This design comes from an exercise in tuning for a short achievable clock period and few clock cycles on the open sky130 flow, not from production work.
Where RTL was checked, it was by simulation tests only, not by an equivalence proof against the original.
Not every run is shown, and edits may drop behaviour that the tests do not exercise.
Only the layout flow was run in run 4; the RTL was not checked for function there.
Power is estimated from default activity; no workload was simulated.

<file path="config.mk">
export PLATFORM = sky130hd
export DESIGN_NAME = SCPU
export DESIGN_NICKNAME = SCPU
export VERILOG_FILES = /design/flow/design.v
export SDC_FILE = /design/flow/constraint.sdc
export NUM_CORES = 4
export LEC_CHECK = 0
export CAP_MARGIN = 20
export CORE_MARGIN = 2
export CORE_UTILIZATION = 40
export SLEW_MARGIN = 20
</file>
<file path="design.v">
`timescale 1ns / 1ps
`timescale 1ns / 1ps
module add_32 (
	input [31:0] a,
	input [31:0] b,
	output [31:0] c );
	assign c = a + b;
endmodule
`timescale 1ns / 1ps
module ADC32 (
	input [31:0] A,
	input [31:0] B,
	input C0,
	output [32:0] S );
	assign S = {1'b0, A} + {C0, B} + C0;
endmodule
`timescale 1ns / 1ps
module and32 (
	input [31:0] A,
	input [31:0] B,
	output [31:0] res );
	assign res = A & B;
endmodule
`timescale 1ns / 1ps
module or32 (
	input [31:0] A,
	input [31:0] B,
	output [31:0] res );
	assign res = A | B;
endmodule
`timescale 1ns / 1ps
module xor32 (
	input [31:0] A,
	input [31:0] B,
	output [31:0] res );
	assign res = A ^ B;
endmodule
`timescale 1ns / 1ps
module nor32 (
	input [31:0] A,
	input [31:0] B,
	output [31:0] res );
	assign res = ~ (A | B);
endmodule
`timescale 1ns / 1ps
module srl32 (
	input [31:0] A,
	input [4:0] B,
	output  [31:0] res );
	reg [31:0] temp;
	always @ (A or B) begin
				temp = B[0] ? {1'b0, A[31:1]} : A;
             temp = B[1] ? {2'b0, temp[31:2]} : temp;
             temp = B[2] ? {4'b0, temp[31:4]} : temp;
             temp = B[3] ? {8'b0, temp[31:8]} : temp;
             temp = B[4] ? {16'b0, temp[31:16]} : temp;
	end
	assign res[31:0]=temp[31:0];
endmodule
`timescale 1ns / 1ps
module or_bit_32 (
	input [31:0] A,
	output o );
	assign o = | A;
endmodule
`timescale 1ns / 1ps
module SignalExt_32 (
	input S,
	output [31:0] So );
	assign So = {32{S}};
endmodule
`timescale 1ns / 1ps
module Ext_32 (
	input [15:0] imm_16,
	output [31:0] Imm_32 );
	assign Imm_32 = {{16{imm_16[15]}}, imm_16};
endmodule
`timescale 1ns / 1ps
module mux2to1_32 (
	input [31:0] a,
	input [31:0] b,
	input sel,
	output [31:0] o );
	assign o = sel ? a : b;
endmodule
`timescale 1ns / 1ps
module mux2to1_5 (
	input [4:0] a,
	input [4:0] b,
	input sel,
	output [4:0] o );
	assign o = sel ? a : b;
endmodule
`timescale 1ns / 1ps
module mux4to1_2(
input [1:0] sel,
	input [1:0] a,
	input [1:0] b,
	input [1:0] c,
	input [1:0] d,
	output reg[1:0] o );
	always @* begin
		case(sel)
			'b00: o = a;
			'b01: o = b;
			'b10: o = c;
			'b11: o = d;
		endcase
	end
endmodule
`timescale 1ns / 1ps
module mux4to1_32 (
	input [1:0] sel,
	input [31:0] a,
	input [31:0] b,
	input [31:0] c,
	input [31:0] d,
	output reg[31:0] o );
	always @* begin
		case(sel)
			'b00: o = a;
			'b01: o = b;
			'b10: o = c;
			'b11: o = d;
		endcase
	end
endmodule
`timescale 1ns / 1ps
module mux8to1_32(
	input [31:0] x0,
	input [31:0] x1,
	input [31:0] x2,
	input [31:0] x3,
	input [31:0] x4,
	input [31:0] x5,
	input [31:0] x6,
	input [31:0] x7,
	input [2:0] sel,
	output reg[31:0] o );
	always @* begin
		case(sel)
			'b000: o = x0;
			'b001: o = x1;
			'b010: o = x2;
			'b011: o = x3;
			'b100: o = x4;
			'b101: o = x5;
			'b110: o = x6;
			'b111: o = x7;
		endcase
	end
endmodule
`timescale 1ns / 1ps
module ALU(A, 
           ALU_operation, 
           B, 
           overflow, 
           res, 
           zero);
    input wire [31:0] A;
    input [2:0] ALU_operation;
    input wire [31:0] B;
   output overflow;
   output  [31:0] res;
   output zero;
   wire N0;
   wire [32:0] S;
   wire [31:0] XLXN_1;
   wire [31:0] XLXN_7;
   wire [31:0] XLXN_8;
   wire [31:0] XLXN_9;
   wire [31:0] XLXN_36;
   wire [31:0] XLXN_48;
   wire [31:0] XLXN_88;
   wire [31:0] res_DUMMY;
   assign res[31:0] = res_DUMMY[31:0];
   and32  XLXI_6 (.A(A[31:0]), 
                 .B(B[31:0]), 
                 .res(XLXN_1[31:0]));
   or32  XLXI_7 (.A(A[31:0]), 
                .B(B[31:0]), 
                .res(XLXN_88[31:0]));
   ADC32  XLXI_8 (.A(A[31:0]), 
                 .B(XLXN_36[31:0]), 
                 .C0(ALU_operation[2]), 
                 .S(S[32:0]));
   xor32  XLXI_10 (.A(A[31:0]), 
                  .B(B[31:0]), 
                  .res(XLXN_7[31:0]));
   nor32  XLXI_11 (.A(A[31:0]), 
                  .B(B[31:0]), 
                  .res(XLXN_8[31:0]));
   srl32  XLXI_12 (.A(B[31:0]), 
                  .B(A[4:0]), 
                  .res(XLXN_9[31:0]));
   xor32  XLXI_13 (.A(XLXN_48[31:0]), 
                  .B(B[31:0]), 
                  .res(XLXN_36[31:0]));
   mux8to1_32  XLXI_14 (.sel(ALU_operation[2:0]), 
                       .x0(XLXN_1[31:0]), 
                       .x1(XLXN_88[31:0]), 
                       .x2(S[31:0]), 
                       .x3(XLXN_7[31:0]), 
                       .x4(XLXN_8[31:0]), 
                       .x5(XLXN_9[31:0]), 
                       .x6(S[31:0]), 
                       .x7({N0, N0, N0, N0, N0, N0, N0, N0, N0, N0, N0, N0, N0, 
         N0, N0, N0, N0, N0, N0, N0, N0, N0, N0, N0, N0, N0, N0, N0, N0, N0, 
         N0, S[32]}), 
                       .o(res_DUMMY[31:0]));
   or_bit_32  XLXI_15 (.A(res_DUMMY[31:0]), 
                      .o(zero));
   assign N0 = 1'b0;
   SignalExt_32  XLXI_23 (.S(ALU_operation[2]), 
                         .So(XLXN_48[31:0]));
endmodule
`timescale 1ns / 1ps
 `timescale 1ns / 1ps
module Regs(
	input clk, rst, L_S,
	input [4:0] R_addr_A, R_addr_B, Wt_addr,
	input [31:0] Wt_data,
	output [31:0] rdata_A, rdata_B );
	reg [31:0] register [1:31];
	integer i;
	assign rdata_A = (R_addr_A == 0)? 0: (L_S && Wt_addr == R_addr_A)? Wt_data: register[R_addr_A];
	assign rdata_B = (R_addr_B == 0)? 0: (L_S && Wt_addr == R_addr_B)? Wt_data: register[R_addr_B];
	always @(posedge clk, posedge rst) begin
		if(rst == 1) for(i = 1; i < 32; i = i + 1) register[i] <= 0;
		else if(Wt_addr != 0 && L_S == 1) register[Wt_addr] <= Wt_data;
	end
endmodule
`timescale 1ns / 1ps
 `timescale 1ns / 1ps
module SCPU_control(
	input wire clk,   
	input wire rst,   
	input [31:0] inst,
	input [31:0] if_inst,
	input [31:0] exe_inst,
	input [31:0] mem_inst,
	input [31:0] wb_inst,
	input [1:0] Branch_mem,
	output reg ALUSrc_B,
	output reg ALUSrc_A,
	output reg Jal,
	output reg RegDst,
	output reg RegWrite,
	output reg[1:0] DatatoReg,
	output reg Memread,
	output reg Memwrite,
	output reg[1:0] Branch,
	output reg[1:0] Branch2,
	output reg[2:0] ALU_Control,
	output reg rs_lock,
	output reg rt_lock,
	output reg if_rst,   
	output reg if_en,   
	output reg if_valid,
	output reg id_rst,
	output reg id_en,
	output reg exe_rst,
	output reg exe_en,
	output reg mem_rst,
	output reg mem_en,
	output reg wb_rst,
	output reg wb_en,
	output wire stall,
	output wire branch_stall,
	output wire [1:0] ForwardA,
	output wire [2:0] ForwardB,
	output wire ForwardM
    );
	wire i_type_exe,i_type_mem;
	wire [4:0] exe_rs;
	wire [4:0] exe_rt;
	wire [4:0] exe_rd;
	wire [4:0] mem_rt;
	wire [4:0] mem_rd;
	wire [4:0] wb_rd;
	wire [4:0] wb_rt;
	wire [5:0] OPcode;
	wire [5:0] if_OPcode;
	wire [5:0] exe_OPcode;
	wire [5:0] mem_OPcode;
	wire [5:0] wb_OPcode;
	wire [5:0] Fun;
	wire [4:0] rs;
	wire [4:0] rt;
	wire [4:0] rd;
	wire [4:0] if_rs;
	wire [4:0] if_rt;
	wire [4:0] if_rd;
	wire [1:0] Forwardb;
	assign OPcode = inst[31:26];
	assign Fun = inst[5:0];
	assign rs[4:0] = inst[25:21];
	assign rt[4:0] = inst[20:16];
	assign rd[4:0] = inst[15:11];
	assign if_OPcode[5:0] =if_inst[31:26];
	assign if_rs[4:0] = if_inst[25:21];
	assign if_rt[4:0] = if_inst[20:16];
	assign if_rd[4:0] = if_inst[15:11];
	assign i_type_if = (if_OPcode > 6'h07 && if_OPcode <6'h10)?1:0;	
	assign exe_OPcode[5:0] = exe_inst[31:26];
	assign exe_rs[4:0] = exe_inst[25:21];
	assign exe_rt[4:0] = exe_inst[20:16];
	assign exe_rd[4:0] = exe_inst[15:11];
	assign i_type_exe = (exe_OPcode > 6'h07 && exe_OPcode <6'h10)?1:0;
	assign mem_OPcode[5:0] = mem_inst[31:26];
	assign mem_rt[4:0] = mem_inst[20:16];
	assign mem_rd[4:0] = mem_inst[15:11];
	assign i_type_mem = (mem_OPcode > 6'h07 && mem_OPcode <6'h10)?1:0;
	assign wb_rd[4:0] = wb_inst[15:11];
	assign wb_rt[4:0] = wb_inst[20:16];
	assign wb_OPcode[5:0] = wb_inst[31:26];
	assign id_branch = ((OPcode > 6'h00) &  (OPcode < 6'h08)) || ((OPcode == 6'h0) & (Fun == 6'h08)) || ((OPcode == 6'h0) & (Fun == 6'h09));
	assign exe_branch = ((exe_OPcode > 6'h00) &  (exe_OPcode < 6'h08)) || ((exe_OPcode == 6'h0) & (exe_inst[5:0] == 6'h08)) || ((exe_OPcode == 6'h0) & (exe_inst[5:0] == 6'h09));
	always @ (OPcode or Fun) begin
		case(OPcode)
			6'b100011: begin {RegDst, ALUSrc_B, DatatoReg, RegWrite, Memread, Memwrite, Branch, Jal, ALU_Control,ALUSrc_A,Branch2} <= 16'b0_1_01_1_1_0_00_0_010_0_00; end  
			6'b101011: begin {RegDst, ALUSrc_B, DatatoReg, RegWrite, Memread, Memwrite, Branch, Jal, ALU_Control,ALUSrc_A,Branch2} <= 16'b0_1_00_0_0_1_00_0_010_0_00; end  
			6'b000100: begin {RegDst, ALUSrc_B, DatatoReg, RegWrite, Memread, Memwrite, Branch, Jal, ALU_Control,ALUSrc_A,Branch2} <= 16'b0_0_00_0_0_0_00_0_110_0_10; end  
			6'b000010: begin {RegDst, ALUSrc_B, DatatoReg, RegWrite, Memread, Memwrite, Branch, Jal, ALU_Control,ALUSrc_A,Branch2} <= 16'b0_0_00_0_0_0_10_0_000_0_00; end  
			6'h0A: begin {RegDst, ALUSrc_B, DatatoReg, RegWrite, Memread, Memwrite, Branch, Jal, ALU_Control,ALUSrc_A,Branch2} <= 16'b0_1_00_1_0_0_00_0_111_0_00; end  
			6'h08: begin {RegDst, ALUSrc_B, DatatoReg, RegWrite, Memread, Memwrite, Branch, Jal, ALU_Control,ALUSrc_A,Branch2} <= 16'b0_1_00_1_0_0_00_0_010_0_00; end  
			6'h09: begin {RegDst, ALUSrc_B, DatatoReg, RegWrite, Memread, Memwrite, Branch, Jal, ALU_Control,ALUSrc_A,Branch2} <= 16'b0_1_00_1_0_0_00_0_010_0_00; end  
			6'h0C: begin {RegDst, ALUSrc_B, DatatoReg, RegWrite, Memread, Memwrite, Branch, Jal, ALU_Control,ALUSrc_A,Branch2} <= 16'b0_1_00_1_0_0_00_0_000_0_00; end  
			6'h0D: begin {RegDst, ALUSrc_B, DatatoReg, RegWrite, Memread, Memwrite, Branch, Jal, ALU_Control,ALUSrc_A,Branch2} <= 16'b0_1_00_1_0_0_00_0_001_0_00; end  
			6'h0E: begin {RegDst, ALUSrc_B, DatatoReg, RegWrite, Memread, Memwrite, Branch, Jal, ALU_Control,ALUSrc_A,Branch2} <= 16'b0_1_00_1_0_0_00_0_011_0_00; end  
			6'h0F: begin {RegDst, ALUSrc_B, DatatoReg, RegWrite, Memread, Memwrite, Branch, Jal, ALU_Control,ALUSrc_A,Branch2} <= 16'b0_0_10_1_0_0_00_0_000_0_00; end  
			6'h03: begin {RegDst, ALUSrc_B, DatatoReg, RegWrite, Memread, Memwrite, Branch, Jal, ALU_Control,ALUSrc_A,Branch2} <= 16'b0_0_11_1_0_0_10_1_000_0_00; end  
			6'h05: begin {RegDst, ALUSrc_B, DatatoReg, RegWrite, Memread, Memwrite, Branch, Jal, ALU_Control,ALUSrc_A,Branch2} <= 16'b0_0_00_0_0_0_0_0_0_110_0_11; end  
			6'b000000: begin case(Fun)
				6'b100000: begin {RegDst, ALUSrc_B, DatatoReg, RegWrite, Memread, Memwrite, Branch, Jal, ALU_Control,ALUSrc_A,Branch2} <= 16'b1_0_00_1_0_0_00_0_010_0_00; end  
				6'b100010: begin {RegDst, ALUSrc_B, DatatoReg, RegWrite, Memread, Memwrite, Branch, Jal, ALU_Control,ALUSrc_A,Branch2} <= 16'b1_0_00_1_0_0_00_0_110_0_00; end  
				6'b100100: begin {RegDst, ALUSrc_B, DatatoReg, RegWrite, Memread, Memwrite, Branch, Jal, ALU_Control,ALUSrc_A,Branch2} <= 16'b1_0_00_1_0_0_00_0_000_0_00; end  
				6'b100101: begin {RegDst, ALUSrc_B, DatatoReg, RegWrite, Memread, Memwrite, Branch, Jal, ALU_Control,ALUSrc_A,Branch2} <= 16'b1_0_00_1_0_0_00_0_001_0_00; end  
				6'b101010: begin {RegDst, ALUSrc_B, DatatoReg, RegWrite, Memread, Memwrite, Branch, Jal, ALU_Control,ALUSrc_A,Branch2} <= 16'b1_0_00_1_0_0_00_0_111_0_00; end  
				6'b100111: begin {RegDst, ALUSrc_B, DatatoReg, RegWrite, Memread, Memwrite, Branch, Jal, ALU_Control,ALUSrc_A,Branch2} <= 16'b1_0_00_1_0_0_00_0_100_0_00; end  
				6'b000010: begin {RegDst, ALUSrc_B, DatatoReg, RegWrite, Memread, Memwrite, Branch, Jal, ALU_Control,ALUSrc_A,Branch2} <= 16'b1_0_00_1_0_0_00_0_101_1_00; end  
				6'b010110: begin {RegDst, ALUSrc_B, DatatoReg, RegWrite, Memread, Memwrite, Branch, Jal, ALU_Control,ALUSrc_A,Branch2} <= 16'b1_0_00_1_0_0_00_0_011_0_00; end  
				6'h08: begin {RegDst, ALUSrc_B, DatatoReg, RegWrite, Memread, Memwrite, Branch, Jal, ALU_Control,ALUSrc_A,Branch2} <= 16'b0_0_00_0_0_0_11_0_000_0_00; end  
				6'h9: begin {RegDst, ALUSrc_B, DatatoReg, RegWrite, Memread, Memwrite, Branch, Jal, ALU_Control,ALUSrc_A,Branch2} <= 16'b0_1_11_1_0_0_11_1_000_0_00; end  
				default: begin {RegDst, ALUSrc_B, DatatoReg, RegWrite, Memread, Memwrite, Branch, Jal, ALU_Control,ALUSrc_A,Branch2} <= 16'b0; end
			endcase end
			default: begin {RegDst, ALUSrc_B, DatatoReg, RegWrite, Memread, Memwrite, Branch, Jal, ALU_Control,ALUSrc_A,Branch2} <= 16'b0; end
		endcase
	end
	assign AfromEx = ((rs==exe_rd) & (rs != 0) & (exe_OPcode == 6'b000000)) || ((rs==exe_rt) & (rs != 0) & (i_type_exe==1));
	assign BfromEx = ((rt==exe_rd) & (rt != 0) & (exe_OPcode == 6'b000000)) || ((rt==exe_rt) & (rt != 0) & (i_type_exe==1));
	assign AfromMem = ((rs==mem_rd) & (rs!= 0) & (mem_OPcode == 6'b000000)) ||  ((rs==mem_rt) & (rs != 0) & (i_type_mem==1));
	assign BfromMem = ((rt==mem_rd) & (rt!= 0) & (mem_OPcode == 6'b000000)) ||  ((rt==mem_rt) & (rt != 0) & (i_type_mem==1));
	assign AfromDM = ((rs==mem_rt) & (rs!=0) & (mem_OPcode == 6'b100011));
	assign BfromDM = ((rt==mem_rt) & (rt!=0) & (mem_OPcode == 6'b100011));
	assign AfromExLW = (if_rs==rt) & (if_rs!=0) & (OPcode == 6'b100011);
	assign BfromExLW = (if_rt==rt) & (if_rt!=0) & (OPcode == 6'b100011) & (if_OPcode != 6'b101011 & if_OPcode != 6'b100011) & (i_type_if!=1);
	assign MfromLW = (exe_OPcode == 6'b100011) &(rt == exe_rt) & (rt!=0) & (OPcode == 6'b101011);
	assign ForwardA[1:0] = (AfromEx == 1) ? 2'b01:((AfromMem == 1) ? 2'b10:((AfromDM == 1) ? 2'b11:2'b00));
	assign Forwardb[1:0] = (BfromEx == 1) ? 2'b01:((BfromMem == 1) ? 2'b10:((BfromDM == 1) ? 2'b11:2'b00));
	assign ForwardM = (MfromLW == 1)?1:0;
	assign stall = AfromExLW || BfromExLW;
	assign ForwardB={1'b0,Forwardb};
	always @(*) begin
		if_rst=0;
		if_en=1;
		if_valid=1;
		id_rst=0;
		id_en=1;
		exe_rst=0;
		exe_en=1;
		mem_rst=0;
		mem_en=1;
		wb_rst=0;
		wb_en=1;
		if (rst) begin
			if_rst=1;
			id_rst=1;
			exe_rst=1;
			mem_rst=1;
			wb_rst=1;
		end
		else if(Branch_mem != 2'b00) begin
	   		if_valid = 0;
	   		id_rst=1;
	   		exe_rst=1;
	   		mem_rst=1;
		end
		else if (stall) begin
		     if_en=0;
			 id_rst=1;
	   	end
	end
endmodule
`timescale 1ns / 1ps
 `timescale 1ns / 1ps
module Data_path(
		input wire clk,
		input rst,
		input [31:0] inst_data,
		input [31:0] Data_in,
		output[31:0] ALU_out,
		output[31:0] Data_out,
		output reg [31:0] inst_addr,    
		output reg[31:0]  inst_data_id,   
		output reg[31:0]  inst_data_mem,
		output reg[31:0]  inst_data_exe,
		output reg[31:0]  inst_data_wb,
		output zero,
		output reg [1:0] Branch_mem,
		input  [2:0] ALU_Control,
		input  ALUSrc_B,
		input  ALUSrc_A,
		input  [1:0] Branch,
		input [1:0] Branch2,
		input  Jal,
		input  RegDst,
		input  RegWrite,
		input  [1:0] DatatoReg,
		input mem_r_control,
		input mem_w_control,
		output  mem_r,
		output  mem_w,
		output inst_r,
		input if_rst,
		input if_en,
		input if_valid,
		input id_rst,
		input id_en,
		input exe_rst,
		input exe_en,
		input mem_rst,
		input mem_en,
		input wb_rst,
		input wb_en,
		input wire data_stall,
		input wire branch_stall,	
		output overflow,    
		input wire[1:0] ForwardA,
		input wire[2:0] ForwardB,
		input wire ForwardM
    );
	reg[31:0] pc_4_if,pc_4_id,pc_4_exe,pc_4_mem,pc_4_wb;
	wire [31:0] pc_4_if_wire,pc_next,pc_next_final;
	wire[31:0] addr_rs_id,addr_rt_id,addr_rd_id;
	wire[15:0] imm_16;
	reg[31:0] inst_addr_id,inst_addr_exe,inst_addr_mem,inst_addr_wb;
	reg[31:0] Imm_32,Imm_32_exe;
	wire[31:0] Imm_32_id;
	wire[31:0] branch_pc;      
	reg[31:0] branch_pc_mem;
	reg[4:0]   Reg_addr_mem,Reg_addr_wb;    
	wire[4:0] wt_addr_1, wt_addr_2;
	reg[4:0]  addr_rd_exe,addr_rt_exe;
	reg[31:0] data_rs_exe,data_rt_exe,data_rs_mem,data_rt_mem;
	wire[31:0] data_rs_id,data_rt_id; 
	wire[31:0] Reg_data_wb;    
	wire[31:0] ALU_A;
	wire[31:0] ALU_B;
	reg[31:0] ALU_out_mem,ALU_out_wb;
	wire[31:0] ALU_out_DUMMY;
	wire[31:0] exe_result;    
	wire[31:0] PC_out;
	reg[31:0] Mem_data;
	reg[2:0] ALU_Control_exe;
	reg ALUSrc_A_exe,ALUSrc_B_exe;
	reg[1:0] Branch_exe,Branch2_exe;
	wire[1:0] finalBranch;
	reg Jal_exe,Jal_mem;
	reg RegDst_exe,RegDst_mem;
	reg RegWrite_exe,RegWrite_mem,RegWrite_wb;
	reg[1:0] DatatoReg_exe,DatatoReg_mem,DatatoReg_wb; 
	reg mem_r_exe,mem_r_mem;
	reg mem_w_exe,mem_w_mem;
	reg inst_ren;
	wire [31:0] data_rs_final,data_rt_final;
	wire [31:0] display_inst_data;
	wire [31:0] memout;
	reg [31:0] memout_mem;
	reg ForwardM_exe;
	assign inst_r = inst_ren;
	add_32  ALU_PC_4 (.a(inst_addr[31:0]), 
						  .b(32'b00000000_00000000_00000000_00000100), 
						  .c(pc_4_if_wire[31:0]));
	always @(posedge clk) begin
		if (if_rst) begin
			inst_ren <= 0;
			inst_addr <= 0;
		end
		else if(if_valid==0) begin
			inst_ren <= 1;
			inst_addr <=PC_out;
		end
		else if (if_en) begin
			inst_ren <= 1;
			inst_addr <= PC_out;
		end
	end
	mux4to1_32  ChoosePC (	.a(pc_4_if_wire[31:0]), 
						.b(branch_pc_mem[31:0]), 
						.c({pc_4_mem[31:28], inst_data_mem[25:0], 2'b00}), 
						.d(data_rs_mem[31:0]), 
						.sel(Branch_mem[1:0]), 
						.o(PC_out[31:0]));	
	always @(posedge clk) begin
		if (id_rst) begin
				inst_addr_id <= 0;
				inst_data_id <= 0;
				pc_4_id<=0;
		end
		else if (id_en) begin
				inst_addr_id <= inst_addr;
				inst_data_id <= inst_data;
				pc_4_id <= pc_4_if_wire;
		end
	end
	assign
		addr_rs_id = inst_data_id[25:21],
		addr_rt_id = inst_data_id[20:16],
		addr_rd_id = inst_data_id[15:11],
		imm_16 = inst_data_id[15:0];
	Ext_32  Ext32 (.imm_16(inst_data_id[15:0]), 
					  .Imm_32(Imm_32_id[31:0]));
	Regs  U2 (.clk(clk), 
				.L_S(RegWrite_wb),      
				.rst(rst), 
				.R_addr_A(addr_rs_id), 
				.R_addr_B(addr_rt_id), 
				.Wt_addr(Reg_addr_wb), 
				.Wt_data(Reg_data_wb), 
				.rdata_A(data_rs_id), 
				.rdata_B(data_rt_id));
    mux4to1_32  FOWRA (.a(data_rs_id),
						.b(exe_result),
						.c(ALU_out_mem),
						.d(Data_in),
						.sel(ForwardA),
						.o(data_rs_final)
						);
    mux8to1_32  FOWRB (.x0(data_rt_id),
						.x1(exe_result),
						.x2(ALU_out_mem),
						.x3(Data_in),
						.x4(32'b0),
						.x5(0),
						.x6(0),
						.x7(0),
						.sel(ForwardB),
						.o(data_rt_final)
						);
    always @(posedge clk) begin
		if (exe_rst) begin
				inst_addr_exe <= 0;
				inst_data_exe <= 0;
				pc_4_exe <= 0;
				Imm_32_exe <= 0;
				ALU_Control_exe <= 0;
				ALUSrc_A_exe <= 0;
				ALUSrc_B_exe <= 0;
				Branch_exe<= 0;
				Branch2_exe<= 0;
				ForwardM_exe<= 0;
				Jal_exe<=0;
				RegDst_exe<=0;
				RegWrite_exe<=0;
				DatatoReg_exe<=0;
				addr_rd_exe <= 0;
				data_rt_exe <= 0;
				data_rs_exe<=0;
				mem_r_exe <= 0;
				mem_w_exe <= 0;
		end
		else if (exe_en) begin
				inst_addr_exe <= inst_addr_id;
				inst_data_exe <= inst_data_id;
				pc_4_exe <= pc_4_id;  
				Imm_32_exe <= Imm_32_id;
				ALU_Control_exe <= ALU_Control;
				ALUSrc_A_exe <= ALUSrc_A;
				ALUSrc_B_exe <= ALUSrc_B;
				Branch_exe <= Branch;
				Branch2_exe <= Branch2;
				Jal_exe <= Jal;
				RegDst_exe <= RegDst;
				RegWrite_exe <= RegWrite;
				DatatoReg_exe <= DatatoReg;
				addr_rd_exe <= addr_rd_id;
				addr_rt_exe <= addr_rt_id;
				data_rt_exe <= data_rt_final;
				data_rs_exe <= data_rs_final;
				mem_r_exe <= mem_r_control;
				mem_w_exe <= mem_w_control;
				ForwardM_exe <=ForwardM;
		end
	end
	mux2to1_32  ALU_A_Choose (.b(data_rs_exe[31:0]),
							.a({27'b0,Imm_32_exe[10:6]}),  
						  .sel(ALUSrc_A_exe), 
						  .o(ALU_A[31:0]));
    mux2to1_32  ALU_B_Choose (.a(Imm_32_exe[31:0]), 
						  .b(data_rt_exe[31:0]), 
						  .sel(ALUSrc_B_exe), 
						  .o(ALU_B[31:0]));
    ALU  U1 (.A(ALU_A[31:0]), 
				.ALU_operation(ALU_Control_exe[2:0]), 
				.B(ALU_B[31:0]), 
				.overflow(overflow), 
				.res(ALU_out_DUMMY[31:0]), 
				.zero(zero));
	assign exe_result = (DatatoReg_exe == 2'b10) ? {Imm_32_exe[15:0], 16'b0} : ALU_out_DUMMY;
	mux2to1_5  RegWriteChoose_1 (.a(5'b11111), 
						 .b(addr_rt_exe),
						 .sel(Jal_exe), 
						 .o(wt_addr_1[4:0]));
	mux2to1_5  RegWriteChoose_2 ( 
						.a(addr_rd_exe),
						 .b(wt_addr_1[4:0]), 
						 .sel(RegDst_exe), 
						 .o(wt_addr_2[4:0]));
	add_32  ALU_Branch (.a(pc_4_exe[31:0]), 
							 .b({Imm_32_exe[29:0], 2'b00}), 
							 .c(branch_pc[31:0]));
	mux4to1_2 ChooseBranch(.a(Branch_exe),
							.b(2'b00),
							.c({Branch_exe[1],~zero}),
							.d({Branch_exe[1],zero}),
							.sel(Branch2_exe),
							.o(finalBranch));
	mux2to1_32  Data_Out_Choose (.a(Data_in[31:0]), 
						  .b(data_rt_exe[31:0]), 
						  .sel(ForwardM_exe), 
						  .o(memout[31:0]));
	always @(posedge clk) begin
		if (mem_rst) begin
			inst_addr_mem <= 0;
			inst_data_mem <= 0;
			pc_4_mem <=0;
			data_rt_mem <= 0;
			data_rs_mem <=0;
			ALU_out_mem <= 0;
			mem_r_mem <= 0;
			mem_w_mem <= 0;
			Branch_mem<= 0;
			RegWrite_mem<=0;
			DatatoReg_mem <= 0;
			Reg_addr_mem <= 0;
			branch_pc_mem <= 0;
			memout_mem <= 0;
		end
		else if (mem_en) begin
			inst_addr_mem <= inst_addr_exe;
			inst_data_mem <= inst_data_exe;  
			pc_4_mem <=pc_4_exe;
			data_rt_mem <= data_rt_exe;  
			data_rs_mem <= data_rs_exe;
			ALU_out_mem <= exe_result;  
			mem_r_mem <= mem_r_exe;  
			mem_w_mem <= mem_w_exe;  
			Branch_mem <= finalBranch;
			RegWrite_mem <= RegWrite_exe;
			DatatoReg_mem <=DatatoReg_exe;
			Reg_addr_mem <= wt_addr_2;
			branch_pc_mem <= branch_pc;
			memout_mem <= memout;
		end
	end
	assign 
		ALU_out = ALU_out_mem,
		Data_out = memout_mem,
		mem_r = mem_r_mem,
		mem_w = mem_w_mem & mem_en;
	 always @(posedge clk) begin
		if(wb_rst) begin 
			RegWrite_wb <=0;
			Reg_addr_wb <=0;
			Mem_data <=0;
			ALU_out_wb <=0;
			pc_4_wb <= 0;
			inst_data_wb <=0;
			DatatoReg_wb <=0;
			inst_addr_wb <= 0;
		end
		else if(wb_en) begin
			Reg_addr_wb <= Reg_addr_mem; 
			Mem_data <= Data_in;
			ALU_out_wb <=ALU_out_mem;
			pc_4_wb <= pc_4_mem;
			inst_data_wb <= inst_data_mem;
			DatatoReg_wb <= DatatoReg_mem;
			inst_addr_wb <= inst_addr_mem;
		end	
		RegWrite_wb <= RegWrite_mem & wb_en;
	end
	mux4to1_32  RegWriteDataChoose (.a(ALU_out_wb[31:0]), 
						  .b(Mem_data[31:0]), 
						  .c({inst_data_wb[15:0], 16'b00000000_00000000}), 
						  .d(pc_4_wb[31:0]), 
						  .sel(DatatoReg_wb[1:0]), 
						  .o(Reg_data_wb[31:0]));
endmodule
`timescale 1ns / 1ps
 `timescale 1ns / 1ps
module SCPU( 
	input wire clk,
	input wire rst,
	output wire inst_ren,   
	output wire [31:0] inst_addr,   
	input wire [31:0] inst_data,   
	output wire mem_ren,   
	output wire mem_wen,   
	output wire [31:0] mem_addr,   
	output wire [31:0] mem_dout,   
	input wire [31:0] mem_din   
    );
	 wire mem_w_controller,mem_r_controller;
	 wire RegDst;
	 wire ALUSrc_B,ALUSrc_A;
	 wire Jal;
	 wire RegWrite;
	 wire [1:0] DatatoReg;
	 wire [1:0] Branch,Branch2;
	 wire [2:0] ALU_Control;
	 wire zero;
	 wire rs_lock,rt_lock;
	 wire stall,branch_stall;
	 wire if_rst, if_en,if_valid;
	 wire id_rst, id_en;
	 wire exe_rst, exe_en;
	 wire mem_rst, mem_en;
	 wire wb_rst, wb_en;
	 wire [31:0] inst_data_control;
	 wire [31:0] inst_data_exe,inst_data_mem,inst_data_wb;
	 wire [1:0] Branch_mem, ForwardA;
	 wire [2:0] ForwardB;
	 wire ForwardM;
	 SCPU_control SCPU_control(
		.clk(clk),
		.rst(rst),
	    .inst(inst_data_control),    
	    .if_inst(inst_data),   
		.exe_inst(inst_data_exe),
		.mem_inst(inst_data_mem),
		.wb_inst(inst_data_wb),
		.RegDst(RegDst),
		.DatatoReg(DatatoReg),
		.ALUSrc_B(ALUSrc_B),
		.ALUSrc_A(ALUSrc_A),
		.Jal(Jal),
		.RegWrite(RegWrite),
		.Memread(mem_r_controller),
		.Memwrite(mem_w_controller),
		.Branch(Branch),
		.Branch2(Branch2),
		.Branch_mem(Branch_mem),
		.ALU_Control(ALU_Control),
		.rs_lock(rs_lock),
		.rt_lock(rt_lock),
		.if_rst(if_rst),
		.if_en(if_en),
		.if_valid(if_valid),
		.id_rst(id_rst),
		.id_en(id_en),
		.exe_rst(exe_rst),
		.exe_en(exe_en),
		.mem_rst(mem_rst),
		.mem_en(mem_en),
		.wb_rst(wb_rst),
		.wb_en(wb_en),
		.stall(stall),
		.branch_stall(branch_stall),
		.ForwardA(ForwardA),
		.ForwardB(ForwardB),
		.ForwardM(ForwardM)
	 );
	 Data_path Data_path(
		.clk(clk),
		.rst(rst),
		.inst_data(inst_data[31:0]), 
		.inst_data_id(inst_data_control[31:0]),   
		.inst_data_mem(inst_data_mem),  
	    .inst_data_exe(inst_data_exe),
	    .inst_data_wb(inst_data_wb),
		.RegDst(RegDst),
		.RegWrite(RegWrite),
		.DatatoReg(DatatoReg),
		.ALUSrc_B(ALUSrc_B),
		.ALUSrc_A(ALUSrc_A),
		.ALU_Control(ALU_Control),
		.Jal(Jal),
		.Branch(Branch),
		.Branch2(Branch2),
		.data_stall(stall),
		.branch_stall(branch_stall),
		.if_rst(if_rst),
		.if_en(if_en),
		.if_valid(if_valid),
		.id_rst(id_rst),
		.id_en(id_en),
		.exe_rst(exe_rst),
		.exe_en(exe_en),
		.mem_rst(mem_rst),
		.mem_en(mem_en),
		.wb_rst(wb_rst),
		.wb_en(wb_en),
		.mem_r_control(mem_r_controller),
		.mem_w_control(mem_w_controller),
		.mem_r(mem_ren),
		.mem_w(mem_wen),
		.Branch_mem(Branch_mem),
		.Data_in(mem_din),
		.ALU_out(mem_addr),
		.Data_out(mem_dout),
		.inst_addr(inst_addr),
		.inst_r(inst_ren),
		.zero(zero),
		.ForwardA(ForwardA),
		.ForwardB(ForwardB),
		.ForwardM(ForwardM)
	 );
endmodule
</file>
<file path="constraint.sdc">
create_clock -name core_clock -period 7.0 [get_ports {clk}]
set_input_delay 1.4000 -clock core_clock [delete_from_list [all_inputs] [get_ports {clk}]]
set_output_delay 1.4000 -clock core_clock [all_outputs]
set_load 0.01 [all_outputs]
</file>
<file path="run.sh">
#!/bin/bash
# synth_recipe.tcl (not shown) runs the flow's synth.tcl, then flattens the netlist and writes it again
# the make line also repeats each setting of config.mk as NAME=value (left out here)
make -C /OpenROAD-flow-scripts/flow DESIGN_CONFIG=/design/flow/config.mk WORK_HOME=/design/flow/orfs CLKGATE_MAP_FILE= SYNTH_SCRIPT=/design/flow/synth_recipe.tcl finish
</file>
==> run_1/util_map.png <==
22 x 22 tiles, from dark purple (low) to yellow (high), 0 to 100% covered.
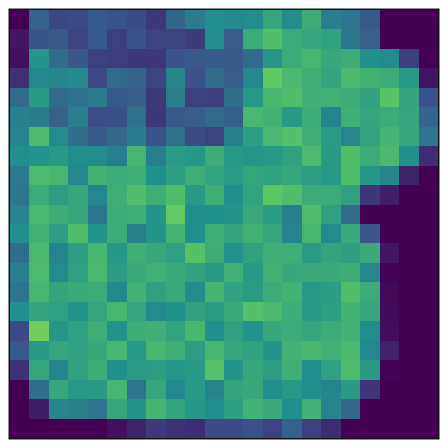
mean over tiles: 44%
fullest tile: 78%
nearly empty tiles: 11%
tiles over 75% full: 0.40%
post-layout utilization of the core: 46.2%
starting density of the core: 40.1%
core area: 187000 um^2

==> run_1/ff_map.png <==
Drawn at 1 px/um. Other sequential cells in the stronger gray, the rest of the logic in the fainter gray.
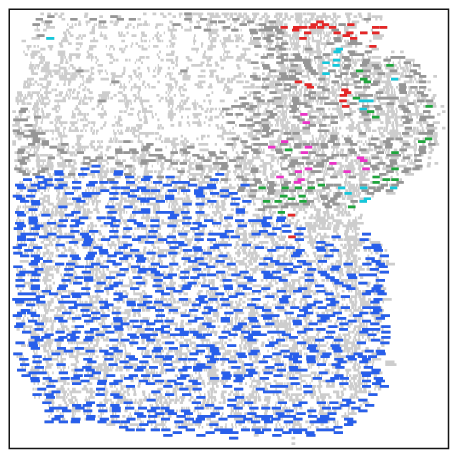
| color | netlist name | placed flops |
|---|---|---|
| cyan | Data_path.inst_data_exe | 17 |
| magenta | Data_path.inst_data_wb | 16 |
| red | Data_path.inst_data_id | 32 |
| green | Data_path.pc_4_mem | 30 |
| blue | Data_path.U2.register | 992 |
fraction of area in registers: 41.9%
sequential power: 0.00925 W

==> run_1/chip.png <==
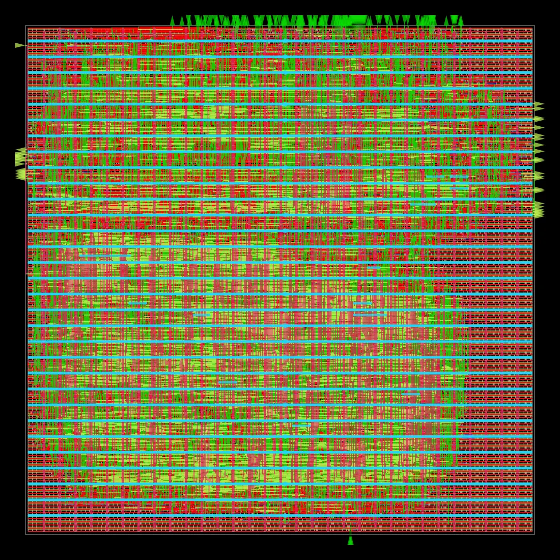
row count: 159
# IOs: 165
design area: 86500 um^2
die area: 192000 um^2

==> run_1/pinout.png <==
Pins as bars across the die edge, other pins in gray.
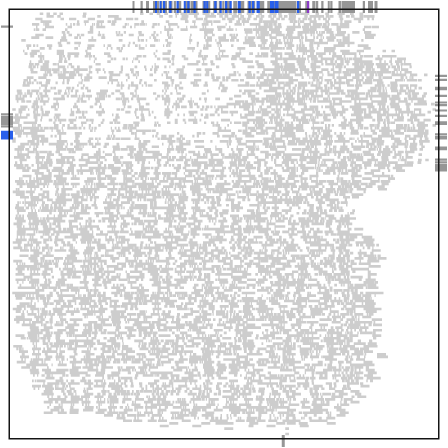
| color | port | pins | direction | edge |
|---|---|---|---|---|
| purple | rst | 1 | input | top |
| blue | mem_addr | 32 | output | 26 top, 6 left |
all pins by edge: 125 top, 23 right, 15 left, 2 bottom
die width: 438 um
input/output buffers: 164
Die Y: 438 um

[run 1: worst max path at each step]
stage / startpoint / end / slack (ns) / depth (start not counted)
finish: Data_path.Imm_32_exe[0] / Data_path.Branch_mem[0] / 0.20 / 19
global route: Data_path.Imm_32_exe[0] / Data_path.Branch_mem[0] / 0.23 / 19
CTS: Data_path.Imm_32_exe[0] / Data_path.Branch_mem[0] / 0.47 / 19
detailed placement: Data_path.Imm_32_exe[0] / Data_path.Branch_mem[0] / 0.52 / 19
global placement: Data_path.Imm_32_exe[0] / Data_path.Branch_mem[0] / 0.62 / 19
floorplan: Data_path.ALU_Control_exe[2] / Data_path.Branch_mem[0] / 1.28 / 21
[run 1: power by group through the flow]
stage | Clock, W | Combinational (W) | Sequential [W]
after floorplan | 0 | 0.000995 | 0.00933
after CTS | 0.00943 | 0.00184 | 0.00925
after global placement | 0 | 0.00184 | 0.00942
after detailed placement | 0 | 0.00184 | 0.00942
after global routing | 0.00981 | 0.00199 | 0.00925
final | 0.00944 | 0.00194 | 0.00925
[run 1: worst max-delay path: stages, from the launching register on]
cell and delay, ns:
dfxtp_1 0.68, mux2i_2 0.24, inv_2 0.18, mux2_4 0.35, fa_1 0.49, a211oi_1 0.46, o21ai_0 0.22, o211ai_1 0.26
nand4b_1 0.27, a21boi_0 0.58, nor2_1 0.23, a211oi_1 0.30, buf_4 0.19, nor4bb_1 0.36, nand4b_1 0.18, or4_1 0.56
or4_1 0.52, nor4_2 0.31, xnor2_1 0.17, o21ai_1 0.09
[run 1: metrics by stage]
stage | cells | setup WS, ns | total power [W] | util, % | area [um^2]
after floorplan | 8156 | 1.28 | 0.0103 | - | 75200
after global placement | 10358 | 0.620 | 0.0113 | 42.9 | 80400
after detailed placement | 10358 | 0.520 | 0.0113 | 42.9 | 80500
after CTS | 10673 | 0.469 | 0.0205 | 46.0 | 86300
after global routing | 10679 | 0.227 | 0.0211 | 46.1 | 86400
final | 10700 | 0.202 | 0.0206 | 46.2 | 86500
[run 1: cell usage in the layout, fill, tap and decap left out, drive strengths merged, types with 21 or more instances in the layout]
cell type / count
nor2b: 178
buf: 282
a21o: 24
clkinv: 51
or4: 23
a221oi: 363
o21ai: 1085
a31oi: 21
dfrtp: 992
nand4: 148
clkbuf: 245
a222oi: 125
o21a: 36
nor2: 417
clkdlybuf4s50: 163
a22oi: 191
xnor2: 100
mux4: 27
and2: 60
a211oi: 39
diode: 22
or3: 24
ha: 125
mux2i: 235
a22o: 309
nand2b: 45
inv: 108
mux2: 45
xor2: 51
o22ai: 82
nand3: 105
nand2: 1245
a21oi: 236
nor3: 72
dfxtp: 564
and3: 181
[run 1: flip-flops by register name, summed over array words and instances (netlist names), 17 cells and up]
register	count
Data_path.inst_data_mem	32
Data_path.inst_data_id	32
Data_path.inst_data_exe	17
Data_path.inst_addr	32
Data_path.data_rs_mem	32
Data_path.pc_4_wb	32
Data_path.data_rt_exe	32
Data_path.Mem_data	32
Data_path.U2.register	992
Data_path.pc_4_mem	30
Data_path.ALU_out_wb	32
Data_path.branch_pc_mem	32
Data_path.ALU_out_mem	32
Data_path.pc_4_id	32
Data_path.pc_4_exe	32
Data_path.data_rs_exe	32
Data_path.memout_mem	32
[run 1: routing by layer]
| layer | GRT usage (%) | wire [um] | share of wire, % | vias to the layer above |
|---|---|---|---|---|
| li1 | - | - | - | 29559 |
| met2 | 53.5 | 153000 | 39 | 5976 |
| met1 | 52.5 | 151000 | 38 | 35429 |
| met3 | 17.2 | 58700 | 15 | 1815 |
| met5 | 0.176 | 221 | 0.056 | - |
| met4 | 25.0 | 31600 | 8.0 | 26 |
[run 1: final cells by class]
cell class,instances,area [um^2],area share (%)
Tap cell,2495,3120,3.61
Timing Repair Buffer,445,4130,4.78
Clock inverter,70,948,1.10
Inverter,104,398,0.460
Antenna cell,22,55.1,0.0636
Sequential cell,1561,36300,41.9
Multi-Input combinational cell,5758,36700,42.4
Clock buffer,245,4860,5.62
[run 1: logic make-up (layout without fill, tap and decap cells)]
family | after synthesis | count (layout) | share of synthesized area (%)
and+or+nand+nor | 2562 | 2562 | 15.6
adders and majority gates | 127 | 127 | 2.13
buffers and inverters | 837 | 864 | 4.28
DFF | 1561 | 1561 | 48.2
AOI/OAI and AO/OA | 2611 | 2611 | 23.2
muxes | 307 | 307 | 4.80
xor gates and xnor gates | 151 | 151 | 1.76
other | 0 | 22 | 0
==> out/metrics.yaml, run 1 <==
sta:
  finalHoldViolations: 0
  final.setup.tns_ns: 0
  finalSetupViolations: 0
  skew_ns: 0.0690
  rsz0062_at_grt: "false"
  slew_headroom_pct: 9.59
  whs_ns: 0.359
  slew_violations: 0
  fin_crit_sh_pct: 97.1
  max_freq_mhz: 147
  worst_slew_pin_slew_ns: 1.35
  period_minus_slack_ns: 6.80
power:
  switchingPower_w: 0.00575
  switching_share_pct: 27.9
  p_per_area_nw_per_um2: 239
  ir_worst_vdd_uv: 208
  p_clk_share_pct: 45.8
  p_leak_nw: 35.5
  sequentialPowerShare_pct: 44.8
  pwr-share-comb_pct: 9.4
  p_int_w: 0.0149
synth:
  yosysTopAreaCell: "dfrtp_1"
  synth_top_cells_by_area: "dfrtp_1 33%, dfxtp_1 15%, o21ai_0 7.2%"
  yosysWarnings: 22
  ys.flop_type: "dfrtp_1"
  ys_top_cells_by_count: "1245 x nand2_1, 1078 x o21ai_0, 992 x dfrtp_1"
  syn_area_um2: 75200
  synth.most_common_cell: "nand2_1"
  synth-edff-count: 5
  syn_inst: 8156
  ys_ff_latch: 1561
  synth_top_area_share_pct: 33.0
  syn_area_per_cell_um2: 9.22
  synthArstFlopShare_pct: 63.5
  ys_seq_area_share_pct: 48.2
  synth.distinct_cells: 88
detailed_routing:
  vias: 72805
  wirelength_um: 394000
  drc: 0
  firstDrtPassIters: 14
  first_iter_violations: 12868
  viasPerCell: 6.80
  wire_per_inst_um: 36.9
  ant_nets: 0
clock_tree:
  post_cts_buffers: 0
  cts_buffers: 171
  cts_hold_buf: 0
  insertion_delay_ns: 0.89
  cts_tree: "done"
  clk_path_buf_depth: 3
  root_buffer: "clkbuf_16"
  clkSinkCount: 1561
  clk_pin_slew_ns: 0.07
  cts.repair.resized: 0
  cts_htree_levels: 4
hold_path:
  hold_path_depth: 0
  holdPathEnd: "Data_path.RegWrite_wb"
  hold_path.class: "flop to flop"
  holdCritStartpoint: "Data_path.RegWrite_mem"
cells_and_area:
  fill_cells: 17877
  area_growth_pct: 15.0
  layout-drive-gt1-share_pct: 10.2
  final_nets: 8234
critical_path:
  critPathCaptureType: "flop"
  reg2reg_from: "Data_path.Imm_32_exe[0]"
  cp.required_ns: 7.73
  worstSetupPathType: "flop to flop"
  critPathMaxFanout: 5
  cp-start-kind: "flop"
  r2r_slack_ns: 0.20
  r2r_end: "Data_path.Branch_mem[0]"
  r2r_cells: 19
  crit_arrival_ns: 7.52
flow_run:
  maxCapViolations: 0
global_routing:
  grt.overflow.total: 0
  grt_pass1_vias: 67593
  antenna_found_initial: 27
  grt_use_total_pct: 40.0
  grt_max_degree: 186
  grt_pass1_wl_um: 542000
placed_design:
  place_congestion: 0.996
  hpwl_um: 248000
status:
  status: "no timing/DRC/antenna violations"
Testbench counts for the RTL of run 1, summed over its fixed seeds: cycles 68,843.
==> run 2: a larger rewrite; changed files in full <==
==> design.v <==
`timescale 1ns / 1ps
`timescale 1ns / 1ps
module SCPU(
	input wire clk,
	input wire rst,
	output wire inst_ren,
	output wire [31:0] inst_addr,
	input wire [31:0] inst_data,
	output wire mem_ren,
	output wire mem_wen,
	output wire [31:0] mem_addr,
	output wire [31:0] mem_dout,
	input wire [31:0] mem_din
	);
	reg [31:0] pc;
	reg        ren_r;
	reg [31:0] ras;
	reg        x_valid;
	reg        x_wen;
	reg [4:0]  x_rd;
	reg        x_load, x_store;
	reg        x_br, x_beq, x_bpred, x_jreg;
	reg [31:0] x_alt;       
	reg [31:0] x_pnpc;      
	reg [31:0] x_a, x_bv, x_bi;
	reg [4:0]  x_sh;
	reg [8:0]  x_op;        
	reg [2:0]  x_fa;        
	reg [2:0]  x_fb;        
	reg [3:0]  x_fi;        
	reg        m_load;
	reg [30:0] m_we;        
	reg [4:0]  m_rd;
	reg        m_wen;
	reg [31:0] m_res;
	reg [31:0] maddr_r, mdout_r;
	reg        mwen_r, mren_r;
	reg [31:0] rf [1:31];
	assign inst_addr = pc;
	assign inst_ren  = ren_r;
	assign mem_addr  = maddr_r;
	assign mem_dout  = mdout_r;
	assign mem_wen   = mwen_r;
	assign mem_ren   = mren_r;
	wire [31:0] m_val = m_load ? mem_din : m_res;
	wire [31:0] a_f  = ({32{x_fa[0]}} & x_a)  | ({32{x_fa[1]}} & m_res) | ({32{x_fa[2]}} & mem_din);
	wire [31:0] bv_f = ({32{x_fb[0]}} & x_bv) | ({32{x_fb[1]}} & m_res) | ({32{x_fb[2]}} & mem_din);
	wire [31:0] b_f  = ({32{x_fi[0]}} & x_bv) | ({32{x_fi[1]}} & m_res) | ({32{x_fi[2]}} & mem_din) |
	                   ({32{x_fi[3]}} & x_bi);
	wire [31:0] sum  = a_f + b_f;
	wire [32:0] diff = {1'b0, a_f} - {1'b0, b_f};
	wire [31:0] shr  = b_f >> x_sh;
	wire [31:0] alu =
		({32{x_op[0]}} & sum) |
		({32{x_op[1]}} & diff[31:0]) |
		({32{x_op[2]}} & (a_f & b_f)) |
		({32{x_op[3]}} & (a_f | b_f)) |
		({32{x_op[4]}} & (a_f ^ b_f)) |
		({32{x_op[5]}} & ~(a_f | b_f)) |
		({32{x_op[6]}} & {31'b0, diff[32]}) |
		({32{x_op[7]}} & shr) |
		({32{x_op[8]}} & b_f);
	wire eq = (a_f == bv_f);
	wire taken = x_beq ? eq : ~eq;
	wire mispredict = x_valid & ((x_br & (taken ^ x_bpred)) | (x_jreg & (a_f != x_pnpc)));
	wire [31:0] fix_pc = x_jreg ? a_f : x_alt;
	wire [31:0] ins = inst_data;
	wire [5:0] op = ins[31:26];
	wire [5:0] fn = ins[5:0];
	wire [4:0] rs = ins[25:21];
	wire [4:0] rt = ins[20:16];
	wire [4:0] rd = ins[15:11];
	wire [31:0] imm = {{16{ins[15]}}, ins[15:0]};
	wire rtype  = (op == 6'h00);
	wire f_j    = (op == 6'h02);
	wire f_jal  = (op == 6'h03);
	wire f_beq  = (op == 6'h04);
	wire f_bne  = (op == 6'h05);
	wire f_jr   = rtype & (fn == 6'h08);
	wire f_jalr = rtype & (fn == 6'h09);
	wire f_add  = rtype & (fn == 6'h20);
	wire f_sub  = rtype & (fn == 6'h22);
	wire f_and  = rtype & (fn == 6'h24);
	wire f_or   = rtype & (fn == 6'h25);
	wire f_nor  = rtype & (fn == 6'h27);
	wire f_xor  = rtype & (fn == 6'h16);
	wire f_slt  = rtype & (fn == 6'h2A);
	wire f_srl  = rtype & (fn == 6'h02);
	wire f_addi = (op == 6'h08) | (op == 6'h09);
	wire f_slti = (op == 6'h0A);
	wire f_andi = (op == 6'h0C);
	wire f_ori  = (op == 6'h0D);
	wire f_xori = (op == 6'h0E);
	wire f_lui  = (op == 6'h0F);
	wire f_lw   = (op == 6'h23);
	wire f_sw   = (op == 6'h2B);
	wire f_ralu = f_add | f_sub | f_and | f_or | f_nor | f_xor | f_slt | f_srl;
	wire f_ialu = f_addi | f_slti | f_andi | f_ori | f_xori | f_lui;
	wire f_link = f_jal | f_jalr;
	wire [4:0] f_dst = f_link ? 5'd31 : f_ralu ? rd : rt;
	wire f_writes = (f_ralu | f_ialu | f_lw | f_link) & (f_dst != 5'd0);
	wire [31:0] pc4 = pc + 32'd4;
	wire [31:0] btarget = pc4 + {imm[29:0], 2'b00};
	wire [31:0] jtarget = {pc4[31:28], ins[25:0], 2'b00};
	wire f_br = (f_beq | f_bne) & (ins[15:0] != 16'd0);
	wire f_bpred = f_br & ((rs == rt) ? f_beq : (f_bne | ins[15]));
	wire [31:0] npc = mispredict ? fix_pc :
	                  (f_j | f_jal) ? jtarget :
	                  f_jr ? ras :
	                  f_bpred ? btarget : pc4;
	wire [31:0] rf_a = (rs == 5'd0) ? 32'd0 : (m_wen && m_rd == rs) ? m_val : rf[rs];
	wire [31:0] rf_b = (rt == 5'd0) ? 32'd0 : (m_wen && m_rd == rt) ? m_val : rf[rt];
	wire fa = x_wen & (x_rd == rs);
	wire fb = x_wen & (x_rd == rt);
	wire f_useimm = f_ialu | f_lw | f_sw | f_link;
	always @(posedge clk) begin
		if (rst) begin
			pc <= 32'd0;
			ren_r <= 1'b0;
			ras <= 32'd0;
			x_valid <= 1'b0;
			x_wen <= 1'b0;
			x_rd <= 5'd0;
			x_load <= 1'b0;
			x_store <= 1'b0;
			x_br <= 1'b0;
			x_beq <= 1'b0;
			x_bpred <= 1'b0;
			x_jreg <= 1'b0;
			x_alt <= 32'd0;
			x_pnpc <= 32'd0;
			x_a <= 32'd0;
			x_bv <= 32'd0;
			x_bi <= 32'd0;
			x_sh <= 5'd0;
			x_op <= 9'd0;
			x_fa <= 3'd0;
			x_fb <= 3'd0;
			x_fi <= 4'd0;
		end else begin
			pc <= npc;
			ren_r <= 1'b1;
			if (~mispredict & f_link) ras <= pc4;
			x_valid <= ~mispredict;
			x_wen <= ~mispredict & f_writes;
			x_rd <= f_dst;
			x_load <= ~mispredict & f_lw;
			x_store <= ~mispredict & f_sw;
			x_br <= ~mispredict & f_br;
			x_beq <= f_beq;
			x_bpred <= f_bpred;
			x_jreg <= ~mispredict & (f_jr | f_jalr);
			x_alt <= f_bpred ? pc4 : btarget;
			x_pnpc <= f_jr ? ras : pc4;
			x_a <= rf_a;
			x_bv <= rf_b;
			x_bi <= f_lui ? {ins[15:0], 16'd0} : f_link ? pc4 : imm;
			x_sh <= ins[10:6];
			x_op <= {f_lui | f_link, f_srl, f_slt | f_slti, f_nor, f_xor | f_xori,
			         f_or | f_ori, f_and | f_andi, f_sub, f_add | f_addi | f_lw | f_sw};
			x_fa <= {fa & x_load, fa & ~x_load, ~fa};
			x_fb <= {fb & x_load, fb & ~x_load, ~fb};
			x_fi <= {f_useimm, ~f_useimm & fb & x_load, ~f_useimm & fb & ~x_load, ~f_useimm & ~fb};
		end
	end
	integer i;
	always @(posedge clk) begin
		if (rst) begin
			m_load <= 1'b0;
			m_we <= 31'd0;
			m_rd <= 5'd0;
			m_wen <= 1'b0;
			m_res <= 32'd0;
			mwen_r <= 1'b0;
			mren_r <= 1'b0;
			maddr_r <= 32'd0;
			mdout_r <= 32'd0;
		end else begin
			m_load <= x_load;
			m_wen <= x_wen;
			m_rd <= x_rd;
			for (i = 1; i < 32; i = i + 1)
				m_we[i-1] <= x_wen & (x_rd == i);
			m_res <= alu;
			mwen_r <= x_store;
			mren_r <= x_load;
			if (x_load | x_store) maddr_r <= sum;
			if (x_store) mdout_r <= bv_f;
		end
	end
	always @(posedge clk) begin
		for (i = 1; i < 32; i = i + 1)
			if (rst) rf[i] <= 32'd0;
			else if (m_we[i-1]) rf[i] <= m_val;
	end
endmodule
==> config.mk <==
export PLATFORM = sky130hd
export DESIGN_NAME = SCPU
export DESIGN_NICKNAME = SCPU
export VERILOG_FILES = /design/flow/design.v
export SDC_FILE = /design/flow/constraint.sdc
export NUM_CORES = 4
export LEC_CHECK = 0
export ABC_CLOCK_PERIOD_IN_PS = 2500
export CAP_MARGIN = 20
export CORE_MARGIN = 2
export CORE_UTILIZATION = 65
export SETUP_SLACK_MARGIN = 4.3
export SLEW_MARGIN = 20
==> out/metrics.yaml, run 2 <==
status:
  status: "aborted with a tool error"
  stop_stage: "global routing"
  error: "[ERROR GRT-0116] Global routing finished with congestion. Check the congestion regions in the DRC Viewer."
placed_design:
  place_congestion: 1.10  # +11%
  hpwl_um: 213000  # -14%
  port_buffers: 164  # unchanged
synth:
  synth-compound-area-share_pct: 32.1  # +8.9 points
  synth_top_family_by_area: "compound AO/OA/AOI/OAI gates"
  synthSimpleGateAreaFrac_pct: 14.2  # -1.4 points
  ys_seq_area_share_pct: 40.3  # -7.9 points
  syn_inst: 8113  # -0.53%
  syn_area_per_cell_um2: 8.49  # -7.9%
  synthMuxAreaShare_pct: 3.08  # -1.7 points
  synth_fa_ha_area_share_pct: 2.37  # +0.24 points
  ys.flop_type: "dfxtp_1"
  synthArstFlopShare_pct: 0  # -64 points
  synth.distinct_cells: 77  # -13%
  yosysTopAreaCell: "dfxtp_1"
  synth_top_cells_by_area: "dfxtp_1 40%, a211oi_1 12%, nor2_1 8.1%"
  synth.most_common_cell: "nor2_1"
  yosysWarnings: 34  # +55%
  synth_top_area_share_pct: 40.3  # +7.3 points
  ys_ff_latch: 1389  # -11%
  synth-xor-area-share_pct: 2.41  # +0.66 points
  ys_top_cells_by_count: "1484 x nor2_1, 1389 x dfxtp_1, 1108 x a211oi_1"
  synth-edff-count: 0  # -5
  syn_area_um2: 68900  # -8.4%
global_routing:
  grt_pass1_wl_um: 737000
  grt_pass1_vias: 96135
  grt_max_degree: 222
  grt.overflow.total: 1093
  grt_use_total_pct: 91.8
clock_tree:
  cts_htree_levels: 4  # unchanged
  root_buffer: "clkbuf_16"
  clk_path_buf_depth: 3  # unchanged
  cts_buffers: 140  # -18%
  clkSinkCount: 1389  # -11%
floorplanning:
  chipWidth_um: 330  # -25%
  io_pins: 165  # unchanged
  initial_utilization_pct: 65.5  # +25 points
  die_h_um: 330  # -25%
  rows: 119  # -25%
Testbench counts for the RTL of run 2, summed over its fixed seeds: cycles 46,702.
-- run 2: changes by cell type after synthesis, moves of 148 or more --
cell      change
a211oi_1   +1070
o21ai_0     -941
dfxtp_1     +825
dfrtp_1     -992
a221oi_1    +149
nor2_1     +1067
and3_1      -169
nor2b_1     -148
nand2_1     -821
-- run 2: routing by layer --
layer,GRT overflow,track usage [%]
met3,176,87.2
met1,161,92.7
met4,335,87.9
met2,404,97.7
met5,17,74.0
-- run 2: power groups by stage --
| stage | clock network [W] | registers [W] | logic [W] |
|---|---|---|---|
| after floorplan | 0 | 0.00818 | 0.000829 |
| after CTS | 0.00780 | 0.00803 | 0.00173 |
| after detailed placement | 0 | 0.00822 | 0.00126 |
| after global placement | 0 | 0.00822 | 0.00125 |
-- run 2: worst min path at each step --
stage,from,to,cells past startpoint
2_1_floorplan,ras[3],x_pnpc[3],2
3_3_place_gp,maddr_r[21],maddr_r[21],2
3_5_place_dp,maddr_r[26],maddr_r[26],2
4_1_cts,maddr_r[29],maddr_r[29],2
-- run 2: kinds of logic after synthesis --
logic type | count (synthesis)
AND/OR/NAND/NOR | 2337
buffers and inverters | 999
flip-flops | 1389
XOR/XNOR | 190
adder cells (fa/ha/maj) | 129
multiplexers | 196
AO/OA/AOI/OAI | 2873
-- run 2: what timing repair did --
action | CTS
gates resized for setup | 1836
hold buffers | 0
cloned | 61
setup endpoints to repair | 1080
pin swaps | 531
buffers inserted | 690
hold endpoints to repair | 0
-- run 2: stage by stage --
step	instance area, um^2	instances	setup WS, ns
floorplan	72200	8113	2.36
CTS	90900	10034	3.05
global placement	73700	9036	0.931
detailed placement	73800	9038	0.872
--- run 3 (diff from run 2) ---
--- a/config.mk
+++ b/config.mk
@@ -6,8 +6,6 @@
 export NUM_CORES = 4
 export LEC_CHECK = 0
-export ABC_CLOCK_PERIOD_IN_PS = 2500
 export CAP_MARGIN = 20
 export CORE_MARGIN = 2
-export CORE_UTILIZATION = 65
-export SETUP_SLACK_MARGIN = 4.3
+export CORE_UTILIZATION = 40
 export SLEW_MARGIN = 20
==> run_3/congestion_map.png <==
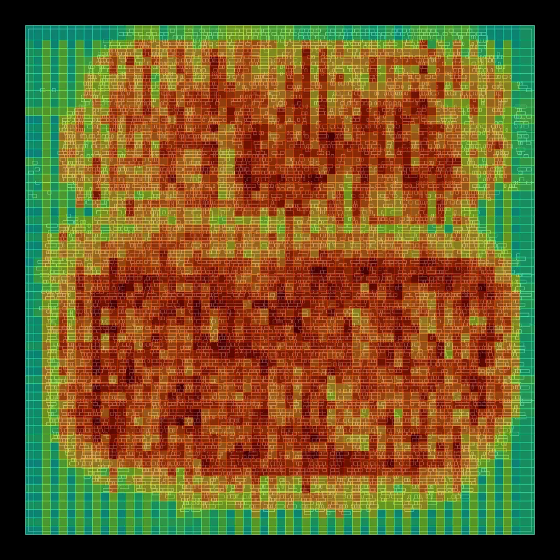
gr busiest metal: met2
All-Layer GR Usage: 41.6%
met1 GRT Util: 54.6%
GRT met2 Usage: 56.0%
WL/cell: 37.0 um

==> run_3/ff_map.png <==
Drawn at 1.5 px/um. Other sequential cells in the stronger gray, the rest of the logic in the fainter gray.
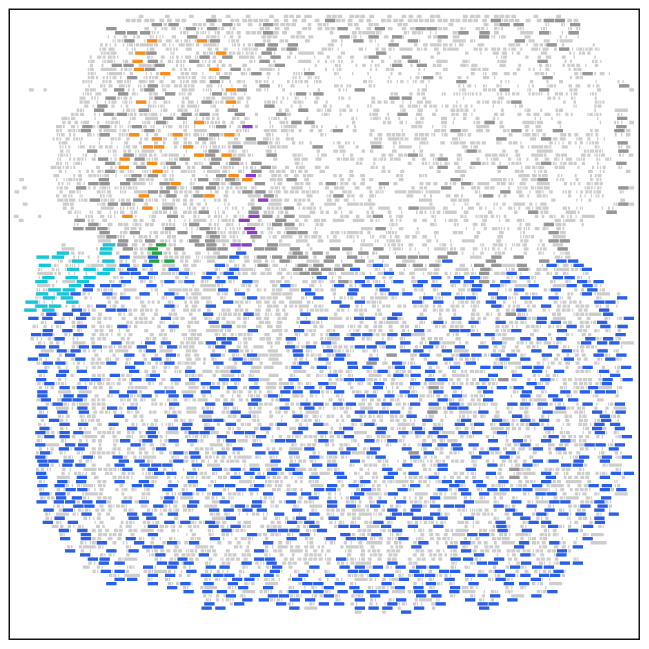
| color | netlist name | placed flops |
|---|---|---|
| cyan | m_we | 31 |
| purple | x_op | 9 |
| green | m_rd | 5 |
| blue | rf | 992 |
| orange | x_pnpc | 32 |
not colored: 320

==> out/metrics.yaml, run 3 <==
detailed_routing:
  wirelength_um: 382000
  firstDrtPassIters: 14
  first_iter_violations: 16744
  vias: 74097
  viasPerCell: 7.18
  drc: 0
  ant_nets: 0
floorplanning:
  fp.coreArea_um2: 171000
  chipWidth_um: 419  # +27%
  dieArea_um2: 176000
  initial_utilization_pct: 40.2  # -25 points
  io_pins: 165  # unchanged
  rows: 152  # +28%
cells_and_area:
  largest_register_ffs: 992
  top_register: "rf"
  final_cell_mix: "1426 x nor2_1, 1349 x dfxtp_1, 1108 x a211oi_1"
  final_nets: 8059
  layout_commonest_cell: "nor2_1"
  area_growth_pct: 15.1
  layout-drive-gt1-share_pct: 10.4
critical_path:
  critPathMaxFanout: 5
  cp.required_ns: 7.74
  crit_family: "compound AO/OA/AOI/OAI gates"
  reg2reg_from: "pc[2]"
  r2r_end: "pc[31]"
  cp_cell_sequence: "clkdlybuf4s50_1 -> a222oi_1 -> buf_4 -> inv_1 -> ha_1 -> fa_1 -> a211oi_1 -> o21ai_0 -> a41oi_1 -> o21ai_1 -> a211oi_1 -> buf_4 -> nor2_1 -> a311oi_1 -> and2_1 -> o21ai_0 -> a31oi_1"
  r2r_slack_ns: 1.45
  critPathCaptureType: "flop"
  cp.depth: 17
  worstSetupPathType: "input port to flop"
  cp-start-kind: "input port"
  r2r_cells: 17
  crit_arrival_ns: 6.62
  max_stage_delay_ns: 0.65
  path_buf_inv: 4
  slowest_stage: "a41oi_1"
sta:
  rsz0062_at_grt: "false"
  slew_violations: 0
  slew_headroom_pct: 12.1
  worst_slack_ns: 1.12
  max_freq_mhz: 170
  period_minus_slack_ns: 5.88
  finalSetupViolations: 0
  final.setup.tns_ns: 0
  finalHoldViolations: 0
  worst_slew_pin_slew_ns: 1.32
  fin_crit_sh_pct: 84.0
  skew_ns: 0.0507
synth:
  ys_ff_latch: 1389  # unchanged
  synth.distinct_cells: 77  # unchanged
  ys_seq_area_share_pct: 40.3  # unchanged
  syn_inst: 8113  # unchanged
  synthArstFlopShare_pct: 0  # unchanged
  syn_area_um2: 68900  # unchanged
  synth-edff-count: 0  # unchanged
  yosysTopAreaCell: "dfxtp_1"
  synth.most_common_cell: "nor2_1"
  ys.flop_type: "dfxtp_1"
  synth_top_cells_by_area: "dfxtp_1 40%, a211oi_1 12%, nor2_1 8.1%"
  ys_top_cells_by_count: "1484 x nor2_1, 1389 x dfxtp_1, 1108 x a211oi_1"
  synth_top_area_share_pct: 40.3  # unchanged
  yosysWarnings: 34  # unchanged
  syn_area_per_cell_um2: 8.49  # unchanged
clock_tree:
  clk_path_buf_depth: 3  # unchanged
  cts_buffers: 155  # +11%
  clkSinkCount: 1389  # unchanged
  cts_htree_levels: 4  # unchanged
  insertion_delay_ns: 0.84
  cts_hold_buf: 0  # unchanged
  root_buffer: "clkbuf_16"
  cts.repair.resized: 0  # -100%
  post_cts_buffers: 0  # -100%
  clk_pin_slew_ns: 0.07
  cts_tree: "done"
power:
  pwr-share-comb_pct: 7.5
  p_clk_share_pct: 47.6
  finalPower_w: 0.0179
  p_int_w: 0.0132
  switching_share_pct: 26.3
  p_per_area_nw_per_um2: 226
  sequentialPowerShare_pct: 44.9
  ir_worst_vdd_uv: 181
  switchingPower_w: 0.00472
  p_leak_nw: 26.1
status:
  status: "no timing/DRC/antenna violations"
global_routing:
  grt_pass1_vias: 66789
  grt_max_degree: 230
  grt_use_met3_pct: 15.8
  grt.overflow.total: 0
  grt_pass1_wl_um: 525000
  antenna_found_initial: 19
placed_design:
  place_congestion: 1.05  # -4.9%
  port_buffers: 164  # unchanged
  place_ws_ns: 0.492  # -0.380 ns
  hpwl_um: 237000  # +11%
hold_path:
  holdCritStartpoint: "m_we[17]"
  hold_path_depth: 1
  hold_path.class: "flop to flop"
  holdPathEnd: "rf[18][31]"
flow_run:
  maxCapViolations: 0
==> run_3/chip.png <==
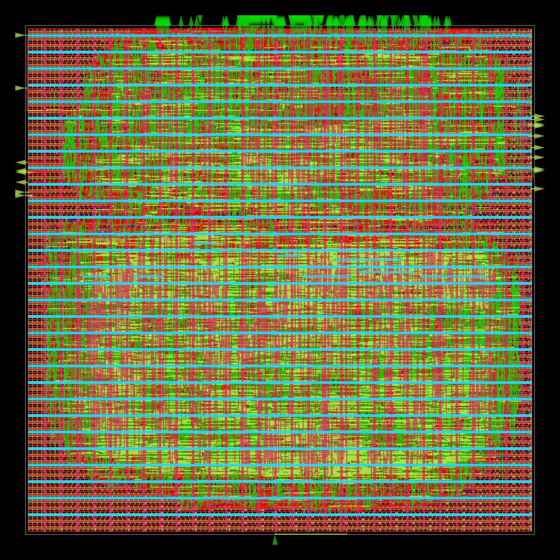
Die Y: 419 um
post-layout utilization of the core: 46.3%

[run 3: power groups by stage]
stage	Sequential, W	Combinational [W]	Clock (W)
finish	0.00805	0.00134	0.00853
global route	0.00805	0.00137	0.00885
CTS	0.00804	0.00127	0.00853
detailed placement	0.00822	0.00127	0
global placement	0.00822	0.00126	0
floorplan	0.00818	0.000712	0
[run 3: area by class of cell]
type,count,area (um^2)
Fill cell,16531,92000
Clock inverter,63,757
Sequential cell,1389,27900
Timing Repair Buffer,466,4550
Tap cell,2310,2890
Multi-Input combinational cell,5725,38200
Antenna cell,21,52.6
Clock buffer,212,4440
Inverter,127,477
[run 3: layer usage]
metal | vias to the layer above | part of all wire (%)
met5 | - | 0.069
met4 | 16 | 8.2
met3 | 1805 | 15
met2 | 6651 | 39
met1 | 35340 | 38
li1 | 30285 | -
[run 3: kinds of logic after synthesis]
family	after synthesis	share of synthesized area, %
adders and majority gates	129	2.37
and+or+nand+nor	2337	14.2
DFF	1389	40.3
xor gates and xnor gates	190	2.41
buffers and inverters	999	5.52
muxes	196	3.08
AOI/OAI and AO/OA	2873	32.1
[run 3: worst max-delay path by stage]
stage	slack (ns)	to	startpoint
6_report	1.12	m_res[30]	mem_din[0]
5_1_grt	1.03	m_res[28]	mem_din[0]
4_1_cts	1.30	m_res[30]	mem_din[0]
3_5_place_dp	0.49	m_res[30]	mem_din[0]
3_3_place_gp	0.45	m_res[30]	mem_din[0]
2_1_floorplan	1.94	maddr_r[28]	mem_din[0]
[run 3: through the flow]
| stage | instances | instance area, um^2 | hold slack (ns) | util (%) |
|---|---|---|---|---|
| 3_3_place_gp | 10009 | 73900 | 0.428 | 43.1 |
| 3_5_place_dp | 10013 | 74000 | 0.434 | 43.2 |
| 6_report | 10313 | 79300 | 0.436 | 46.3 |
| 2_1_floorplan | 8113 | 68900 | 0.454 | - |
| 4_1_cts | 10288 | 79200 | 0.439 | 46.2 |
| 5_1_grt | 10298 | 79300 | 0.449 | 46.3 |
==> run_3/pinout.png <==
Drawn at 1 px/um. Pins as bars across the die edge, other pins in gray.
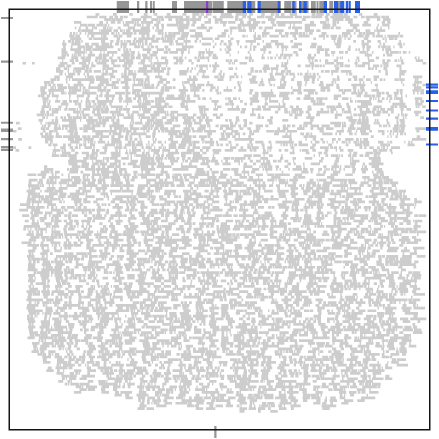

## Run 4: files that changed since run 3, shown whole
==> design.v <==
`timescale 1ns / 1ps
`timescale 1ns / 1ps
module SCPU(
	input wire clk,
	input wire rst,
	output wire inst_ren,
	output wire [31:0] inst_addr,
	input wire [31:0] inst_data,
	output wire mem_ren,
	output wire mem_wen,
	output wire [31:0] mem_addr,
	output wire [31:0] mem_dout,
	input wire [31:0] mem_din
	);
	reg [31:0] pc_o;        
	reg [31:0] pc_i;        
	reg        ren_r;
	reg [31:0] ras;
	reg        x_wen;
	reg [4:0]  x_rd;
	reg        x_load, x_store, x_sdl;
	reg        x_br, x_beq, x_bpred, x_jreg;
	reg [31:0] x_alt;       
	reg [31:0] x_pnpc;      
	reg [31:0] x_a, x_b, x_bv;
	reg [4:0]  x_sh;
	reg [8:0]  x_op;        
	reg        m_load;
	reg [30:0] m_we;        
	reg [4:0]  m_rd;
	reg        m_wen;
	reg [31:0] m_res;
	reg [31:0] maddr_r, mdout_r;
	reg        mwen_r, mren_r;
	reg [31:0] rf [1:31];
	assign inst_addr = pc_o;
	assign inst_ren  = ren_r;
	assign mem_addr  = maddr_r;
	assign mem_dout  = mdout_r;
	assign mem_wen   = mwen_r;
	assign mem_ren   = mren_r;
	wire [31:0] m_val = m_load ? mem_din : m_res;
	wire [31:0] alu, sum;
	wire        mispredict;
	wire [31:0] fix_pc;
	wire [32:0] diff;
	scpu_add32 u_add(.a(x_a), .b(x_b), .s(sum));
	scpu_sub33 u_sub(.a(x_a), .b(x_b), .d(diff));
	scpu_resolve u_res(.a(x_a), .bv(x_bv), .pnpc(x_pnpc), .alt(x_alt),
		.br(x_br), .beq(x_beq), .bpred(x_bpred), .jreg(x_jreg),
		.mispredict(mispredict), .fix_pc(fix_pc));
	wire [31:0] npc, npc_i, pc4, alt, pnpc, immv;
	wire        lu_stall, f_go, f_link, f_writes, f_lw, f_sw, f_br, f_beq, f_bpred, f_jreg;
	wire        f_useimm, fa, fb, sdl;
	wire [4:0]  f_dst;
	wire [8:0]  f_op;
	scpu_fetch u_fetch(.ins(inst_data), .pc(pc_i), .ras(ras),
		.mispredict(mispredict), .fix_pc(fix_pc),
		.x_wen(x_wen), .x_load(x_load), .x_rd(x_rd),
		.npc(npc), .npc_i(npc_i), .pc4(pc4), .alt(alt), .pnpc(pnpc), .immv(immv),
		.lu_stall(lu_stall), .go(f_go), .link(f_link), .writes(f_writes), .dst(f_dst),
		.lw(f_lw), .sw(f_sw), .br(f_br), .beq(f_beq), .bpred(f_bpred), .jreg(f_jreg),
		.useimm(f_useimm), .op(f_op), .fa(fa), .fb(fb), .sdl(sdl));
	wire [32*31-1:0] rf_flat;
	genvar g;
	generate
		for (g = 1; g < 32; g = g + 1) begin : rf_out
			assign rf_flat[32*(g-1) +: 32] = rf[g];
		end
	endgenerate
	wire [31:0] op_a, op_b, op_bv, rf_a, rf_b;
	scpu_rfread u_rd(.rs(inst_data[25:21]), .rt(inst_data[20:16]), .rf(rf_flat),
		.m_wen(m_wen), .m_rd(m_rd), .m_val(m_val), .rf_a(rf_a), .rf_b(rf_b));
	scpu_xsel u_xsel(.a(x_a), .b(x_b), .sum(sum), .diff(diff), .op(x_op), .sh(x_sh),
		.fa(fa), .fb(fb), .rf_a(rf_a), .rf_b(rf_b), .useimm(f_useimm), .immv(immv),
		.res(alu), .op_a(op_a), .op_b(op_b), .op_bv(op_bv));
	always @(posedge clk) begin
		if (rst) begin
			pc_o <= 32'd0;
			pc_i <= 32'd0;
			ren_r <= 1'b0;
			x_wen <= 1'b0;
			x_load <= 1'b0;
			x_store <= 1'b0;
			x_br <= 1'b0;
			x_jreg <= 1'b0;
		end else begin
			pc_o <= npc;
			if (mispredict | ~lu_stall) pc_i <= npc_i;
			ren_r <= 1'b1;
			x_wen <= f_go & f_writes;
			x_load <= f_go & f_lw;
			x_store <= f_go & f_sw;
			x_br <= f_go & f_br;
			x_jreg <= f_go & f_jreg;
		end
	end
	always @(posedge clk) begin
		if (f_go & f_link) ras <= pc4;
		x_rd <= f_dst;
		x_sdl <= sdl;
		x_beq <= f_beq;
		x_bpred <= f_bpred;
		x_alt <= alt;
		x_pnpc <= pnpc;
		x_a <= op_a;
		x_b <= op_b;
		x_bv <= op_bv;
		x_sh <= inst_data[10:6];
		x_op <= f_op;
	end
	integer i;
	always @(posedge clk) begin
		if (rst) begin
			m_load <= 1'b0;
			m_we <= 31'd0;
			m_wen <= 1'b0;
			mwen_r <= 1'b0;
			mren_r <= 1'b0;
		end else begin
			m_load <= x_load;
			m_wen <= x_wen;
			for (i = 1; i < 32; i = i + 1)
				m_we[i-1] <= x_wen & (x_rd == i);
			mwen_r <= x_store;
			mren_r <= x_load;
		end
	end
	always @(posedge clk) begin
		m_rd <= x_rd;
		m_res <= alu;
		if (x_load | x_store) maddr_r <= sum;
		if (x_store) mdout_r <= x_sdl ? mem_din : x_bv;
	end
	always @(posedge clk) begin
		for (i = 1; i < 32; i = i + 1)
			if (rst) rf[i] <= 32'd0;
			else if (m_we[i-1]) rf[i] <= m_val;
	end
endmodule
module scpu_add32(
	input wire [31:0] a,
	input wire [31:0] b,
	output wire [31:0] s
	);
	assign s = a + b;
endmodule
module scpu_sub33(
	input wire [31:0] a,
	input wire [31:0] b,
	output wire [32:0] d
	);
	assign d = {1'b0, a} - {1'b0, b};
endmodule
module scpu_xsel(
	input wire [31:0] a,
	input wire [31:0] b,
	input wire [31:0] sum,
	input wire [32:0] diff,
	input wire [8:0] op,
	input wire [4:0] sh,
	input wire fa, fb,
	input wire [31:0] rf_a,
	input wire [31:0] rf_b,
	input wire useimm,
	input wire [31:0] immv,
	output wire [31:0] res,
	output wire [31:0] op_a,
	output wire [31:0] op_b,
	output wire [31:0] op_bv
	);
	wire [31:0] shr = b >> sh;
	assign res =
		({32{op[0]}} & sum) |
		({32{op[1]}} & diff[31:0]) |
		({32{op[2]}} & (a & b)) |
		({32{op[3]}} & (a | b)) |
		({32{op[4]}} & (a ^ b)) |
		({32{op[5]}} & ~(a | b)) |
		({32{op[6]}} & {31'b0, diff[32]}) |
		({32{op[7]}} & shr) |
		({32{op[8]}} & b);
	assign op_a  = fa ? res : rf_a;
	assign op_bv = fb ? res : rf_b;
	assign op_b  = useimm ? immv : op_bv;
endmodule
module scpu_resolve(
	input wire [31:0] a,
	input wire [31:0] bv,
	input wire [31:0] pnpc,
	input wire [31:0] alt,
	input wire br, beq, bpred, jreg,
	output wire mispredict,
	output wire [31:0] fix_pc
	);
	wire eq = (a == bv);
	wire taken = beq ? eq : ~eq;
	assign mispredict = (br & (taken ^ bpred)) | (jreg & (a != pnpc));
	assign fix_pc = jreg ? a : alt;
endmodule
module scpu_fetch(
	input wire [31:0] ins,
	input wire [31:0] pc,
	input wire [31:0] ras,
	input wire mispredict,
	input wire [31:0] fix_pc,
	input wire x_wen, x_load,
	input wire [4:0] x_rd,
	output wire [31:0] npc,      
	output wire [31:0] npc_i,    
	output wire [31:0] pc4,
	output wire [31:0] alt,
	output wire [31:0] pnpc,
	output wire [31:0] immv,
	output wire lu_stall, go, link, writes,
	output wire [4:0] dst,
	output wire lw, sw, br, beq, bpred, jreg, useimm,
	output wire [8:0] op,
	output wire fa, fb, sdl
	);
	wire [5:0] opc = ins[31:26];
	wire [5:0] fn = ins[5:0];
	wire [4:0] rs = ins[25:21];
	wire [4:0] rt = ins[20:16];
	wire [4:0] rd = ins[15:11];
	wire rtype  = (opc == 6'h00);
	wire f_j    = (opc == 6'h02);
	wire f_jal  = (opc == 6'h03);
	wire f_beq  = (opc == 6'h04);
	wire f_bne  = (opc == 6'h05);
	wire f_jr   = rtype & (fn == 6'h08);
	wire f_jalr = rtype & (fn == 6'h09);
	wire f_add  = rtype & (fn == 6'h20);
	wire f_sub  = rtype & (fn == 6'h22);
	wire f_and  = rtype & (fn == 6'h24);
	wire f_or   = rtype & (fn == 6'h25);
	wire f_nor  = rtype & (fn == 6'h27);
	wire f_xor  = rtype & (fn == 6'h16);
	wire f_slt  = rtype & (fn == 6'h2A);
	wire f_srl  = rtype & (fn == 6'h02);
	wire f_addi = (opc == 6'h08) | (opc == 6'h09);
	wire f_slti = (opc == 6'h0A);
	wire f_andi = (opc == 6'h0C);
	wire f_ori  = (opc == 6'h0D);
	wire f_xori = (opc == 6'h0E);
	wire f_lui  = (opc == 6'h0F);
	wire f_lw   = (opc == 6'h23);
	wire f_sw   = (opc == 6'h2B);
	wire f_ralu = f_add | f_sub | f_and | f_or | f_nor | f_xor | f_slt | f_srl;
	wire f_ialu = f_addi | f_slti | f_andi | f_ori | f_xori | f_lui;
	assign link = f_jal | f_jalr;
	assign dst = link ? 5'd31 : f_ralu ? rd : rt;
	assign writes = (f_ralu | f_ialu | f_lw | link) & (dst != 5'd0);
	assign useimm = f_ialu | f_lw | f_sw | link;
	assign br = (f_beq | f_bne) & (ins[15:0] != 16'd0);
	assign bpred = br & ((rs == rt) ? f_beq : (f_bne | ins[15]));
	assign beq = f_beq;
	assign lw = f_lw;
	assign sw = f_sw;
	assign jreg = f_jr | f_jalr;
	assign op = {f_lui | link, f_srl, f_slt | f_slti, f_nor, f_xor | f_xori,
	             f_or | f_ori, f_and | f_andi, f_sub, f_add | f_addi | f_lw | f_sw};
	wire use_rs = (f_ralu & ~f_srl) | f_jr | f_jalr | (f_ialu & ~f_lui) | f_lw | f_sw | f_beq | f_bne;
	wire use_rt = f_ralu | f_beq | f_bne;    
	assign lu_stall = x_load & x_wen & (((x_rd == rs) & use_rs) | ((x_rd == rt) & use_rt));
	assign go = ~mispredict & ~lu_stall;
	assign fa = x_wen & ~x_load & (x_rd == rs);
	assign fb = x_wen & ~x_load & (x_rd == rt);
	assign sdl = x_load & x_wen & (x_rd == rt);
	wire [13:0] h   = pc[31:18];
	wire [13:0] hm1 = h - 14'd1;
	wire [13:0] hp1 = h + 14'd1;
	assign pc4 = pc + 32'd4;
	wire [16:0] blo = {1'b0, pc[17:2]} + {1'b0, ins[15:0]} + 17'd1;
	wire cb = blo[16];
	wire s = ins[15];
	wire [13:0] bhi = (cb & ~s) ? hp1 : (~cb & s) ? hm1 : h;
	wire [31:0] btarget = {bhi, blo[15:0], pc[1:0]};
	wire [31:0] jtarget = {pc4[31:28], ins[25:0], 2'b00};
	wire [31:0] pred = (f_j | f_jal) ? jtarget :
	                   f_jr ? ras :
	                   bpred ? btarget : pc4;
	wire take_pred = ~mispredict & ~lu_stall;
	wire [31:0] other = mispredict ? fix_pc : pc;
	assign npc = take_pred ? pred : other;
	assign npc_i = mispredict ? fix_pc : pred;
	assign alt = bpred ? pc4 : btarget;
	assign pnpc = f_jr ? ras : pc4;
	assign immv = f_lui ? {ins[15:0], 16'd0} : link ? pc4 : {{16{ins[15]}}, ins[15:0]};
endmodule
module scpu_rfread(
	input wire [4:0] rs,
	input wire [4:0] rt,
	input wire [32*31-1:0] rf,
	input wire m_wen,
	input wire [4:0] m_rd,
	input wire [31:0] m_val,
	output wire [31:0] rf_a,
	output wire [31:0] rf_b
	);
	wire [32*32-1:0] regs = {rf, 32'd0};
	wire [31:0] ra = regs[32*rs +: 32];
	wire [31:0] rb = regs[32*rt +: 32];
	assign rf_a = (rs != 5'd0 && m_wen && m_rd == rs) ? m_val : ra;
	assign rf_b = (rt != 5'd0 && m_wen && m_rd == rt) ? m_val : rb;
endmodule
==> config.mk <==
export PLATFORM = sky130hd
export DESIGN_NAME = SCPU
export DESIGN_NICKNAME = SCPU
export VERILOG_FILES = /design/flow/design.v
export SDC_FILE = /design/flow/constraint.sdc
export NUM_CORES = 4
export LEC_CHECK = 0
export CAP_MARGIN = 20
export CORE_MARGIN = 2
export CORE_UTILIZATION = 50
export SETUP_SLACK_MARGIN = 4.3
export SLEW_MARGIN = 20
export SYNTH_HIERARCHICAL = 1
export SYNTH_MINIMUM_KEEP_SIZE = 0
==> run_4/pinout.png <==
Drawn at 1 px/um. Pins as bars across the die edge, other pins in gray.
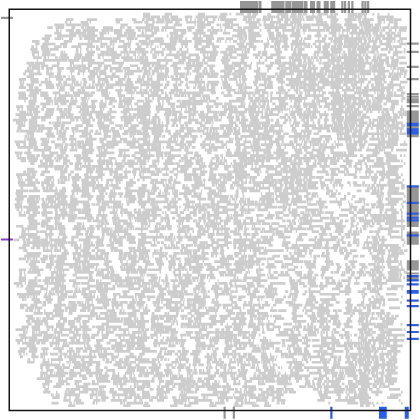
| color | port | pins | direction | edge |
|---|---|---|---|---|
| purple | rst | 1 | input | left |
| blue | mem_addr | 32 | output | 22 right, 10 bottom |
Die Y: 400 um
die width: 400 um

==> run_4/util_map.png <==
Drawn at 1 px/um. 40 x 40 tiles, from dark purple (low) to yellow (high), 0 to 100% covered.
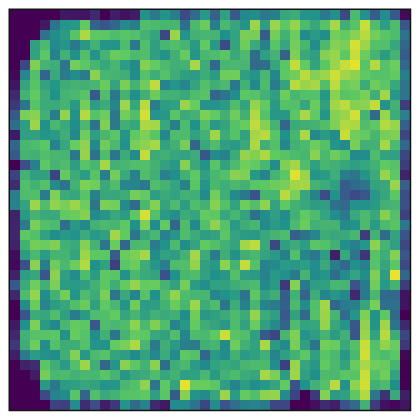
densest ninth of the die: top right
nearly empty tiles: 2.6%
tiles over 75% full: 19%
fullest tile: 97%
post-layout utilization of the core: 61.1%
starting density of the core: 50.3%

==> out/metrics.yaml, run 4 <==
cells_and_area:
  layout_commonest_cell: "nor2_1"
  final_nets: 8488  # +5.3%
  multi_input_area_um2: 48200  # +26%
  fill_cells: 13050  # -21%
  area_growth_pct: 21.5
  register_area_um2: 29500  # +5.6%
  top_register: "rf"
  largest_register_ffs: 992  # unchanged
  layout-drive-gt1-share_pct: 29.3  # +19 points
  final_cell_mix: "1288 x nor2_1, 1193 x dfxtp_1, 964 x a211oi_1"
clock_tree:
  root_buffer: "clkbuf_16"
  clkSinkCount: 1411  # +1.6%
  insertion_delay_ns: 0.83  # about the same
  cts_htree_levels: 4  # unchanged
  cts_buffers: 158  # +1.9%
  clk_path_buf_depth: 3  # unchanged
  cts_hold_buf: 0  # unchanged
  clk_pin_slew_ns: 0.06  # about the same
  cts_tree: "done"
floorplanning:
  dieArea_um2: 160000  # -9.0%
  io_pins: 165  # unchanged
  fp.coreArea_um2: 156000  # -9.1%
  rows: 145  # -4.6%
detailed_routing:
  wire_per_inst_um: 31.2  # -16%
  first_iter_violations: 8997  # -46%
  firstDrtPassIters: 8  # -6
  viasPerCell: 6.75  # -6.1%
  wirelength_um: 326000  # -15%
  vias: 70502  # -4.9%
  dr_wl_met2_um: 145000  # -1.9%
  wl_met3_um: 32800  # -42%
  routed.top_layer: "met5"
  m1WireLength_um: 125000  # -14%
  drc: 0  # unchanged
  ant_nets: 0  # unchanged
status:
  status: "no timing/DRC/antenna violations"
power:
  p_leak_nw: 34.7  # +33%
  ir_worst_vdd_uv: 265  # +47%
  finalPower_w: 0.0204  # +14%
  p_per_area_nw_per_um2: 215  # -5.0%
critical_path:
  crit_arrival_ns: 4.41  # -2.21 ns
  worstSetupPathType: "flop to flop"
  cp-start-kind: "flop"
  critPathMaxFanout: 13  # +8
  cp.required_ns: 7.71  # -0.03 ns
  critPathCaptureType: "flop"
global_routing:
  grt.overflow.total: 0  # unchanged
  grt_pass1_wl_um: 462000  # -12%
  grt_max_degree: 158  # -31%
  antenna_found_initial: 10  # -9
  grt_pass1_vias: 65524  # -1.9%
sta:
  fin_crit_sh_pct: 52.9  # -31 points
  max_freq_mhz: 270  # +59%
  final.setup.tns_ns: 0  # unchanged
  period_minus_slack_ns: 3.70  # -2.18 ns
  worst_slew_pin_slew_ns: 1.15  # -0.161 ns
  slew_violations: 0  # unchanged
  finalSetupViolations: 0  # unchanged
  finalHoldViolations: 0  # unchanged
  skew_ns: 0.0401  # -0.0105 ns
  slew_headroom_pct: 23.1  # +11 points
  rsz0062_at_grt: "true"
synth:
  syn_inst: 8162  # +0.60%
  ys_top_cells_by_count: "1330 x nor2_1, 1315 x dfxtp_1, 995 x a211oi_1"
  synth_top_area_share_pct: 33.6  # -6.7 points
  ys.flop_type: "dfxtp_1"
  yosysWarnings: 8  # -76%
  ys_seq_area_share_pct: 37.3  # -3.1 points
  syn_area_per_cell_um2: 9.60  # +13%
  syn_area_um2: 78300  # +14%
  ys_ff_latch: 1411  # +1.6%
  synth.distinct_cells: 124  # +61%
  synth-edff-count: 96  # +96
  synthArstFlopShare_pct: 0  # unchanged
  synth.most_common_cell: "nor2_1"
  yosysTopAreaCell: "dfxtp_1"
  synth_top_cells_by_area: "dfxtp_1 34%, mux4_2 11%, a211oi_1 9.5%"
placed_design:
  port_buffers: 164  # unchanged
  place_congestion: 1.01  # -4.2%
  hpwl_um: 193000  # -19%
flow_run:
  maxCapViolations: 0  # unchanged
hold_path:
  hold_path.class: "flop to flop"
==> run_4/congestion_map.png <==
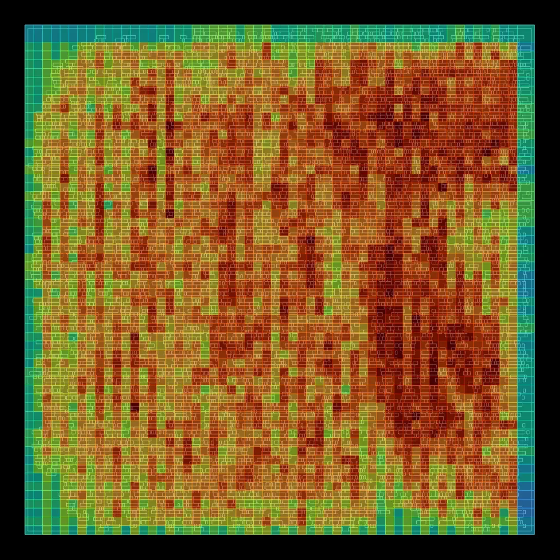
All-Layer GR Usage: 39.1%
met1 GRT Util: 51.2%
GRT met2 Usage: 59.8%

run 4: cell types whose count changed after synthesis, moves of 126 or more:
cell	previous run	this run
inv_1	121	247
a221oi_1	511	47
mux2i_1	103	288
nor2_1	1484	1330
a22o_1	386	19
mux2_2	89	270
buf_2	9	139
mux4_2	4	375
clkbuf_1	806	502
run 4: path summary, 6_finish.rpt:
path,from,end,slack [ns],cells after the start
worst max-delay path,x_b[24],x_b[31],3.30,14
worst min register to register,m_we[8],rf[9][30],0.48,1
worst max register to register,x_b[24],x_b[31],3.30,14
worst min-delay path,m_we[8],rf[9][30],0.48,1
run 4: layout make-up:
type / instances / area share [%]
Clock buffer: 235 / 4.85
Clock inverter: 38 / 0.480
Multi-Input combinational cell: 5658 / 50.6
Sequential cell: 1411 / 31.0
Antenna cell: 3 / 0.00789
Tap cell: 2058 / 2.71
Timing Repair Buffer: 786 / 9.20
Timing Repair inverter: 5 / 0.0776
Inverter: 253 / 1.07
run 4: modules after synthesis, one instance, submodules excluded:
module,cell area [um^2],flops+latches
scpu_rfread,17300,0
scpu_resolve,1120,0
scpu_xsel,5790,0
scpu_fetch,5600,0
SCPU,44800,1411
scpu_add32,1740,0
scpu_sub33,1980,0
run 4: critical path, cell delays in order (launching register included):
cell and delay, ns:
dfxtp_1 0.39, buf_6 0.21, ha_2 0.37, a21oi_1 0.17, o21bai_1 0.08, a21oi_1 0.21, nor2_1 0.08, a2111oi_2 0.39
o21ai_0 0.14, or3_4 0.40, a222oi_1 0.38, nand3_1 0.20, a21oi_4 0.21, a21oi_2 0.09, mux2_4 0.27
run 4: cells by family (layout without fill, tap and decap cells):
group                      Yosys count  in the layout  synth area share (%)
adders and majority gates          151            151                  2.43
other                                0              3                     0
DFF                               1411           1411                  37.3
AOI/OAI and AO/OA                 2191           2191                  20.5
xor gates and xnor gates           194            194                  2.17
muxes                              994            995                  19.3
and+or+nand+nor                   2119           2127                  11.5
buffers and inverters             1102           1317                  6.80
run 4: power breakdown:
group,switching [W],internal [W],total [W]
clock network,0.00356,0.00478,0.00834
registers,0.000265,0.00828,0.00854
logic,0.00211,0.00145,0.00355
total,0.00593,0.0145,0.0204
run 4: timing repair:
item,CTS,global route
resized for setup,1300,331
setup buffers,274,132
cloned,46,13
pin swaps,237,211
endpoints found under the setup margin,470,357
run 4: layer usage:
layer / global-route usage [%] / up-vias
li1: - / 30613
met1: 51.2 / 34605
met2: 59.8 / 4259
met3: 7.39 / 1017
met4: 23.7 / 8
met5: 0 / -
run 4: per-stage QoR:
stage	std cells	hold WS, ns	cell area (um^2)	util, %	setup slack [ns]
6_report	10447	0.475	95200	61.1	3.30
5_1_grt	10444	0.510	95200	61.1	3.23
4_1_cts	10296	0.477	92200	59.2	3.32
3_5_place_dp	9703	0.472	81000	52.0	1.70
3_3_place_gp	9701	0.472	81000	52.0	1.77
2_1_floorplan	8162	0.383	80200	-	3.03
==> run_4/chip.png <==
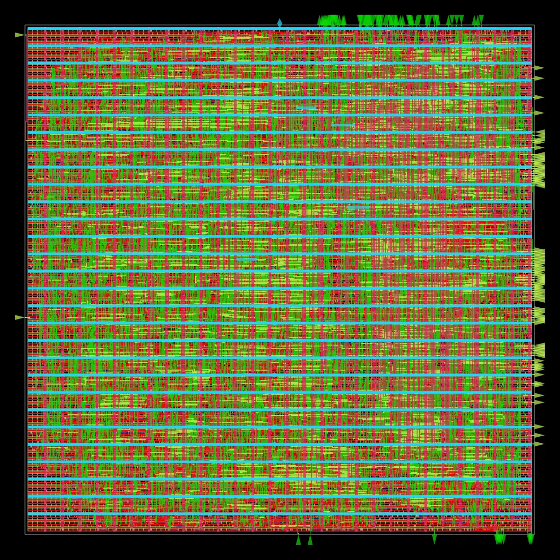

## Run 5: large edit since run 4, in outline
design.v: 306 -> 540 lines; modules unchanged: 2
  SCPU: edited, 138 -> 160 lines
  scpu_pg32: new, 9 lines
  scpu_pg32n: new, 9 lines
  scpu_add32: edited, 7 -> 10 lines
  scpu_sub33: edited, 7 -> 11 lines
  scpu_xor32: new, 7 lines
  scpu_xearly: new, 34 lines
  scpu_xlate: new, 9 lines
  scpu_dec: new, 63 lines
  scpu_add16: new, 13 lines
  scpu_npc: new, 41 lines
  scpu_pclate: new, 11 lines
  ks32_l1: new, 9 lines
  ks32_l2: new, 9 lines
  ks32_l4: new, 9 lines
  ks32_l8: new, 9 lines
  ks32_l16: new, 9 lines
  ks32_prefix: new, 27 lines
  ks16_l1: new, 9 lines
  ks16_l2: new, 9 lines
  ks16_l4: new, 9 lines
  ks16_l8: new, 9 lines
  ks16_prefix: new, 23 lines
  removed: scpu_xsel, scpu_fetch
==> module scpu_pclate as of run 5 <==
module scpu_pclate(
	input wire [31:0] e,
	input wire t, c,
	input wire [13:0] x1,
	input wire [13:0] x0,
	input wire [15:0] lo,
	input wire [1:0] pc10,
	output wire [31:0] o
	);
	assign o = e | ({32{t}} & {c ? x1 : x0, lo, pc10});
endmodule
==> module ks32_l8 as of run 5 <==
module ks32_l8(
	input wire [31:0] g,
	input wire [31:0] p,
	output wire [31:8] go,
	output wire [31:8] po
	);
	assign go = g[31:8] | (p[31:8] & g[23:0]);
	assign po = p[31:8] & p[23:0];
endmodule
==> module scpu_npc as of run 5 <==
module scpu_npc(
	input wire [31:0] ins,
	input wire [31:0] pc,
	input wire [31:0] pc_hold,    
	input wire [31:0] ras,
	input wire rst,
	input wire mispredict,
	input wire [31:0] fix_pc,
	input wire lu_stall,
	input wire j, jr, bpred, link, lui,
	output wire [31:0] pc4,
	output wire [31:0] pnpc,
	output wire [31:0] immv,
	output wire [13:0] x1,
	output wire [13:0] x0,
	output wire [31:0] e_o,
	output wire t_o,
	output wire [31:0] e_i,
	output wire t_i,
	output wire [31:0] e_alt,
	output wire t_alt
	);
	wire [13:0] h = pc[31:18];
	wire s = ins[15];
	assign x1 = s ? h : h + 14'd1;
	assign x0 = s ? h - 14'd1 : h;
	assign pc4 = pc + 32'd4;
	wire [31:0] jtarget = {pc4[31:28], ins[25:0], 2'b00};
	wire [31:0] pred_nb = j ? jtarget : jr ? ras : bpred ? 32'd0 : pc4;
	wire take_b = ~j & ~jr & bpred;
	wire [31:0] other = rst ? 32'd0 : fix_pc;
	wire redirect = rst | mispredict;
	assign e_i = redirect ? other : lu_stall ? pc_hold : pred_nb;
	assign t_i = ~redirect & ~lu_stall & take_b;
	assign e_o = redirect ? other : lu_stall ? pc : pred_nb;
	assign t_o = ~redirect & ~lu_stall & take_b;
	assign e_alt = bpred ? pc4 : 32'd0;
	assign t_alt = ~bpred;
	assign pnpc = jr ? ras : pc4;
	assign immv = lui ? {ins[15:0], 16'd0} : link ? pc4 : {{16{ins[15]}}, ins[15:0]};
endmodule
==> module scpu_pg32n as of run 5 <==
module scpu_pg32n(
	input wire [31:0] a,
	input wire [31:0] b,
	output wire [31:0] g,
	output wire [31:0] p
	);
	assign g = a & ~b;
	assign p = ~(a ^ b);
endmodule
==> module ks32_l16 as of run 5 <==
module ks32_l16(
	input wire [31:0] g,
	input wire [31:0] p,
	output wire [31:16] go,
	output wire [31:16] po
	);
	assign go = g[31:16] | (p[31:16] & g[15:0]);
	assign po = p[31:16] & p[15:0];
endmodule
==> module ks32_l2 as of run 5 <==
module ks32_l2(
	input wire [31:0] g,
	input wire [31:0] p,
	output wire [31:2] go,
	output wire [31:2] po
	);
	assign go = g[31:2] | (p[31:2] & g[29:0]);
	assign po = p[31:2] & p[29:0];
endmodule
==> module ks16_l1 as of run 5 <==
module ks16_l1(
	input wire [15:0] g,
	input wire [15:0] p,
	output wire [15:1] go,
	output wire [15:1] po
	);
	assign go = g[15:1] | (p[15:1] & g[14:0]);
	assign po = p[15:1] & p[14:0];
endmodule
==> module scpu_add16 as of run 5 <==
module scpu_add16(
	input wire [15:0] a,
	input wire [15:0] b,
	output wire [15:0] s,
	output wire co
	);
	wire [15:0] g = a & b;
	wire [15:0] p = a ^ b;
	wire [15:0] G;
	ks16_prefix u_px(.g({g[15:1], g[0] | p[0]}), .p(p), .G(G));
	assign s = p ^ {G[14:0], 1'b1};
	assign co = G[15];
endmodule
==> module scpu_xor32 as of run 5 <==
module scpu_xor32(
	input wire [31:0] a,
	input wire [31:0] b,
	output wire [31:0] o
	);
	assign o = a ^ b;
endmodule
==> module scpu_xlate as of run 5 <==
module scpu_xlate(
	input wire [31:0] e,
	input wire ss, sd, sl,
	input wire [31:0] sum,
	input wire [32:0] diff,
	output wire [31:0] o
	);
	assign o = e | ({32{ss}} & sum) | ({32{sd}} & diff[31:0]) | {31'b0, sl & diff[32]};
endmodule
==> module ks16_l4 as of run 5 <==
module ks16_l4(
	input wire [15:0] g,
	input wire [15:0] p,
	output wire [15:4] go,
	output wire [15:4] po
	);
	assign go = g[15:4] | (p[15:4] & g[11:0]);
	assign po = p[15:4] & p[11:0];
endmodule
==> module ks32_prefix as of run 5 <==
module ks32_prefix(
	input wire [31:0] g,
	input wire [31:0] p,
	output wire [31:0] G
	);
	wire [31:0] g1, p1;
	ks32_l1 u1(.g(g), .p(p), .go(g1[31:1]), .po(p1[31:1]));
	assign g1[0:0] = g[0:0];
	assign p1[0:0] = p[0:0];
	wire [31:0] g2, p2;
	ks32_l2 u2(.g(g1), .p(p1), .go(g2[31:2]), .po(p2[31:2]));
	assign g2[1:0] = g1[1:0];
	assign p2[1:0] = p1[1:0];
	wire [31:0] g3, p3;
	ks32_l4 u3(.g(g2), .p(p2), .go(g3[31:4]), .po(p3[31:4]));
	assign g3[3:0] = g2[3:0];
	assign p3[3:0] = p2[3:0];
	wire [31:0] g4, p4;
	ks32_l8 u4(.g(g3), .p(p3), .go(g4[31:8]), .po(p4[31:8]));
	assign g4[7:0] = g3[7:0];
	assign p4[7:0] = p3[7:0];
	wire [31:0] g5, p5;
	ks32_l16 u5(.g(g4), .p(p4), .go(g5[31:16]), .po(p5[31:16]));
	assign g5[15:0] = g4[15:0];
	assign p5[15:0] = p4[15:0];
	assign G = g5;
endmodule
==> module scpu_xearly as of run 5 <==
module scpu_xearly(
	input wire [31:0] a,
	input wire [31:0] b,
	input wire [8:0] op,
	input wire [4:0] sh,
	input wire fa, fb,
	input wire [31:0] rf_a,
	input wire [31:0] rf_b,
	input wire useimm,
	input wire [31:0] immv,
	output wire [31:0] e_res,
	output wire [31:0] e_a,
	output wire [31:0] e_b,
	output wire [31:0] e_bv,
	output wire [3:0] ss,
	output wire [3:0] sd,
	output wire [3:0] sl
	);
	wire [31:0] shr = b >> sh;
	assign e_res =
		({32{op[2]}} & (a & b)) |
		({32{op[3]}} & (a | b)) |
		({32{op[4]}} & (a ^ b)) |
		({32{op[5]}} & ~(a | b)) |
		({32{op[7]}} & shr) |
		({32{op[8]}} & b);
	assign e_a  = fa ? e_res : rf_a;
	assign e_bv = fb ? e_res : rf_b;
	assign e_b  = useimm ? immv : e_bv;
	wire [3:0] to = {fb, ~useimm & fb, fa, 1'b1};
	assign ss = to & {4{op[0]}};
	assign sd = to & {4{op[1]}};
	assign sl = to & {4{op[6]}};
endmodule
==> module ks32_l4 as of run 5 <==
module ks32_l4(
	input wire [31:0] g,
	input wire [31:0] p,
	output wire [31:4] go,
	output wire [31:4] po
	);
	assign go = g[31:4] | (p[31:4] & g[27:0]);
	assign po = p[31:4] & p[27:0];
endmodule
==> module ks16_prefix as of run 5 <==
module ks16_prefix(
	input wire [15:0] g,
	input wire [15:0] p,
	output wire [15:0] G
	);
	wire [15:0] g1, p1;
	ks16_l1 u1(.g(g), .p(p), .go(g1[15:1]), .po(p1[15:1]));
	assign g1[0:0] = g[0:0];
	assign p1[0:0] = p[0:0];
	wire [15:0] g2, p2;
	ks16_l2 u2(.g(g1), .p(p1), .go(g2[15:2]), .po(p2[15:2]));
	assign g2[1:0] = g1[1:0];
	assign p2[1:0] = p1[1:0];
	wire [15:0] g3, p3;
	ks16_l4 u3(.g(g2), .p(p2), .go(g3[15:4]), .po(p3[15:4]));
	assign g3[3:0] = g2[3:0];
	assign p3[3:0] = p2[3:0];
	wire [15:0] g4, p4;
	ks16_l8 u4(.g(g3), .p(p3), .go(g4[15:8]), .po(p4[15:8]));
	assign g4[7:0] = g3[7:0];
	assign p4[7:0] = p3[7:0];
	assign G = g4;
endmodule
==> module scpu_pg32 as of run 5 <==
module scpu_pg32(
	input wire [31:0] a,
	input wire [31:0] b,
	output wire [31:0] g,
	output wire [31:0] p
	);
	assign g = a & b;
	assign p = a ^ b;
endmodule
==> module ks16_l2 as of run 5 <==
module ks16_l2(
	input wire [15:0] g,
	input wire [15:0] p,
	output wire [15:2] go,
	output wire [15:2] po
	);
	assign go = g[15:2] | (p[15:2] & g[13:0]);
	assign po = p[15:2] & p[13:0];
endmodule
==> module scpu_add32 as of run 5 <==
module scpu_add32(
	input wire [31:0] a,
	input wire [31:0] b,
	output wire [31:0] s
	);
	wire [31:0] g, p, G;
	scpu_pg32 u_pg(.a(a), .b(b), .g(g), .p(p));
	ks32_prefix u_px(.g(g), .p(p), .G(G));
	scpu_xor32 u_x(.a(p), .b({G[30:0], 1'b0}), .o(s));
endmodule
==> module ks32_l1 as of run 5 <==
module ks32_l1(
	input wire [31:0] g,
	input wire [31:0] p,
	output wire [31:1] go,
	output wire [31:1] po
	);
	assign go = g[31:1] | (p[31:1] & g[30:0]);
	assign po = p[31:1] & p[30:0];
endmodule
==> module ks16_l8 as of run 5 <==
module ks16_l8(
	input wire [15:0] g,
	input wire [15:0] p,
	output wire [15:8] go,
	output wire [15:8] po
	);
	assign go = g[15:8] | (p[15:8] & g[7:0]);
	assign po = p[15:8] & p[7:0];
endmodule
==> run_5/chip.png <==
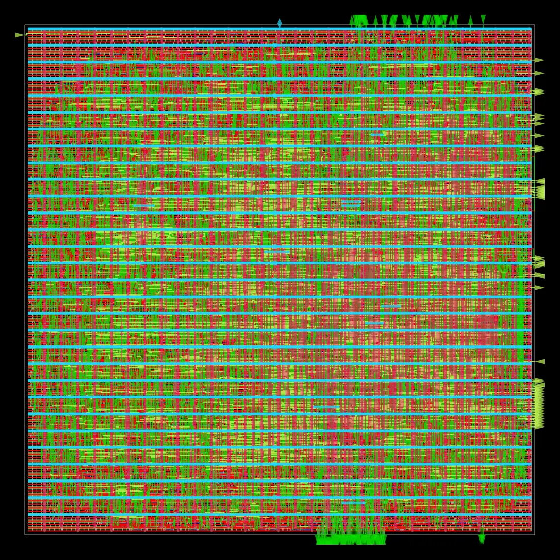
Cell Count, Final, Fillers Out: 10949
design area: 105000 um^2
final WL: 382000 um

==> run_5/ff_map.png <==
Drawn at 1.5 px/um. Other sequential cells in the stronger gray, the rest of the logic in the fainter gray.
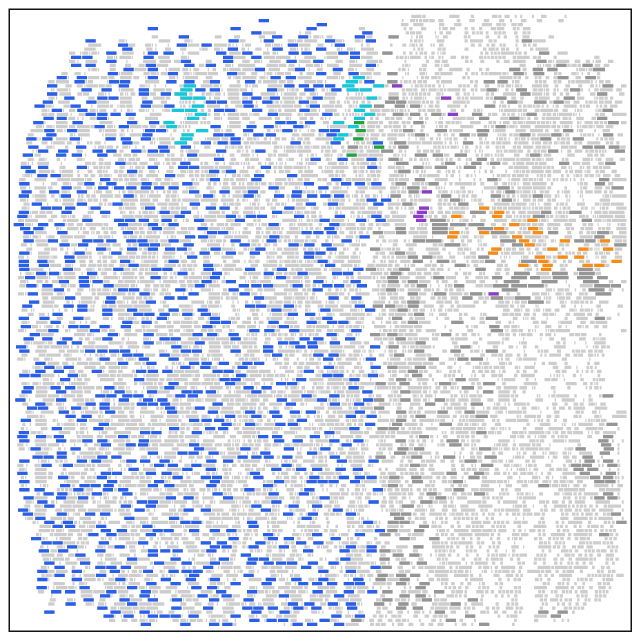
| color | netlist name | placed flops |
|---|---|---|
| blue | rf | 992 |
| cyan | m_we | 31 |
| orange | x_pnpc | 32 |
| purple | x_op | 9 |
| green | m_rd | 5 |
sequential power: 0.00854 W
Register Area: 28900 um^2
fraction of area in registers: 27.7%
post-layout utilization of the core: 62.7%

==> run_5/util_map.png <==
Drawn at 1 px/um. 21 x 21 tiles, from dark purple (low) to yellow (high), 0 to 100% covered.
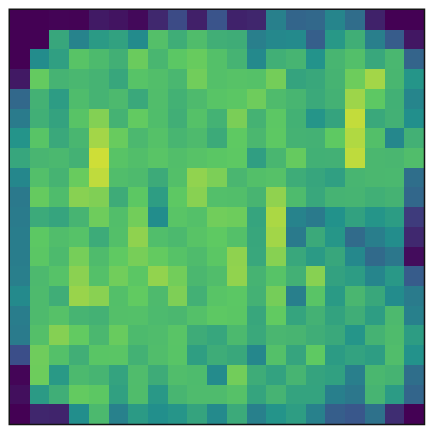
nearly empty tiles: 2.7%
mean over tiles: 60%
fullest tile: 93%
core area: 167000 um^2
starting density of the core: 50.3%

==> out/metrics.yaml, run 5 <==
critical_path:
  worstSetupPathType: "flop to flop"
  critPathCaptureType: "flop"
  crit_arrival_ns: 4.09  # -0.32 ns
  max_stage_delay_ns: 0.55  # +0.15 ns
  slowest_stage: "or4_4"
  cp_cell_sequence: "buf_12 -> xor2_1 -> nor4_1 -> nand4_1 -> o21ai_4 -> o311ai_4 -> buf_12 -> or4_4 -> nor3_4 -> buf_12 -> buf_12 -> clkbuf_16 -> a21o_1"
  reg2reg_from: "x_a[18]"
  cp.required_ns: 7.76  # +0.05 ns
  crit_family: "simple AND/OR/NAND/NOR gates"
  r2r_end: "pc_i[26]"
  r2r_cells: 13  # -1
  cp-start-kind: "flop"
  crit_path_frequent_cell: "buf_12"
  r2r_slack_ns: 3.66  # +0.37 ns
  path_buf_inv: 5  # +4
  critPathMaxFanout: 9  # -4
synth:
  syn_area_um2: 83900  # +7.1%
  syn_area_per_cell_um2: 10.0  # +4.2%
  syn_inst: 8392  # +2.8%
  yosysWarnings: 8  # unchanged
cells_and_area:
  final_nets: 8821  # +3.9%
  fill_cells: 13295  # +1.9%
  top_register: "rf"
  layout_commonest_cell: "dfxtp_1"
  multi_input_area_um2: 54600  # +13%
  area_growth_pct: 24.6
  final_cell_mix: "1259 x dfxtp_1, 1143 x nor2_1, 537 x a211oi_2"
  layout-drive-gt1-share_pct: 36.5  # +7.2 points
  largest_register_ffs: 992  # unchanged
sta:
  fin_crit_sh_pct: 47.7  # -5.2 points
  period_minus_slack_ns: 3.34  # -0.367 ns
  max_freq_mhz: 300  # +11%
  worst_slew_pin_slew_ns: 1.20  # +0.0460 ns
  finalHoldViolations: 0  # unchanged
  skew_ns: 0.0820  # +0.0419 ns
  rsz0062_at_grt: "true"
  worst_slack_ns: 3.66  # +0.367 ns
  finalSetupViolations: 0  # unchanged
  slew_violations: 0  # unchanged
  final.setup.tns_ns: 0  # unchanged
  slew_headroom_pct: 20.0  # -3.1 points
detailed_routing:
  drc: 0  # unchanged
  firstDrtPassIters: 9  # +1
  ant_nets: 0  # unchanged
  wire_per_inst_um: 34.9  # +12%
  viasPerCell: 7.00  # +3.7%
  first_iter_violations: 10854  # +21%
  vias: 76628  # +8.7%
floorplanning:
  chipWidth_um: 414  # +3.5%
  die_h_um: 414  # +3.5%
  dieArea_um2: 171000  # +7.0%
  rows: 150  # +3.4%
  io_pins: 165  # unchanged
clock_tree:
  clk_path_buf_depth: 3  # unchanged
  clkSinkCount: 1413  # +0.14%
  insertion_delay_ns: 0.83  # about the same
  root_buffer: "clkbuf_16"
  clk_pin_slew_ns: 0.07  # about the same
  cts_buffers: 162  # +2.5%
  cts_tree: "done"
  cts_htree_levels: 4  # unchanged
power:
  p_per_area_nw_per_um2: 210  # -2.3%
  p_leak_nw: 40.8  # +18%
  ir_worst_vdd_uv: 244  # -7.9%
global_routing:
  grt_pass1_vias: 71565  # +9.2%
  grt_use_total_pct: 42.5  # +3.5 points
  grt.overflow.total: 0  # unchanged
  grt_max_degree: 141  # -11%
  grt_pass1_wl_um: 526000  # +14%
  antenna_found_initial: 27  # +17
placed_design:
  place_congestion: 1.04  # +3.8%
  hpwl_um: 215000  # +11%
  port_buffers: 164  # unchanged
  placed_cell_area_um2: 86200  # +6.4%
  place_ws_ns: 1.54  # -0.161 ns
hold_path:
  holdPathEnd: "mwen_r"
  hold_path_depth: 1  # unchanged
  hold_path.class: "flop to flop"
  holdCritStartpoint: "x_store"
flow_run:
  maxCapViolations: 0  # unchanged
status:
  status: "no timing/DRC/antenna violations"
Testbench counts for the RTL of run 5, summed over its fixed seeds: cycles 47,301.
[run 5: timing repair]
action,4_1_cts,5_1_grt
setup buffers,258,127
gates resized for setup,1556,472
setup endpoints to repair,1013,647
cloned,104,28
hold buffers,0,0
pin swaps,168,200
hold endpoints to repair,0,0
[run 5: area by class of cell]
type / instances / area share, %
inverter: 254 / 0.945
clock inverter: 52 / 0.600
multi-input combinational: 5897 / 52.3
sequential: 1413 / 27.7
timing repair buffer: 880 / 11.4
antenna: 10 / 0.0239
tap: 2204 / 2.64
clock buffer: 239 / 4.49
[run 5: worst max-delay path by stage]
stage | from | endpoint | cells after the start
finish | x_a[18] | pc_i[26] | 13
floorplan | inst_data[30] | pc_i[20] | 14
CTS | inst_data[4] | pc_i[20] | 13
detailed placement | inst_data[2] | pc_i[20] | 13
global placement | inst_data[2] | pc_i[20] | 13
global route | x_a[18] | pc_i[26] | 13
[run 5: stage by stage]
| step | hold slack (ns) | util, % | cells | power, W |
|---|---|---|---|---|
| after floorplan | 0.383 | - | 8392 | 0.0107 |
| after global placement | 0.446 | 51.7 | 10131 | 0.0122 |
| after detailed placement | 0.451 | 51.7 | 10131 | 0.0122 |
| after CTS | 0.458 | 60.2 | 10784 | 0.0214 |
| after global routing | 0.469 | 62.7 | 10940 | 0.0223 |
| final | 0.445 | 62.7 | 10949 | 0.0219 |
[run 5: power by group]
group	switching, W	total, W	internal [W]
clock network	0.00372	0.00865	0.00493
logic	0.00293	0.00473	0.00180
registers	0.000260	0.00854	0.00828
total	0.00691	0.0219	0.0150
[run 5: per-layer routing]
metal	global-route usage, %	share of wire, %	up-vias
met1	51.8	36	37713
met3	11.5	12	1637
met2	63.9	43	5474
met4	32.6	9.3	18
met5	0	0.035	-
li1	-	-	31786
==> run_5/pinout.png <==
Drawn at 1 px/um. Pins as bars across the die edge, other pins in gray.
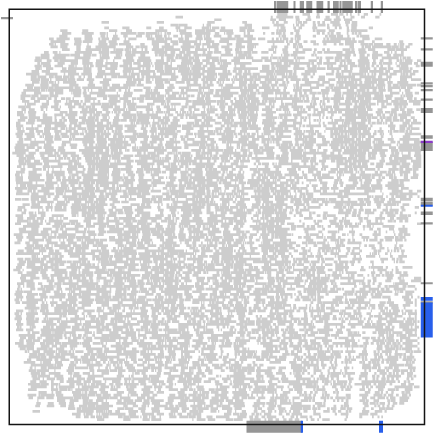

--- run 6 (diff from run 5) ---
--- a/design.v
+++ b/design.v
@@ -63,12 +63,21 @@
 	wire        bco;
 	scpu_add16 u_badd(.a(pc_i[17:2]), .b(inst_data[15:0]), .s(blo), .co(bco));
-	wire [31:0] pc4, pnpc, immv, e_o, e_i, e_alt;
+	wire [31:0] pc4, jtarget, pnpc, immv, e_o, e_i, e_alt;
 	wire [13:0] bx1, bx0;
-	wire        t_o, t_i, t_alt;
-	scpu_npc u_npc(.ins(inst_data), .pc(pc_i), .pc_hold(pc_o), .ras(ras), .rst(rst),
-		.mispredict(mispredict), .fix_pc(fix_pc), .lu_stall(lu_stall),
-		.j(f_j), .jr(f_jr), .bpred(f_bpred), .link(f_link), .lui(f_lui),
-		.pc4(pc4), .pnpc(pnpc), .immv(immv), .x1(bx1), .x0(bx0),
-		.e_o(e_o), .t_o(t_o), .e_i(e_i), .t_i(t_i), .e_alt(e_alt), .t_alt(t_alt));
+	scpu_npc u_npc(.ins(inst_data), .pc(pc_i), .ras(ras),
+		.jr(f_jr), .bpred(f_bpred), .link(f_link), .lui(f_lui),
+		.pc4(pc4), .jtarget(jtarget), .pnpc(pnpc), .immv(immv), .x1(bx1), .x0(bx0),
+		.e_alt(e_alt));
+	wire t_alt = ~f_bpred;
+	wire so_fix, so_hold, so_j, so_ras, so_pc4, t_o;
+	wire si_fix, si_hold, si_j, si_ras, si_pc4, t_i;
+	scpu_pcctl u_pco(.rst(rst), .mispredict(mispredict), .lu_stall(lu_stall), .j(f_j), .jr(f_jr), .bpred(f_bpred),
+		.s_fix(so_fix), .s_hold(so_hold), .s_j(so_j), .s_ras(so_ras), .s_pc4(so_pc4), .t(t_o));
+	scpu_pcctl u_pci(.rst(rst), .mispredict(mispredict), .lu_stall(lu_stall), .j(f_j), .jr(f_jr), .bpred(f_bpred),
+		.s_fix(si_fix), .s_hold(si_hold), .s_j(si_j), .s_ras(si_ras), .s_pc4(si_pc4), .t(t_i));
+	scpu_npcsel u_eo(.s_fix(so_fix), .s_hold(so_hold), .s_j(so_j), .s_ras(so_ras), .s_pc4(so_pc4),
+		.fix(fix_pc), .hold(pc_i), .jt(jtarget), .ras(ras), .pc4(pc4), .e(e_o));
+	scpu_npcsel u_ei(.s_fix(si_fix), .s_hold(si_hold), .s_j(si_j), .s_ras(si_ras), .s_pc4(si_pc4),
+		.fix(fix_pc), .hold(pc_o), .jt(jtarget), .ras(ras), .pc4(pc4), .e(e_i));
 	wire [31:0] npc_o, npc_i, alt;
 	scpu_pclate u_lo(.e(e_o), .t(t_o), .c(bco), .x1(bx1), .x0(bx0), .lo(blo), .pc10(pc_i[1:0]), .o(npc_o));
@@ -82,12 +91,17 @@
 		end
 	endgenerate
-	wire [31:0] rf_a, rf_b;
-	scpu_rfread u_rd(.rs(inst_data[25:21]), .rt(inst_data[20:16]), .rf(rf_flat),
-		.m_wen(m_wen), .m_rd(m_rd), .m_val(m_val), .rf_a(rf_a), .rf_b(rf_b));
-	wire [31:0] e_res, e_a, e_b, e_bv;
+	wire [31:0] ra, rb;
+	scpu_rfread u_rd(.rs(inst_data[25:21]), .rt(inst_data[20:16]), .rf(rf_flat), .ra(ra), .rb(rb));
+	wire [31:0] e_res;
 	wire [3:0]  ss, sd, sl;
-	scpu_xearly u_xe(.a(x_a), .b(x_b), .op(x_op), .sh(x_sh),
-		.fa(fa), .fb(fb), .rf_a(rf_a), .rf_b(rf_b), .useimm(f_useimm), .immv(immv),
-		.e_res(e_res), .e_a(e_a), .e_b(e_b), .e_bv(e_bv), .ss(ss), .sd(sd), .sl(sl));
+	scpu_xearly u_xe(.a(x_a), .b(x_b), .op(x_op), .sh(x_sh), .fa(fa), .fb(fb), .useimm(f_useimm),
+		.e_res(e_res), .ss(ss), .sd(sd), .sl(sl));
+	wire [3:0] sa, sv;
+	wire [4:0] sb;
+	scpu_opctl u_oc(.rs(inst_data[25:21]), .rt(inst_data[20:16]), .m_wen(m_wen), .m_rd(m_rd),
+		.m_load(m_load), .fa(fa), .fb(fb), .useimm(f_useimm), .sa(sa), .sb(sb), .sv(sv));
+	wire [31:0] e_a, e_b, e_bv;
+	scpu_opsel u_os(.sa(sa), .sb(sb), .sv(sv), .e_res(e_res), .mem_din(mem_din), .m_res(m_res),
+		.ra(ra), .rb(rb), .immv(immv), .e_a(e_a), .e_b(e_b), .e_bv(e_bv));
 	wire [31:0] alu, op_a, op_b, op_bv;
 	scpu_xlate u_xr(.e(e_res), .ss(ss[0]), .sd(sd[0]), .sl(sl[0]), .sum(sum), .diff(diff), .o(alu));
@@ -212,13 +226,6 @@
 	input wire [8:0] op,
 	input wire [4:0] sh,
-	input wire fa, fb,
-	input wire [31:0] rf_a,
-	input wire [31:0] rf_b,
-	input wire useimm,
-	input wire [31:0] immv,
+	input wire fa, fb, useimm,
 	output wire [31:0] e_res,
-	output wire [31:0] e_a,
-	output wire [31:0] e_b,
-	output wire [31:0] e_bv,
 	output wire [3:0] ss,
 	output wire [3:0] sd,
@@ -233,7 +240,4 @@
 		({32{op[7]}} & shr) |
 		({32{op[8]}} & b);
-	assign e_a  = fa ? e_res : rf_a;
-	assign e_bv = fb ? e_res : rf_b;
-	assign e_b  = useimm ? immv : e_bv;
 	wire [3:0] to = {fb, ~useimm & fb, fa, 1'b1};
 	assign ss = to & {4{op[0]}};
@@ -241,4 +245,40 @@
 	assign sl = to & {4{op[6]}};
 endmodule
+module scpu_opctl(
+	input wire [4:0] rs,
+	input wire [4:0] rt,
+	input wire m_wen,
+	input wire [4:0] m_rd,
+	input wire m_load,
+	input wire fa, fb, useimm,
+	output wire [3:0] sa,
+	output wire [4:0] sb,
+	output wire [3:0] sv
+	);
+	wire bpa = m_wen & (m_rd == rs);
+	wire bpb = m_wen & (m_rd == rt);
+	assign sa = {fa, ~fa & bpa & m_load, ~fa & bpa & ~m_load, ~fa & ~bpa};
+	assign sv = {fb, ~fb & bpb & m_load, ~fb & bpb & ~m_load, ~fb & ~bpb};
+	assign sb = {useimm, sv & {4{~useimm}}};
+endmodule
+module scpu_opsel(
+	input wire [3:0] sa,
+	input wire [4:0] sb,
+	input wire [3:0] sv,
+	input wire [31:0] e_res,
+	input wire [31:0] mem_din,
+	input wire [31:0] m_res,
+	input wire [31:0] ra,
+	input wire [31:0] rb,
+	input wire [31:0] immv,
+	output wire [31:0] e_a,
+	output wire [31:0] e_b,
+	output wire [31:0] e_bv
+	);
+	assign e_a  = ({32{sa[3]}} & e_res) | ({32{sa[2]}} & mem_din) | ({32{sa[1]}} & m_res) | ({32{sa[0]}} & ra);
+	assign e_bv = ({32{sv[3]}} & e_res) | ({32{sv[2]}} & mem_din) | ({32{sv[1]}} & m_res) | ({32{sv[0]}} & rb);
+	assign e_b  = ({32{sb[3]}} & e_res) | ({32{sb[2]}} & mem_din) | ({32{sb[1]}} & m_res) | ({32{sb[0]}} & rb) |
+	              ({32{sb[4]}} & immv);
+endmodule
 module scpu_xlate(
 	input wire [31:0] e,
@@ -343,22 +383,13 @@
 	input wire [31:0] ins,
 	input wire [31:0] pc,
-	input wire [31:0] pc_hold,    
 	input wire [31:0] ras,
-	input wire rst,
-	input wire mispredict,
-	input wire [31:0] fix_pc,
-	input wire lu_stall,
-	input wire j, jr, bpred, link, lui,
+	input wire jr, bpred, link, lui,
 	output wire [31:0] pc4,
+	output wire [31:0] jtarget,
 	output wire [31:0] pnpc,
 	output wire [31:0] immv,
 	output wire [13:0] x1,
 	output wire [13:0] x0,
-	output wire [31:0] e_o,
-	output wire t_o,
-	output wire [31:0] e_i,
-	output wire t_i,
-	output wire [31:0] e_alt,
-	output wire t_alt
+	output wire [31:0] e_alt
 	);
 	wire [13:0] h = pc[31:18];
@@ -367,18 +398,33 @@
 	assign x0 = s ? h - 14'd1 : h;
 	assign pc4 = pc + 32'd4;
-	wire [31:0] jtarget = {pc4[31:28], ins[25:0], 2'b00};
-	wire [31:0] pred_nb = j ? jtarget : jr ? ras : bpred ? 32'd0 : pc4;
-	wire take_b = ~j & ~jr & bpred;
-	wire [31:0] other = rst ? 32'd0 : fix_pc;
-	wire redirect = rst | mispredict;
-	assign e_i = redirect ? other : lu_stall ? pc_hold : pred_nb;
-	assign t_i = ~redirect & ~lu_stall & take_b;
-	assign e_o = redirect ? other : lu_stall ? pc : pred_nb;
-	assign t_o = ~redirect & ~lu_stall & take_b;
+	assign jtarget = {pc4[31:28], ins[25:0], 2'b00};
 	assign e_alt = bpred ? pc4 : 32'd0;
-	assign t_alt = ~bpred;
 	assign pnpc = jr ? ras : pc4;
 	assign immv = lui ? {ins[15:0], 16'd0} : link ? pc4 : {{16{ins[15]}}, ins[15:0]};
 endmodule
+module scpu_pcctl(
+	input wire rst, mispredict, lu_stall, j, jr, bpred,
+	output wire s_fix, s_hold, s_j, s_ras, s_pc4, t
+	);
+	wire go = ~rst & ~mispredict & ~lu_stall;
+	assign s_fix  = ~rst & mispredict;
+	assign s_hold = ~rst & ~mispredict & lu_stall;
+	assign s_j    = go & j;
+	assign s_ras  = go & ~j & jr;
+	assign t      = go & ~j & ~jr & bpred;
+	assign s_pc4  = go & ~j & ~jr & ~bpred;
+endmodule
+module scpu_npcsel(
+	input wire s_fix, s_hold, s_j, s_ras, s_pc4,
+	input wire [31:0] fix,
+	input wire [31:0] hold,
+	input wire [31:0] jt,
+	input wire [31:0] ras,
+	input wire [31:0] pc4,
+	output wire [31:0] e
+	);
+	assign e = ({32{s_fix}} & fix) | ({32{s_hold}} & hold) | ({32{s_j}} & jt) |
+	           ({32{s_ras}} & ras) | ({32{s_pc4}} & pc4);
+endmodule
 module scpu_pclate(
 	input wire [31:0] e,
@@ -396,15 +442,10 @@
 	input wire [4:0] rt,
 	input wire [32*31-1:0] rf,
-	input wire m_wen,
-	input wire [4:0] m_rd,
-	input wire [31:0] m_val,
-	output wire [31:0] rf_a,
-	output wire [31:0] rf_b
+	output wire [31:0] ra,
+	output wire [31:0] rb
 	);
 	wire [32*32-1:0] regs = {rf, 32'd0};
-	wire [31:0] ra = regs[32*rs +: 32];
-	wire [31:0] rb = regs[32*rt +: 32];
-	assign rf_a = (rs != 5'd0 && m_wen && m_rd == rs) ? m_val : ra;
-	assign rf_b = (rt != 5'd0 && m_wen && m_rd == rt) ? m_val : rb;
+	assign ra = regs[32*rs +: 32];
+	assign rb = regs[32*rt +: 32];
 endmodule
 module ks32_l1(
==> run_6/pinout.png <==
Drawn at 1 px/um. Pins as bars across the die edge, other pins in gray.
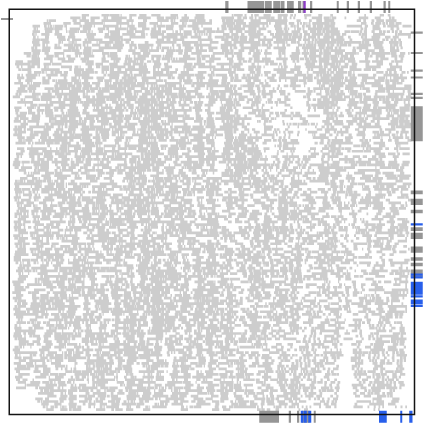
| color | port | pins | direction | edge |
|---|---|---|---|---|
| purple | rst | 1 | input | top |
| blue | mem_addr | 32 | output | 17 right, 15 bottom |
all pins by edge: 74 right, 47 top, 43 bottom, 1 left

==> run_6/congestion_map.png <==
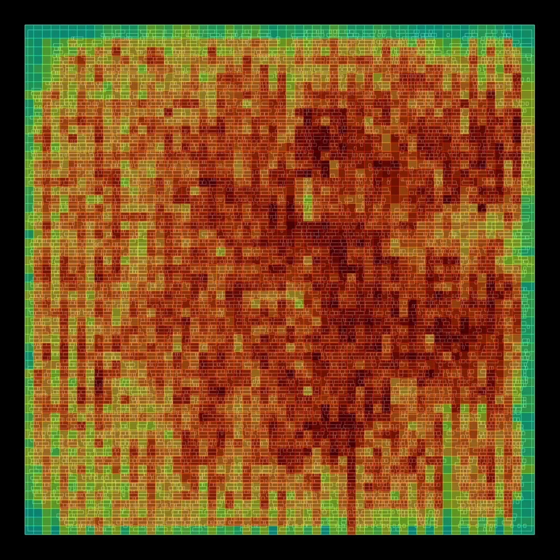
post-layout utilization of the core: 62.9%
met3 global-route usage: 12.2%

==> out/metrics.yaml, run 6 <==
sta:
  final.setup.tns_ns: 0  # unchanged
  finalHoldViolations: 0  # unchanged
  max_freq_mhz: 301  # +0.54%
  worst_slew_pin_slew_ns: 1.29  # +0.0883 ns
  period_minus_slack_ns: 3.32  # -0.0179 ns
  slew_violations: 0  # unchanged
  finalSetupViolations: 0  # unchanged
  slew_headroom_pct: 14.1  # -5.9 points
clock_tree:
  root_buffer: "clkbuf_16"
  cts_tree: "done"
  cts_buffers: 159  # -1.9%
placed_design:
  place_congestion: 1.01  # -3.5%
  hpwl_um: 215000  # -0.11%
  port_buffers: 164  # unchanged
detailed_routing:
  first_iter_violations: 11431  # +5.3%
  wire_per_inst_um: 37.1  # +6.4%
  viasPerCell: 7.17  # +2.5%
  ant_nets: 0  # unchanged
critical_path:
  critPathCaptureType: "flop"
  slowest_stage: "a221o_2"
  cp.required_ns: 7.69  # -0.07 ns
  path_buf_inv: 4  # -1
  critPathMaxFanout: 8  # -1
cells_and_area:
  stdcell_count: 10345  # -5.5%
  area_growth_pct: 24.8
  layout_commonest_cell: "dfxtp_1"
  largest_register_ffs: 992  # unchanged
  layout-drive-gt1-share_pct: 29.8  # -6.7 points
synth:
  syn_area_per_cell_um2: 9.99  # -0.12%
global_routing:
  grt_pass1_vias: 70335  # -1.7%
  grt.overflow.total: 0  # unchanged
  grt_max_degree: 186  # +32%
floorplanning:
  chipWidth_um: 404  # -2.4%
  initial_utilization_pct: 50.4  # +0.094 points
status:
  status: "no timing/DRC/antenna violations"
flow_run:
  maxCapViolations: 0  # unchanged
power:
  ir_worst_vdd_uv: 256  # +4.6%
Testbench counts for the RTL of run 6, summed over its fixed seeds: cycles 47,301.
==> run_6/chip.png <==
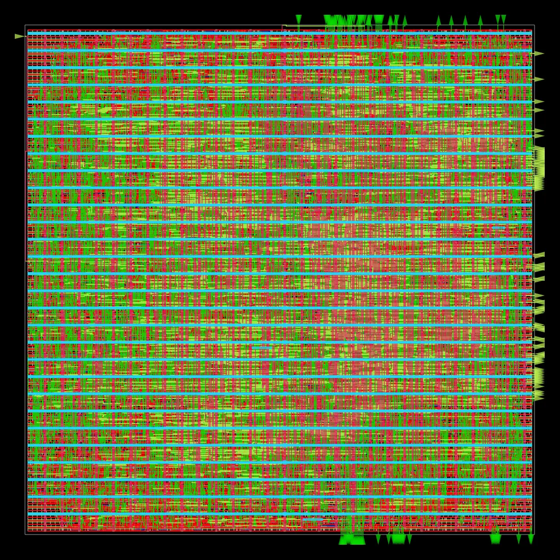
row count: 146
die area: 163000 um^2
final WL: 384000 um
design area: 99700 um^2
Die Y: 404 um

[run 6: metrics by stage]
step	setup slack, ns	util, %	hold slack, ns	power (W)
floorplan	3.22	-	0.383	0.00969
detailed placement	1.52	52.1	0.457	0.0104
finish	3.68	62.9	0.475	0.0200
CTS	3.81	61.1	0.466	0.0197
global route	3.62	62.9	0.479	0.0204
global placement	1.57	52.0	0.455	0.0104
[run 6: final cells by class]
type                       instances  area, um^2
fill                           12867       58900
multi-input combinational       5609       50600
sequential                      1413       29000
timing repair buffer             816       11300
clock buffer                     230        4650
tap                             2072        2590
clock inverter                    60         878
inverter                         132         567
timing repair inverter             5        56.3
antenna                            8        20.0
[run 6: report_power, final]
group | switching [W] | total (W) | internal (W)
logic | 0.00162 | 0.00273 | 0.00111
registers | 0.000175 | 0.00835 | 0.00817
clock network | 0.00378 | 0.00892 | 0.00515
[run 6: worst paths after layout]
path | startpoint | endpoint | slack [ns] | cells past startpoint
setup / recovery | inst_data[5] | pc_o[31] | 3.68 | 14
hold / removal | m_we[26] | rf[27][24] | 0.48 | 1
setup reg to reg | x_a[7] | pc_o[21] | 3.69 | 13
hold reg to reg | m_we[26] | rf[27][24] | 0.48 | 1
[run 6: repair_timing]
action,CTS,global route
gates resized for setup,1422,268
setup endpoints to repair,1024,566
hold buffers,0,0
pin swaps,252,177
cloned,120,18
buffers inserted,244,96
[run 6: per-layer routing]
layer  vias up  GRT usage [%]  wire length [um]
li1      30802              -                 -
met5         -              0                35
met1     36303           54.7            135000
met2      5420           67.4            166000
met4         6           36.9             37300
met3      1694           12.2             46300

-- afterwards: timing with drivers on the ports --
The results above use ideal ports. As a check the final layouts listed here were re-extracted and re-timed, cells and wires unchanged.
Step 1 (the two cells are an assumption about what drives the block):
set clk [get_ports {clk}]
set_driving_cell -lib_cell sky130_fd_sc_hd__clkbuf_16 $clk
set_driving_cell -lib_cell sky130_fd_sc_hd__buf_2 [delete_from_list [all_inputs] $clk]
Step 2, shift: input delay + t, output delay - t, t = (earliest + latest rising clock arrival at the registers) / 2. This alone moves slack from input paths to output paths.
a / b / c = ideal / step 1 / step 2; a / b = the first two.
| run | t, ns | setup WS [ns] | worst data-port slew with drivers (ns) |
|---|---|---|---|
| run 1 | 0.951 | 0.202 / 0.202 / 0.202 | 0.12 |
| run 3 | 0.905 | 1.119 / 1.187 / 0.282 | 0.31 |
| run 4 | 0.899 | 3.297 / 3.297 / 2.685 | 0.41 |
| run 5 | 0.877 | 3.665 / 3.304 / 2.427 | 0.63 |
| run 6 | 0.889 | 3.682 / 3.282 / 2.393 | 0.71 |
After both steps every run listed still meets setup and hold. For run 6, which loses most, drivers alone change the setup slack by -0.400 ns; drivers and shift together by -1.289 ns.
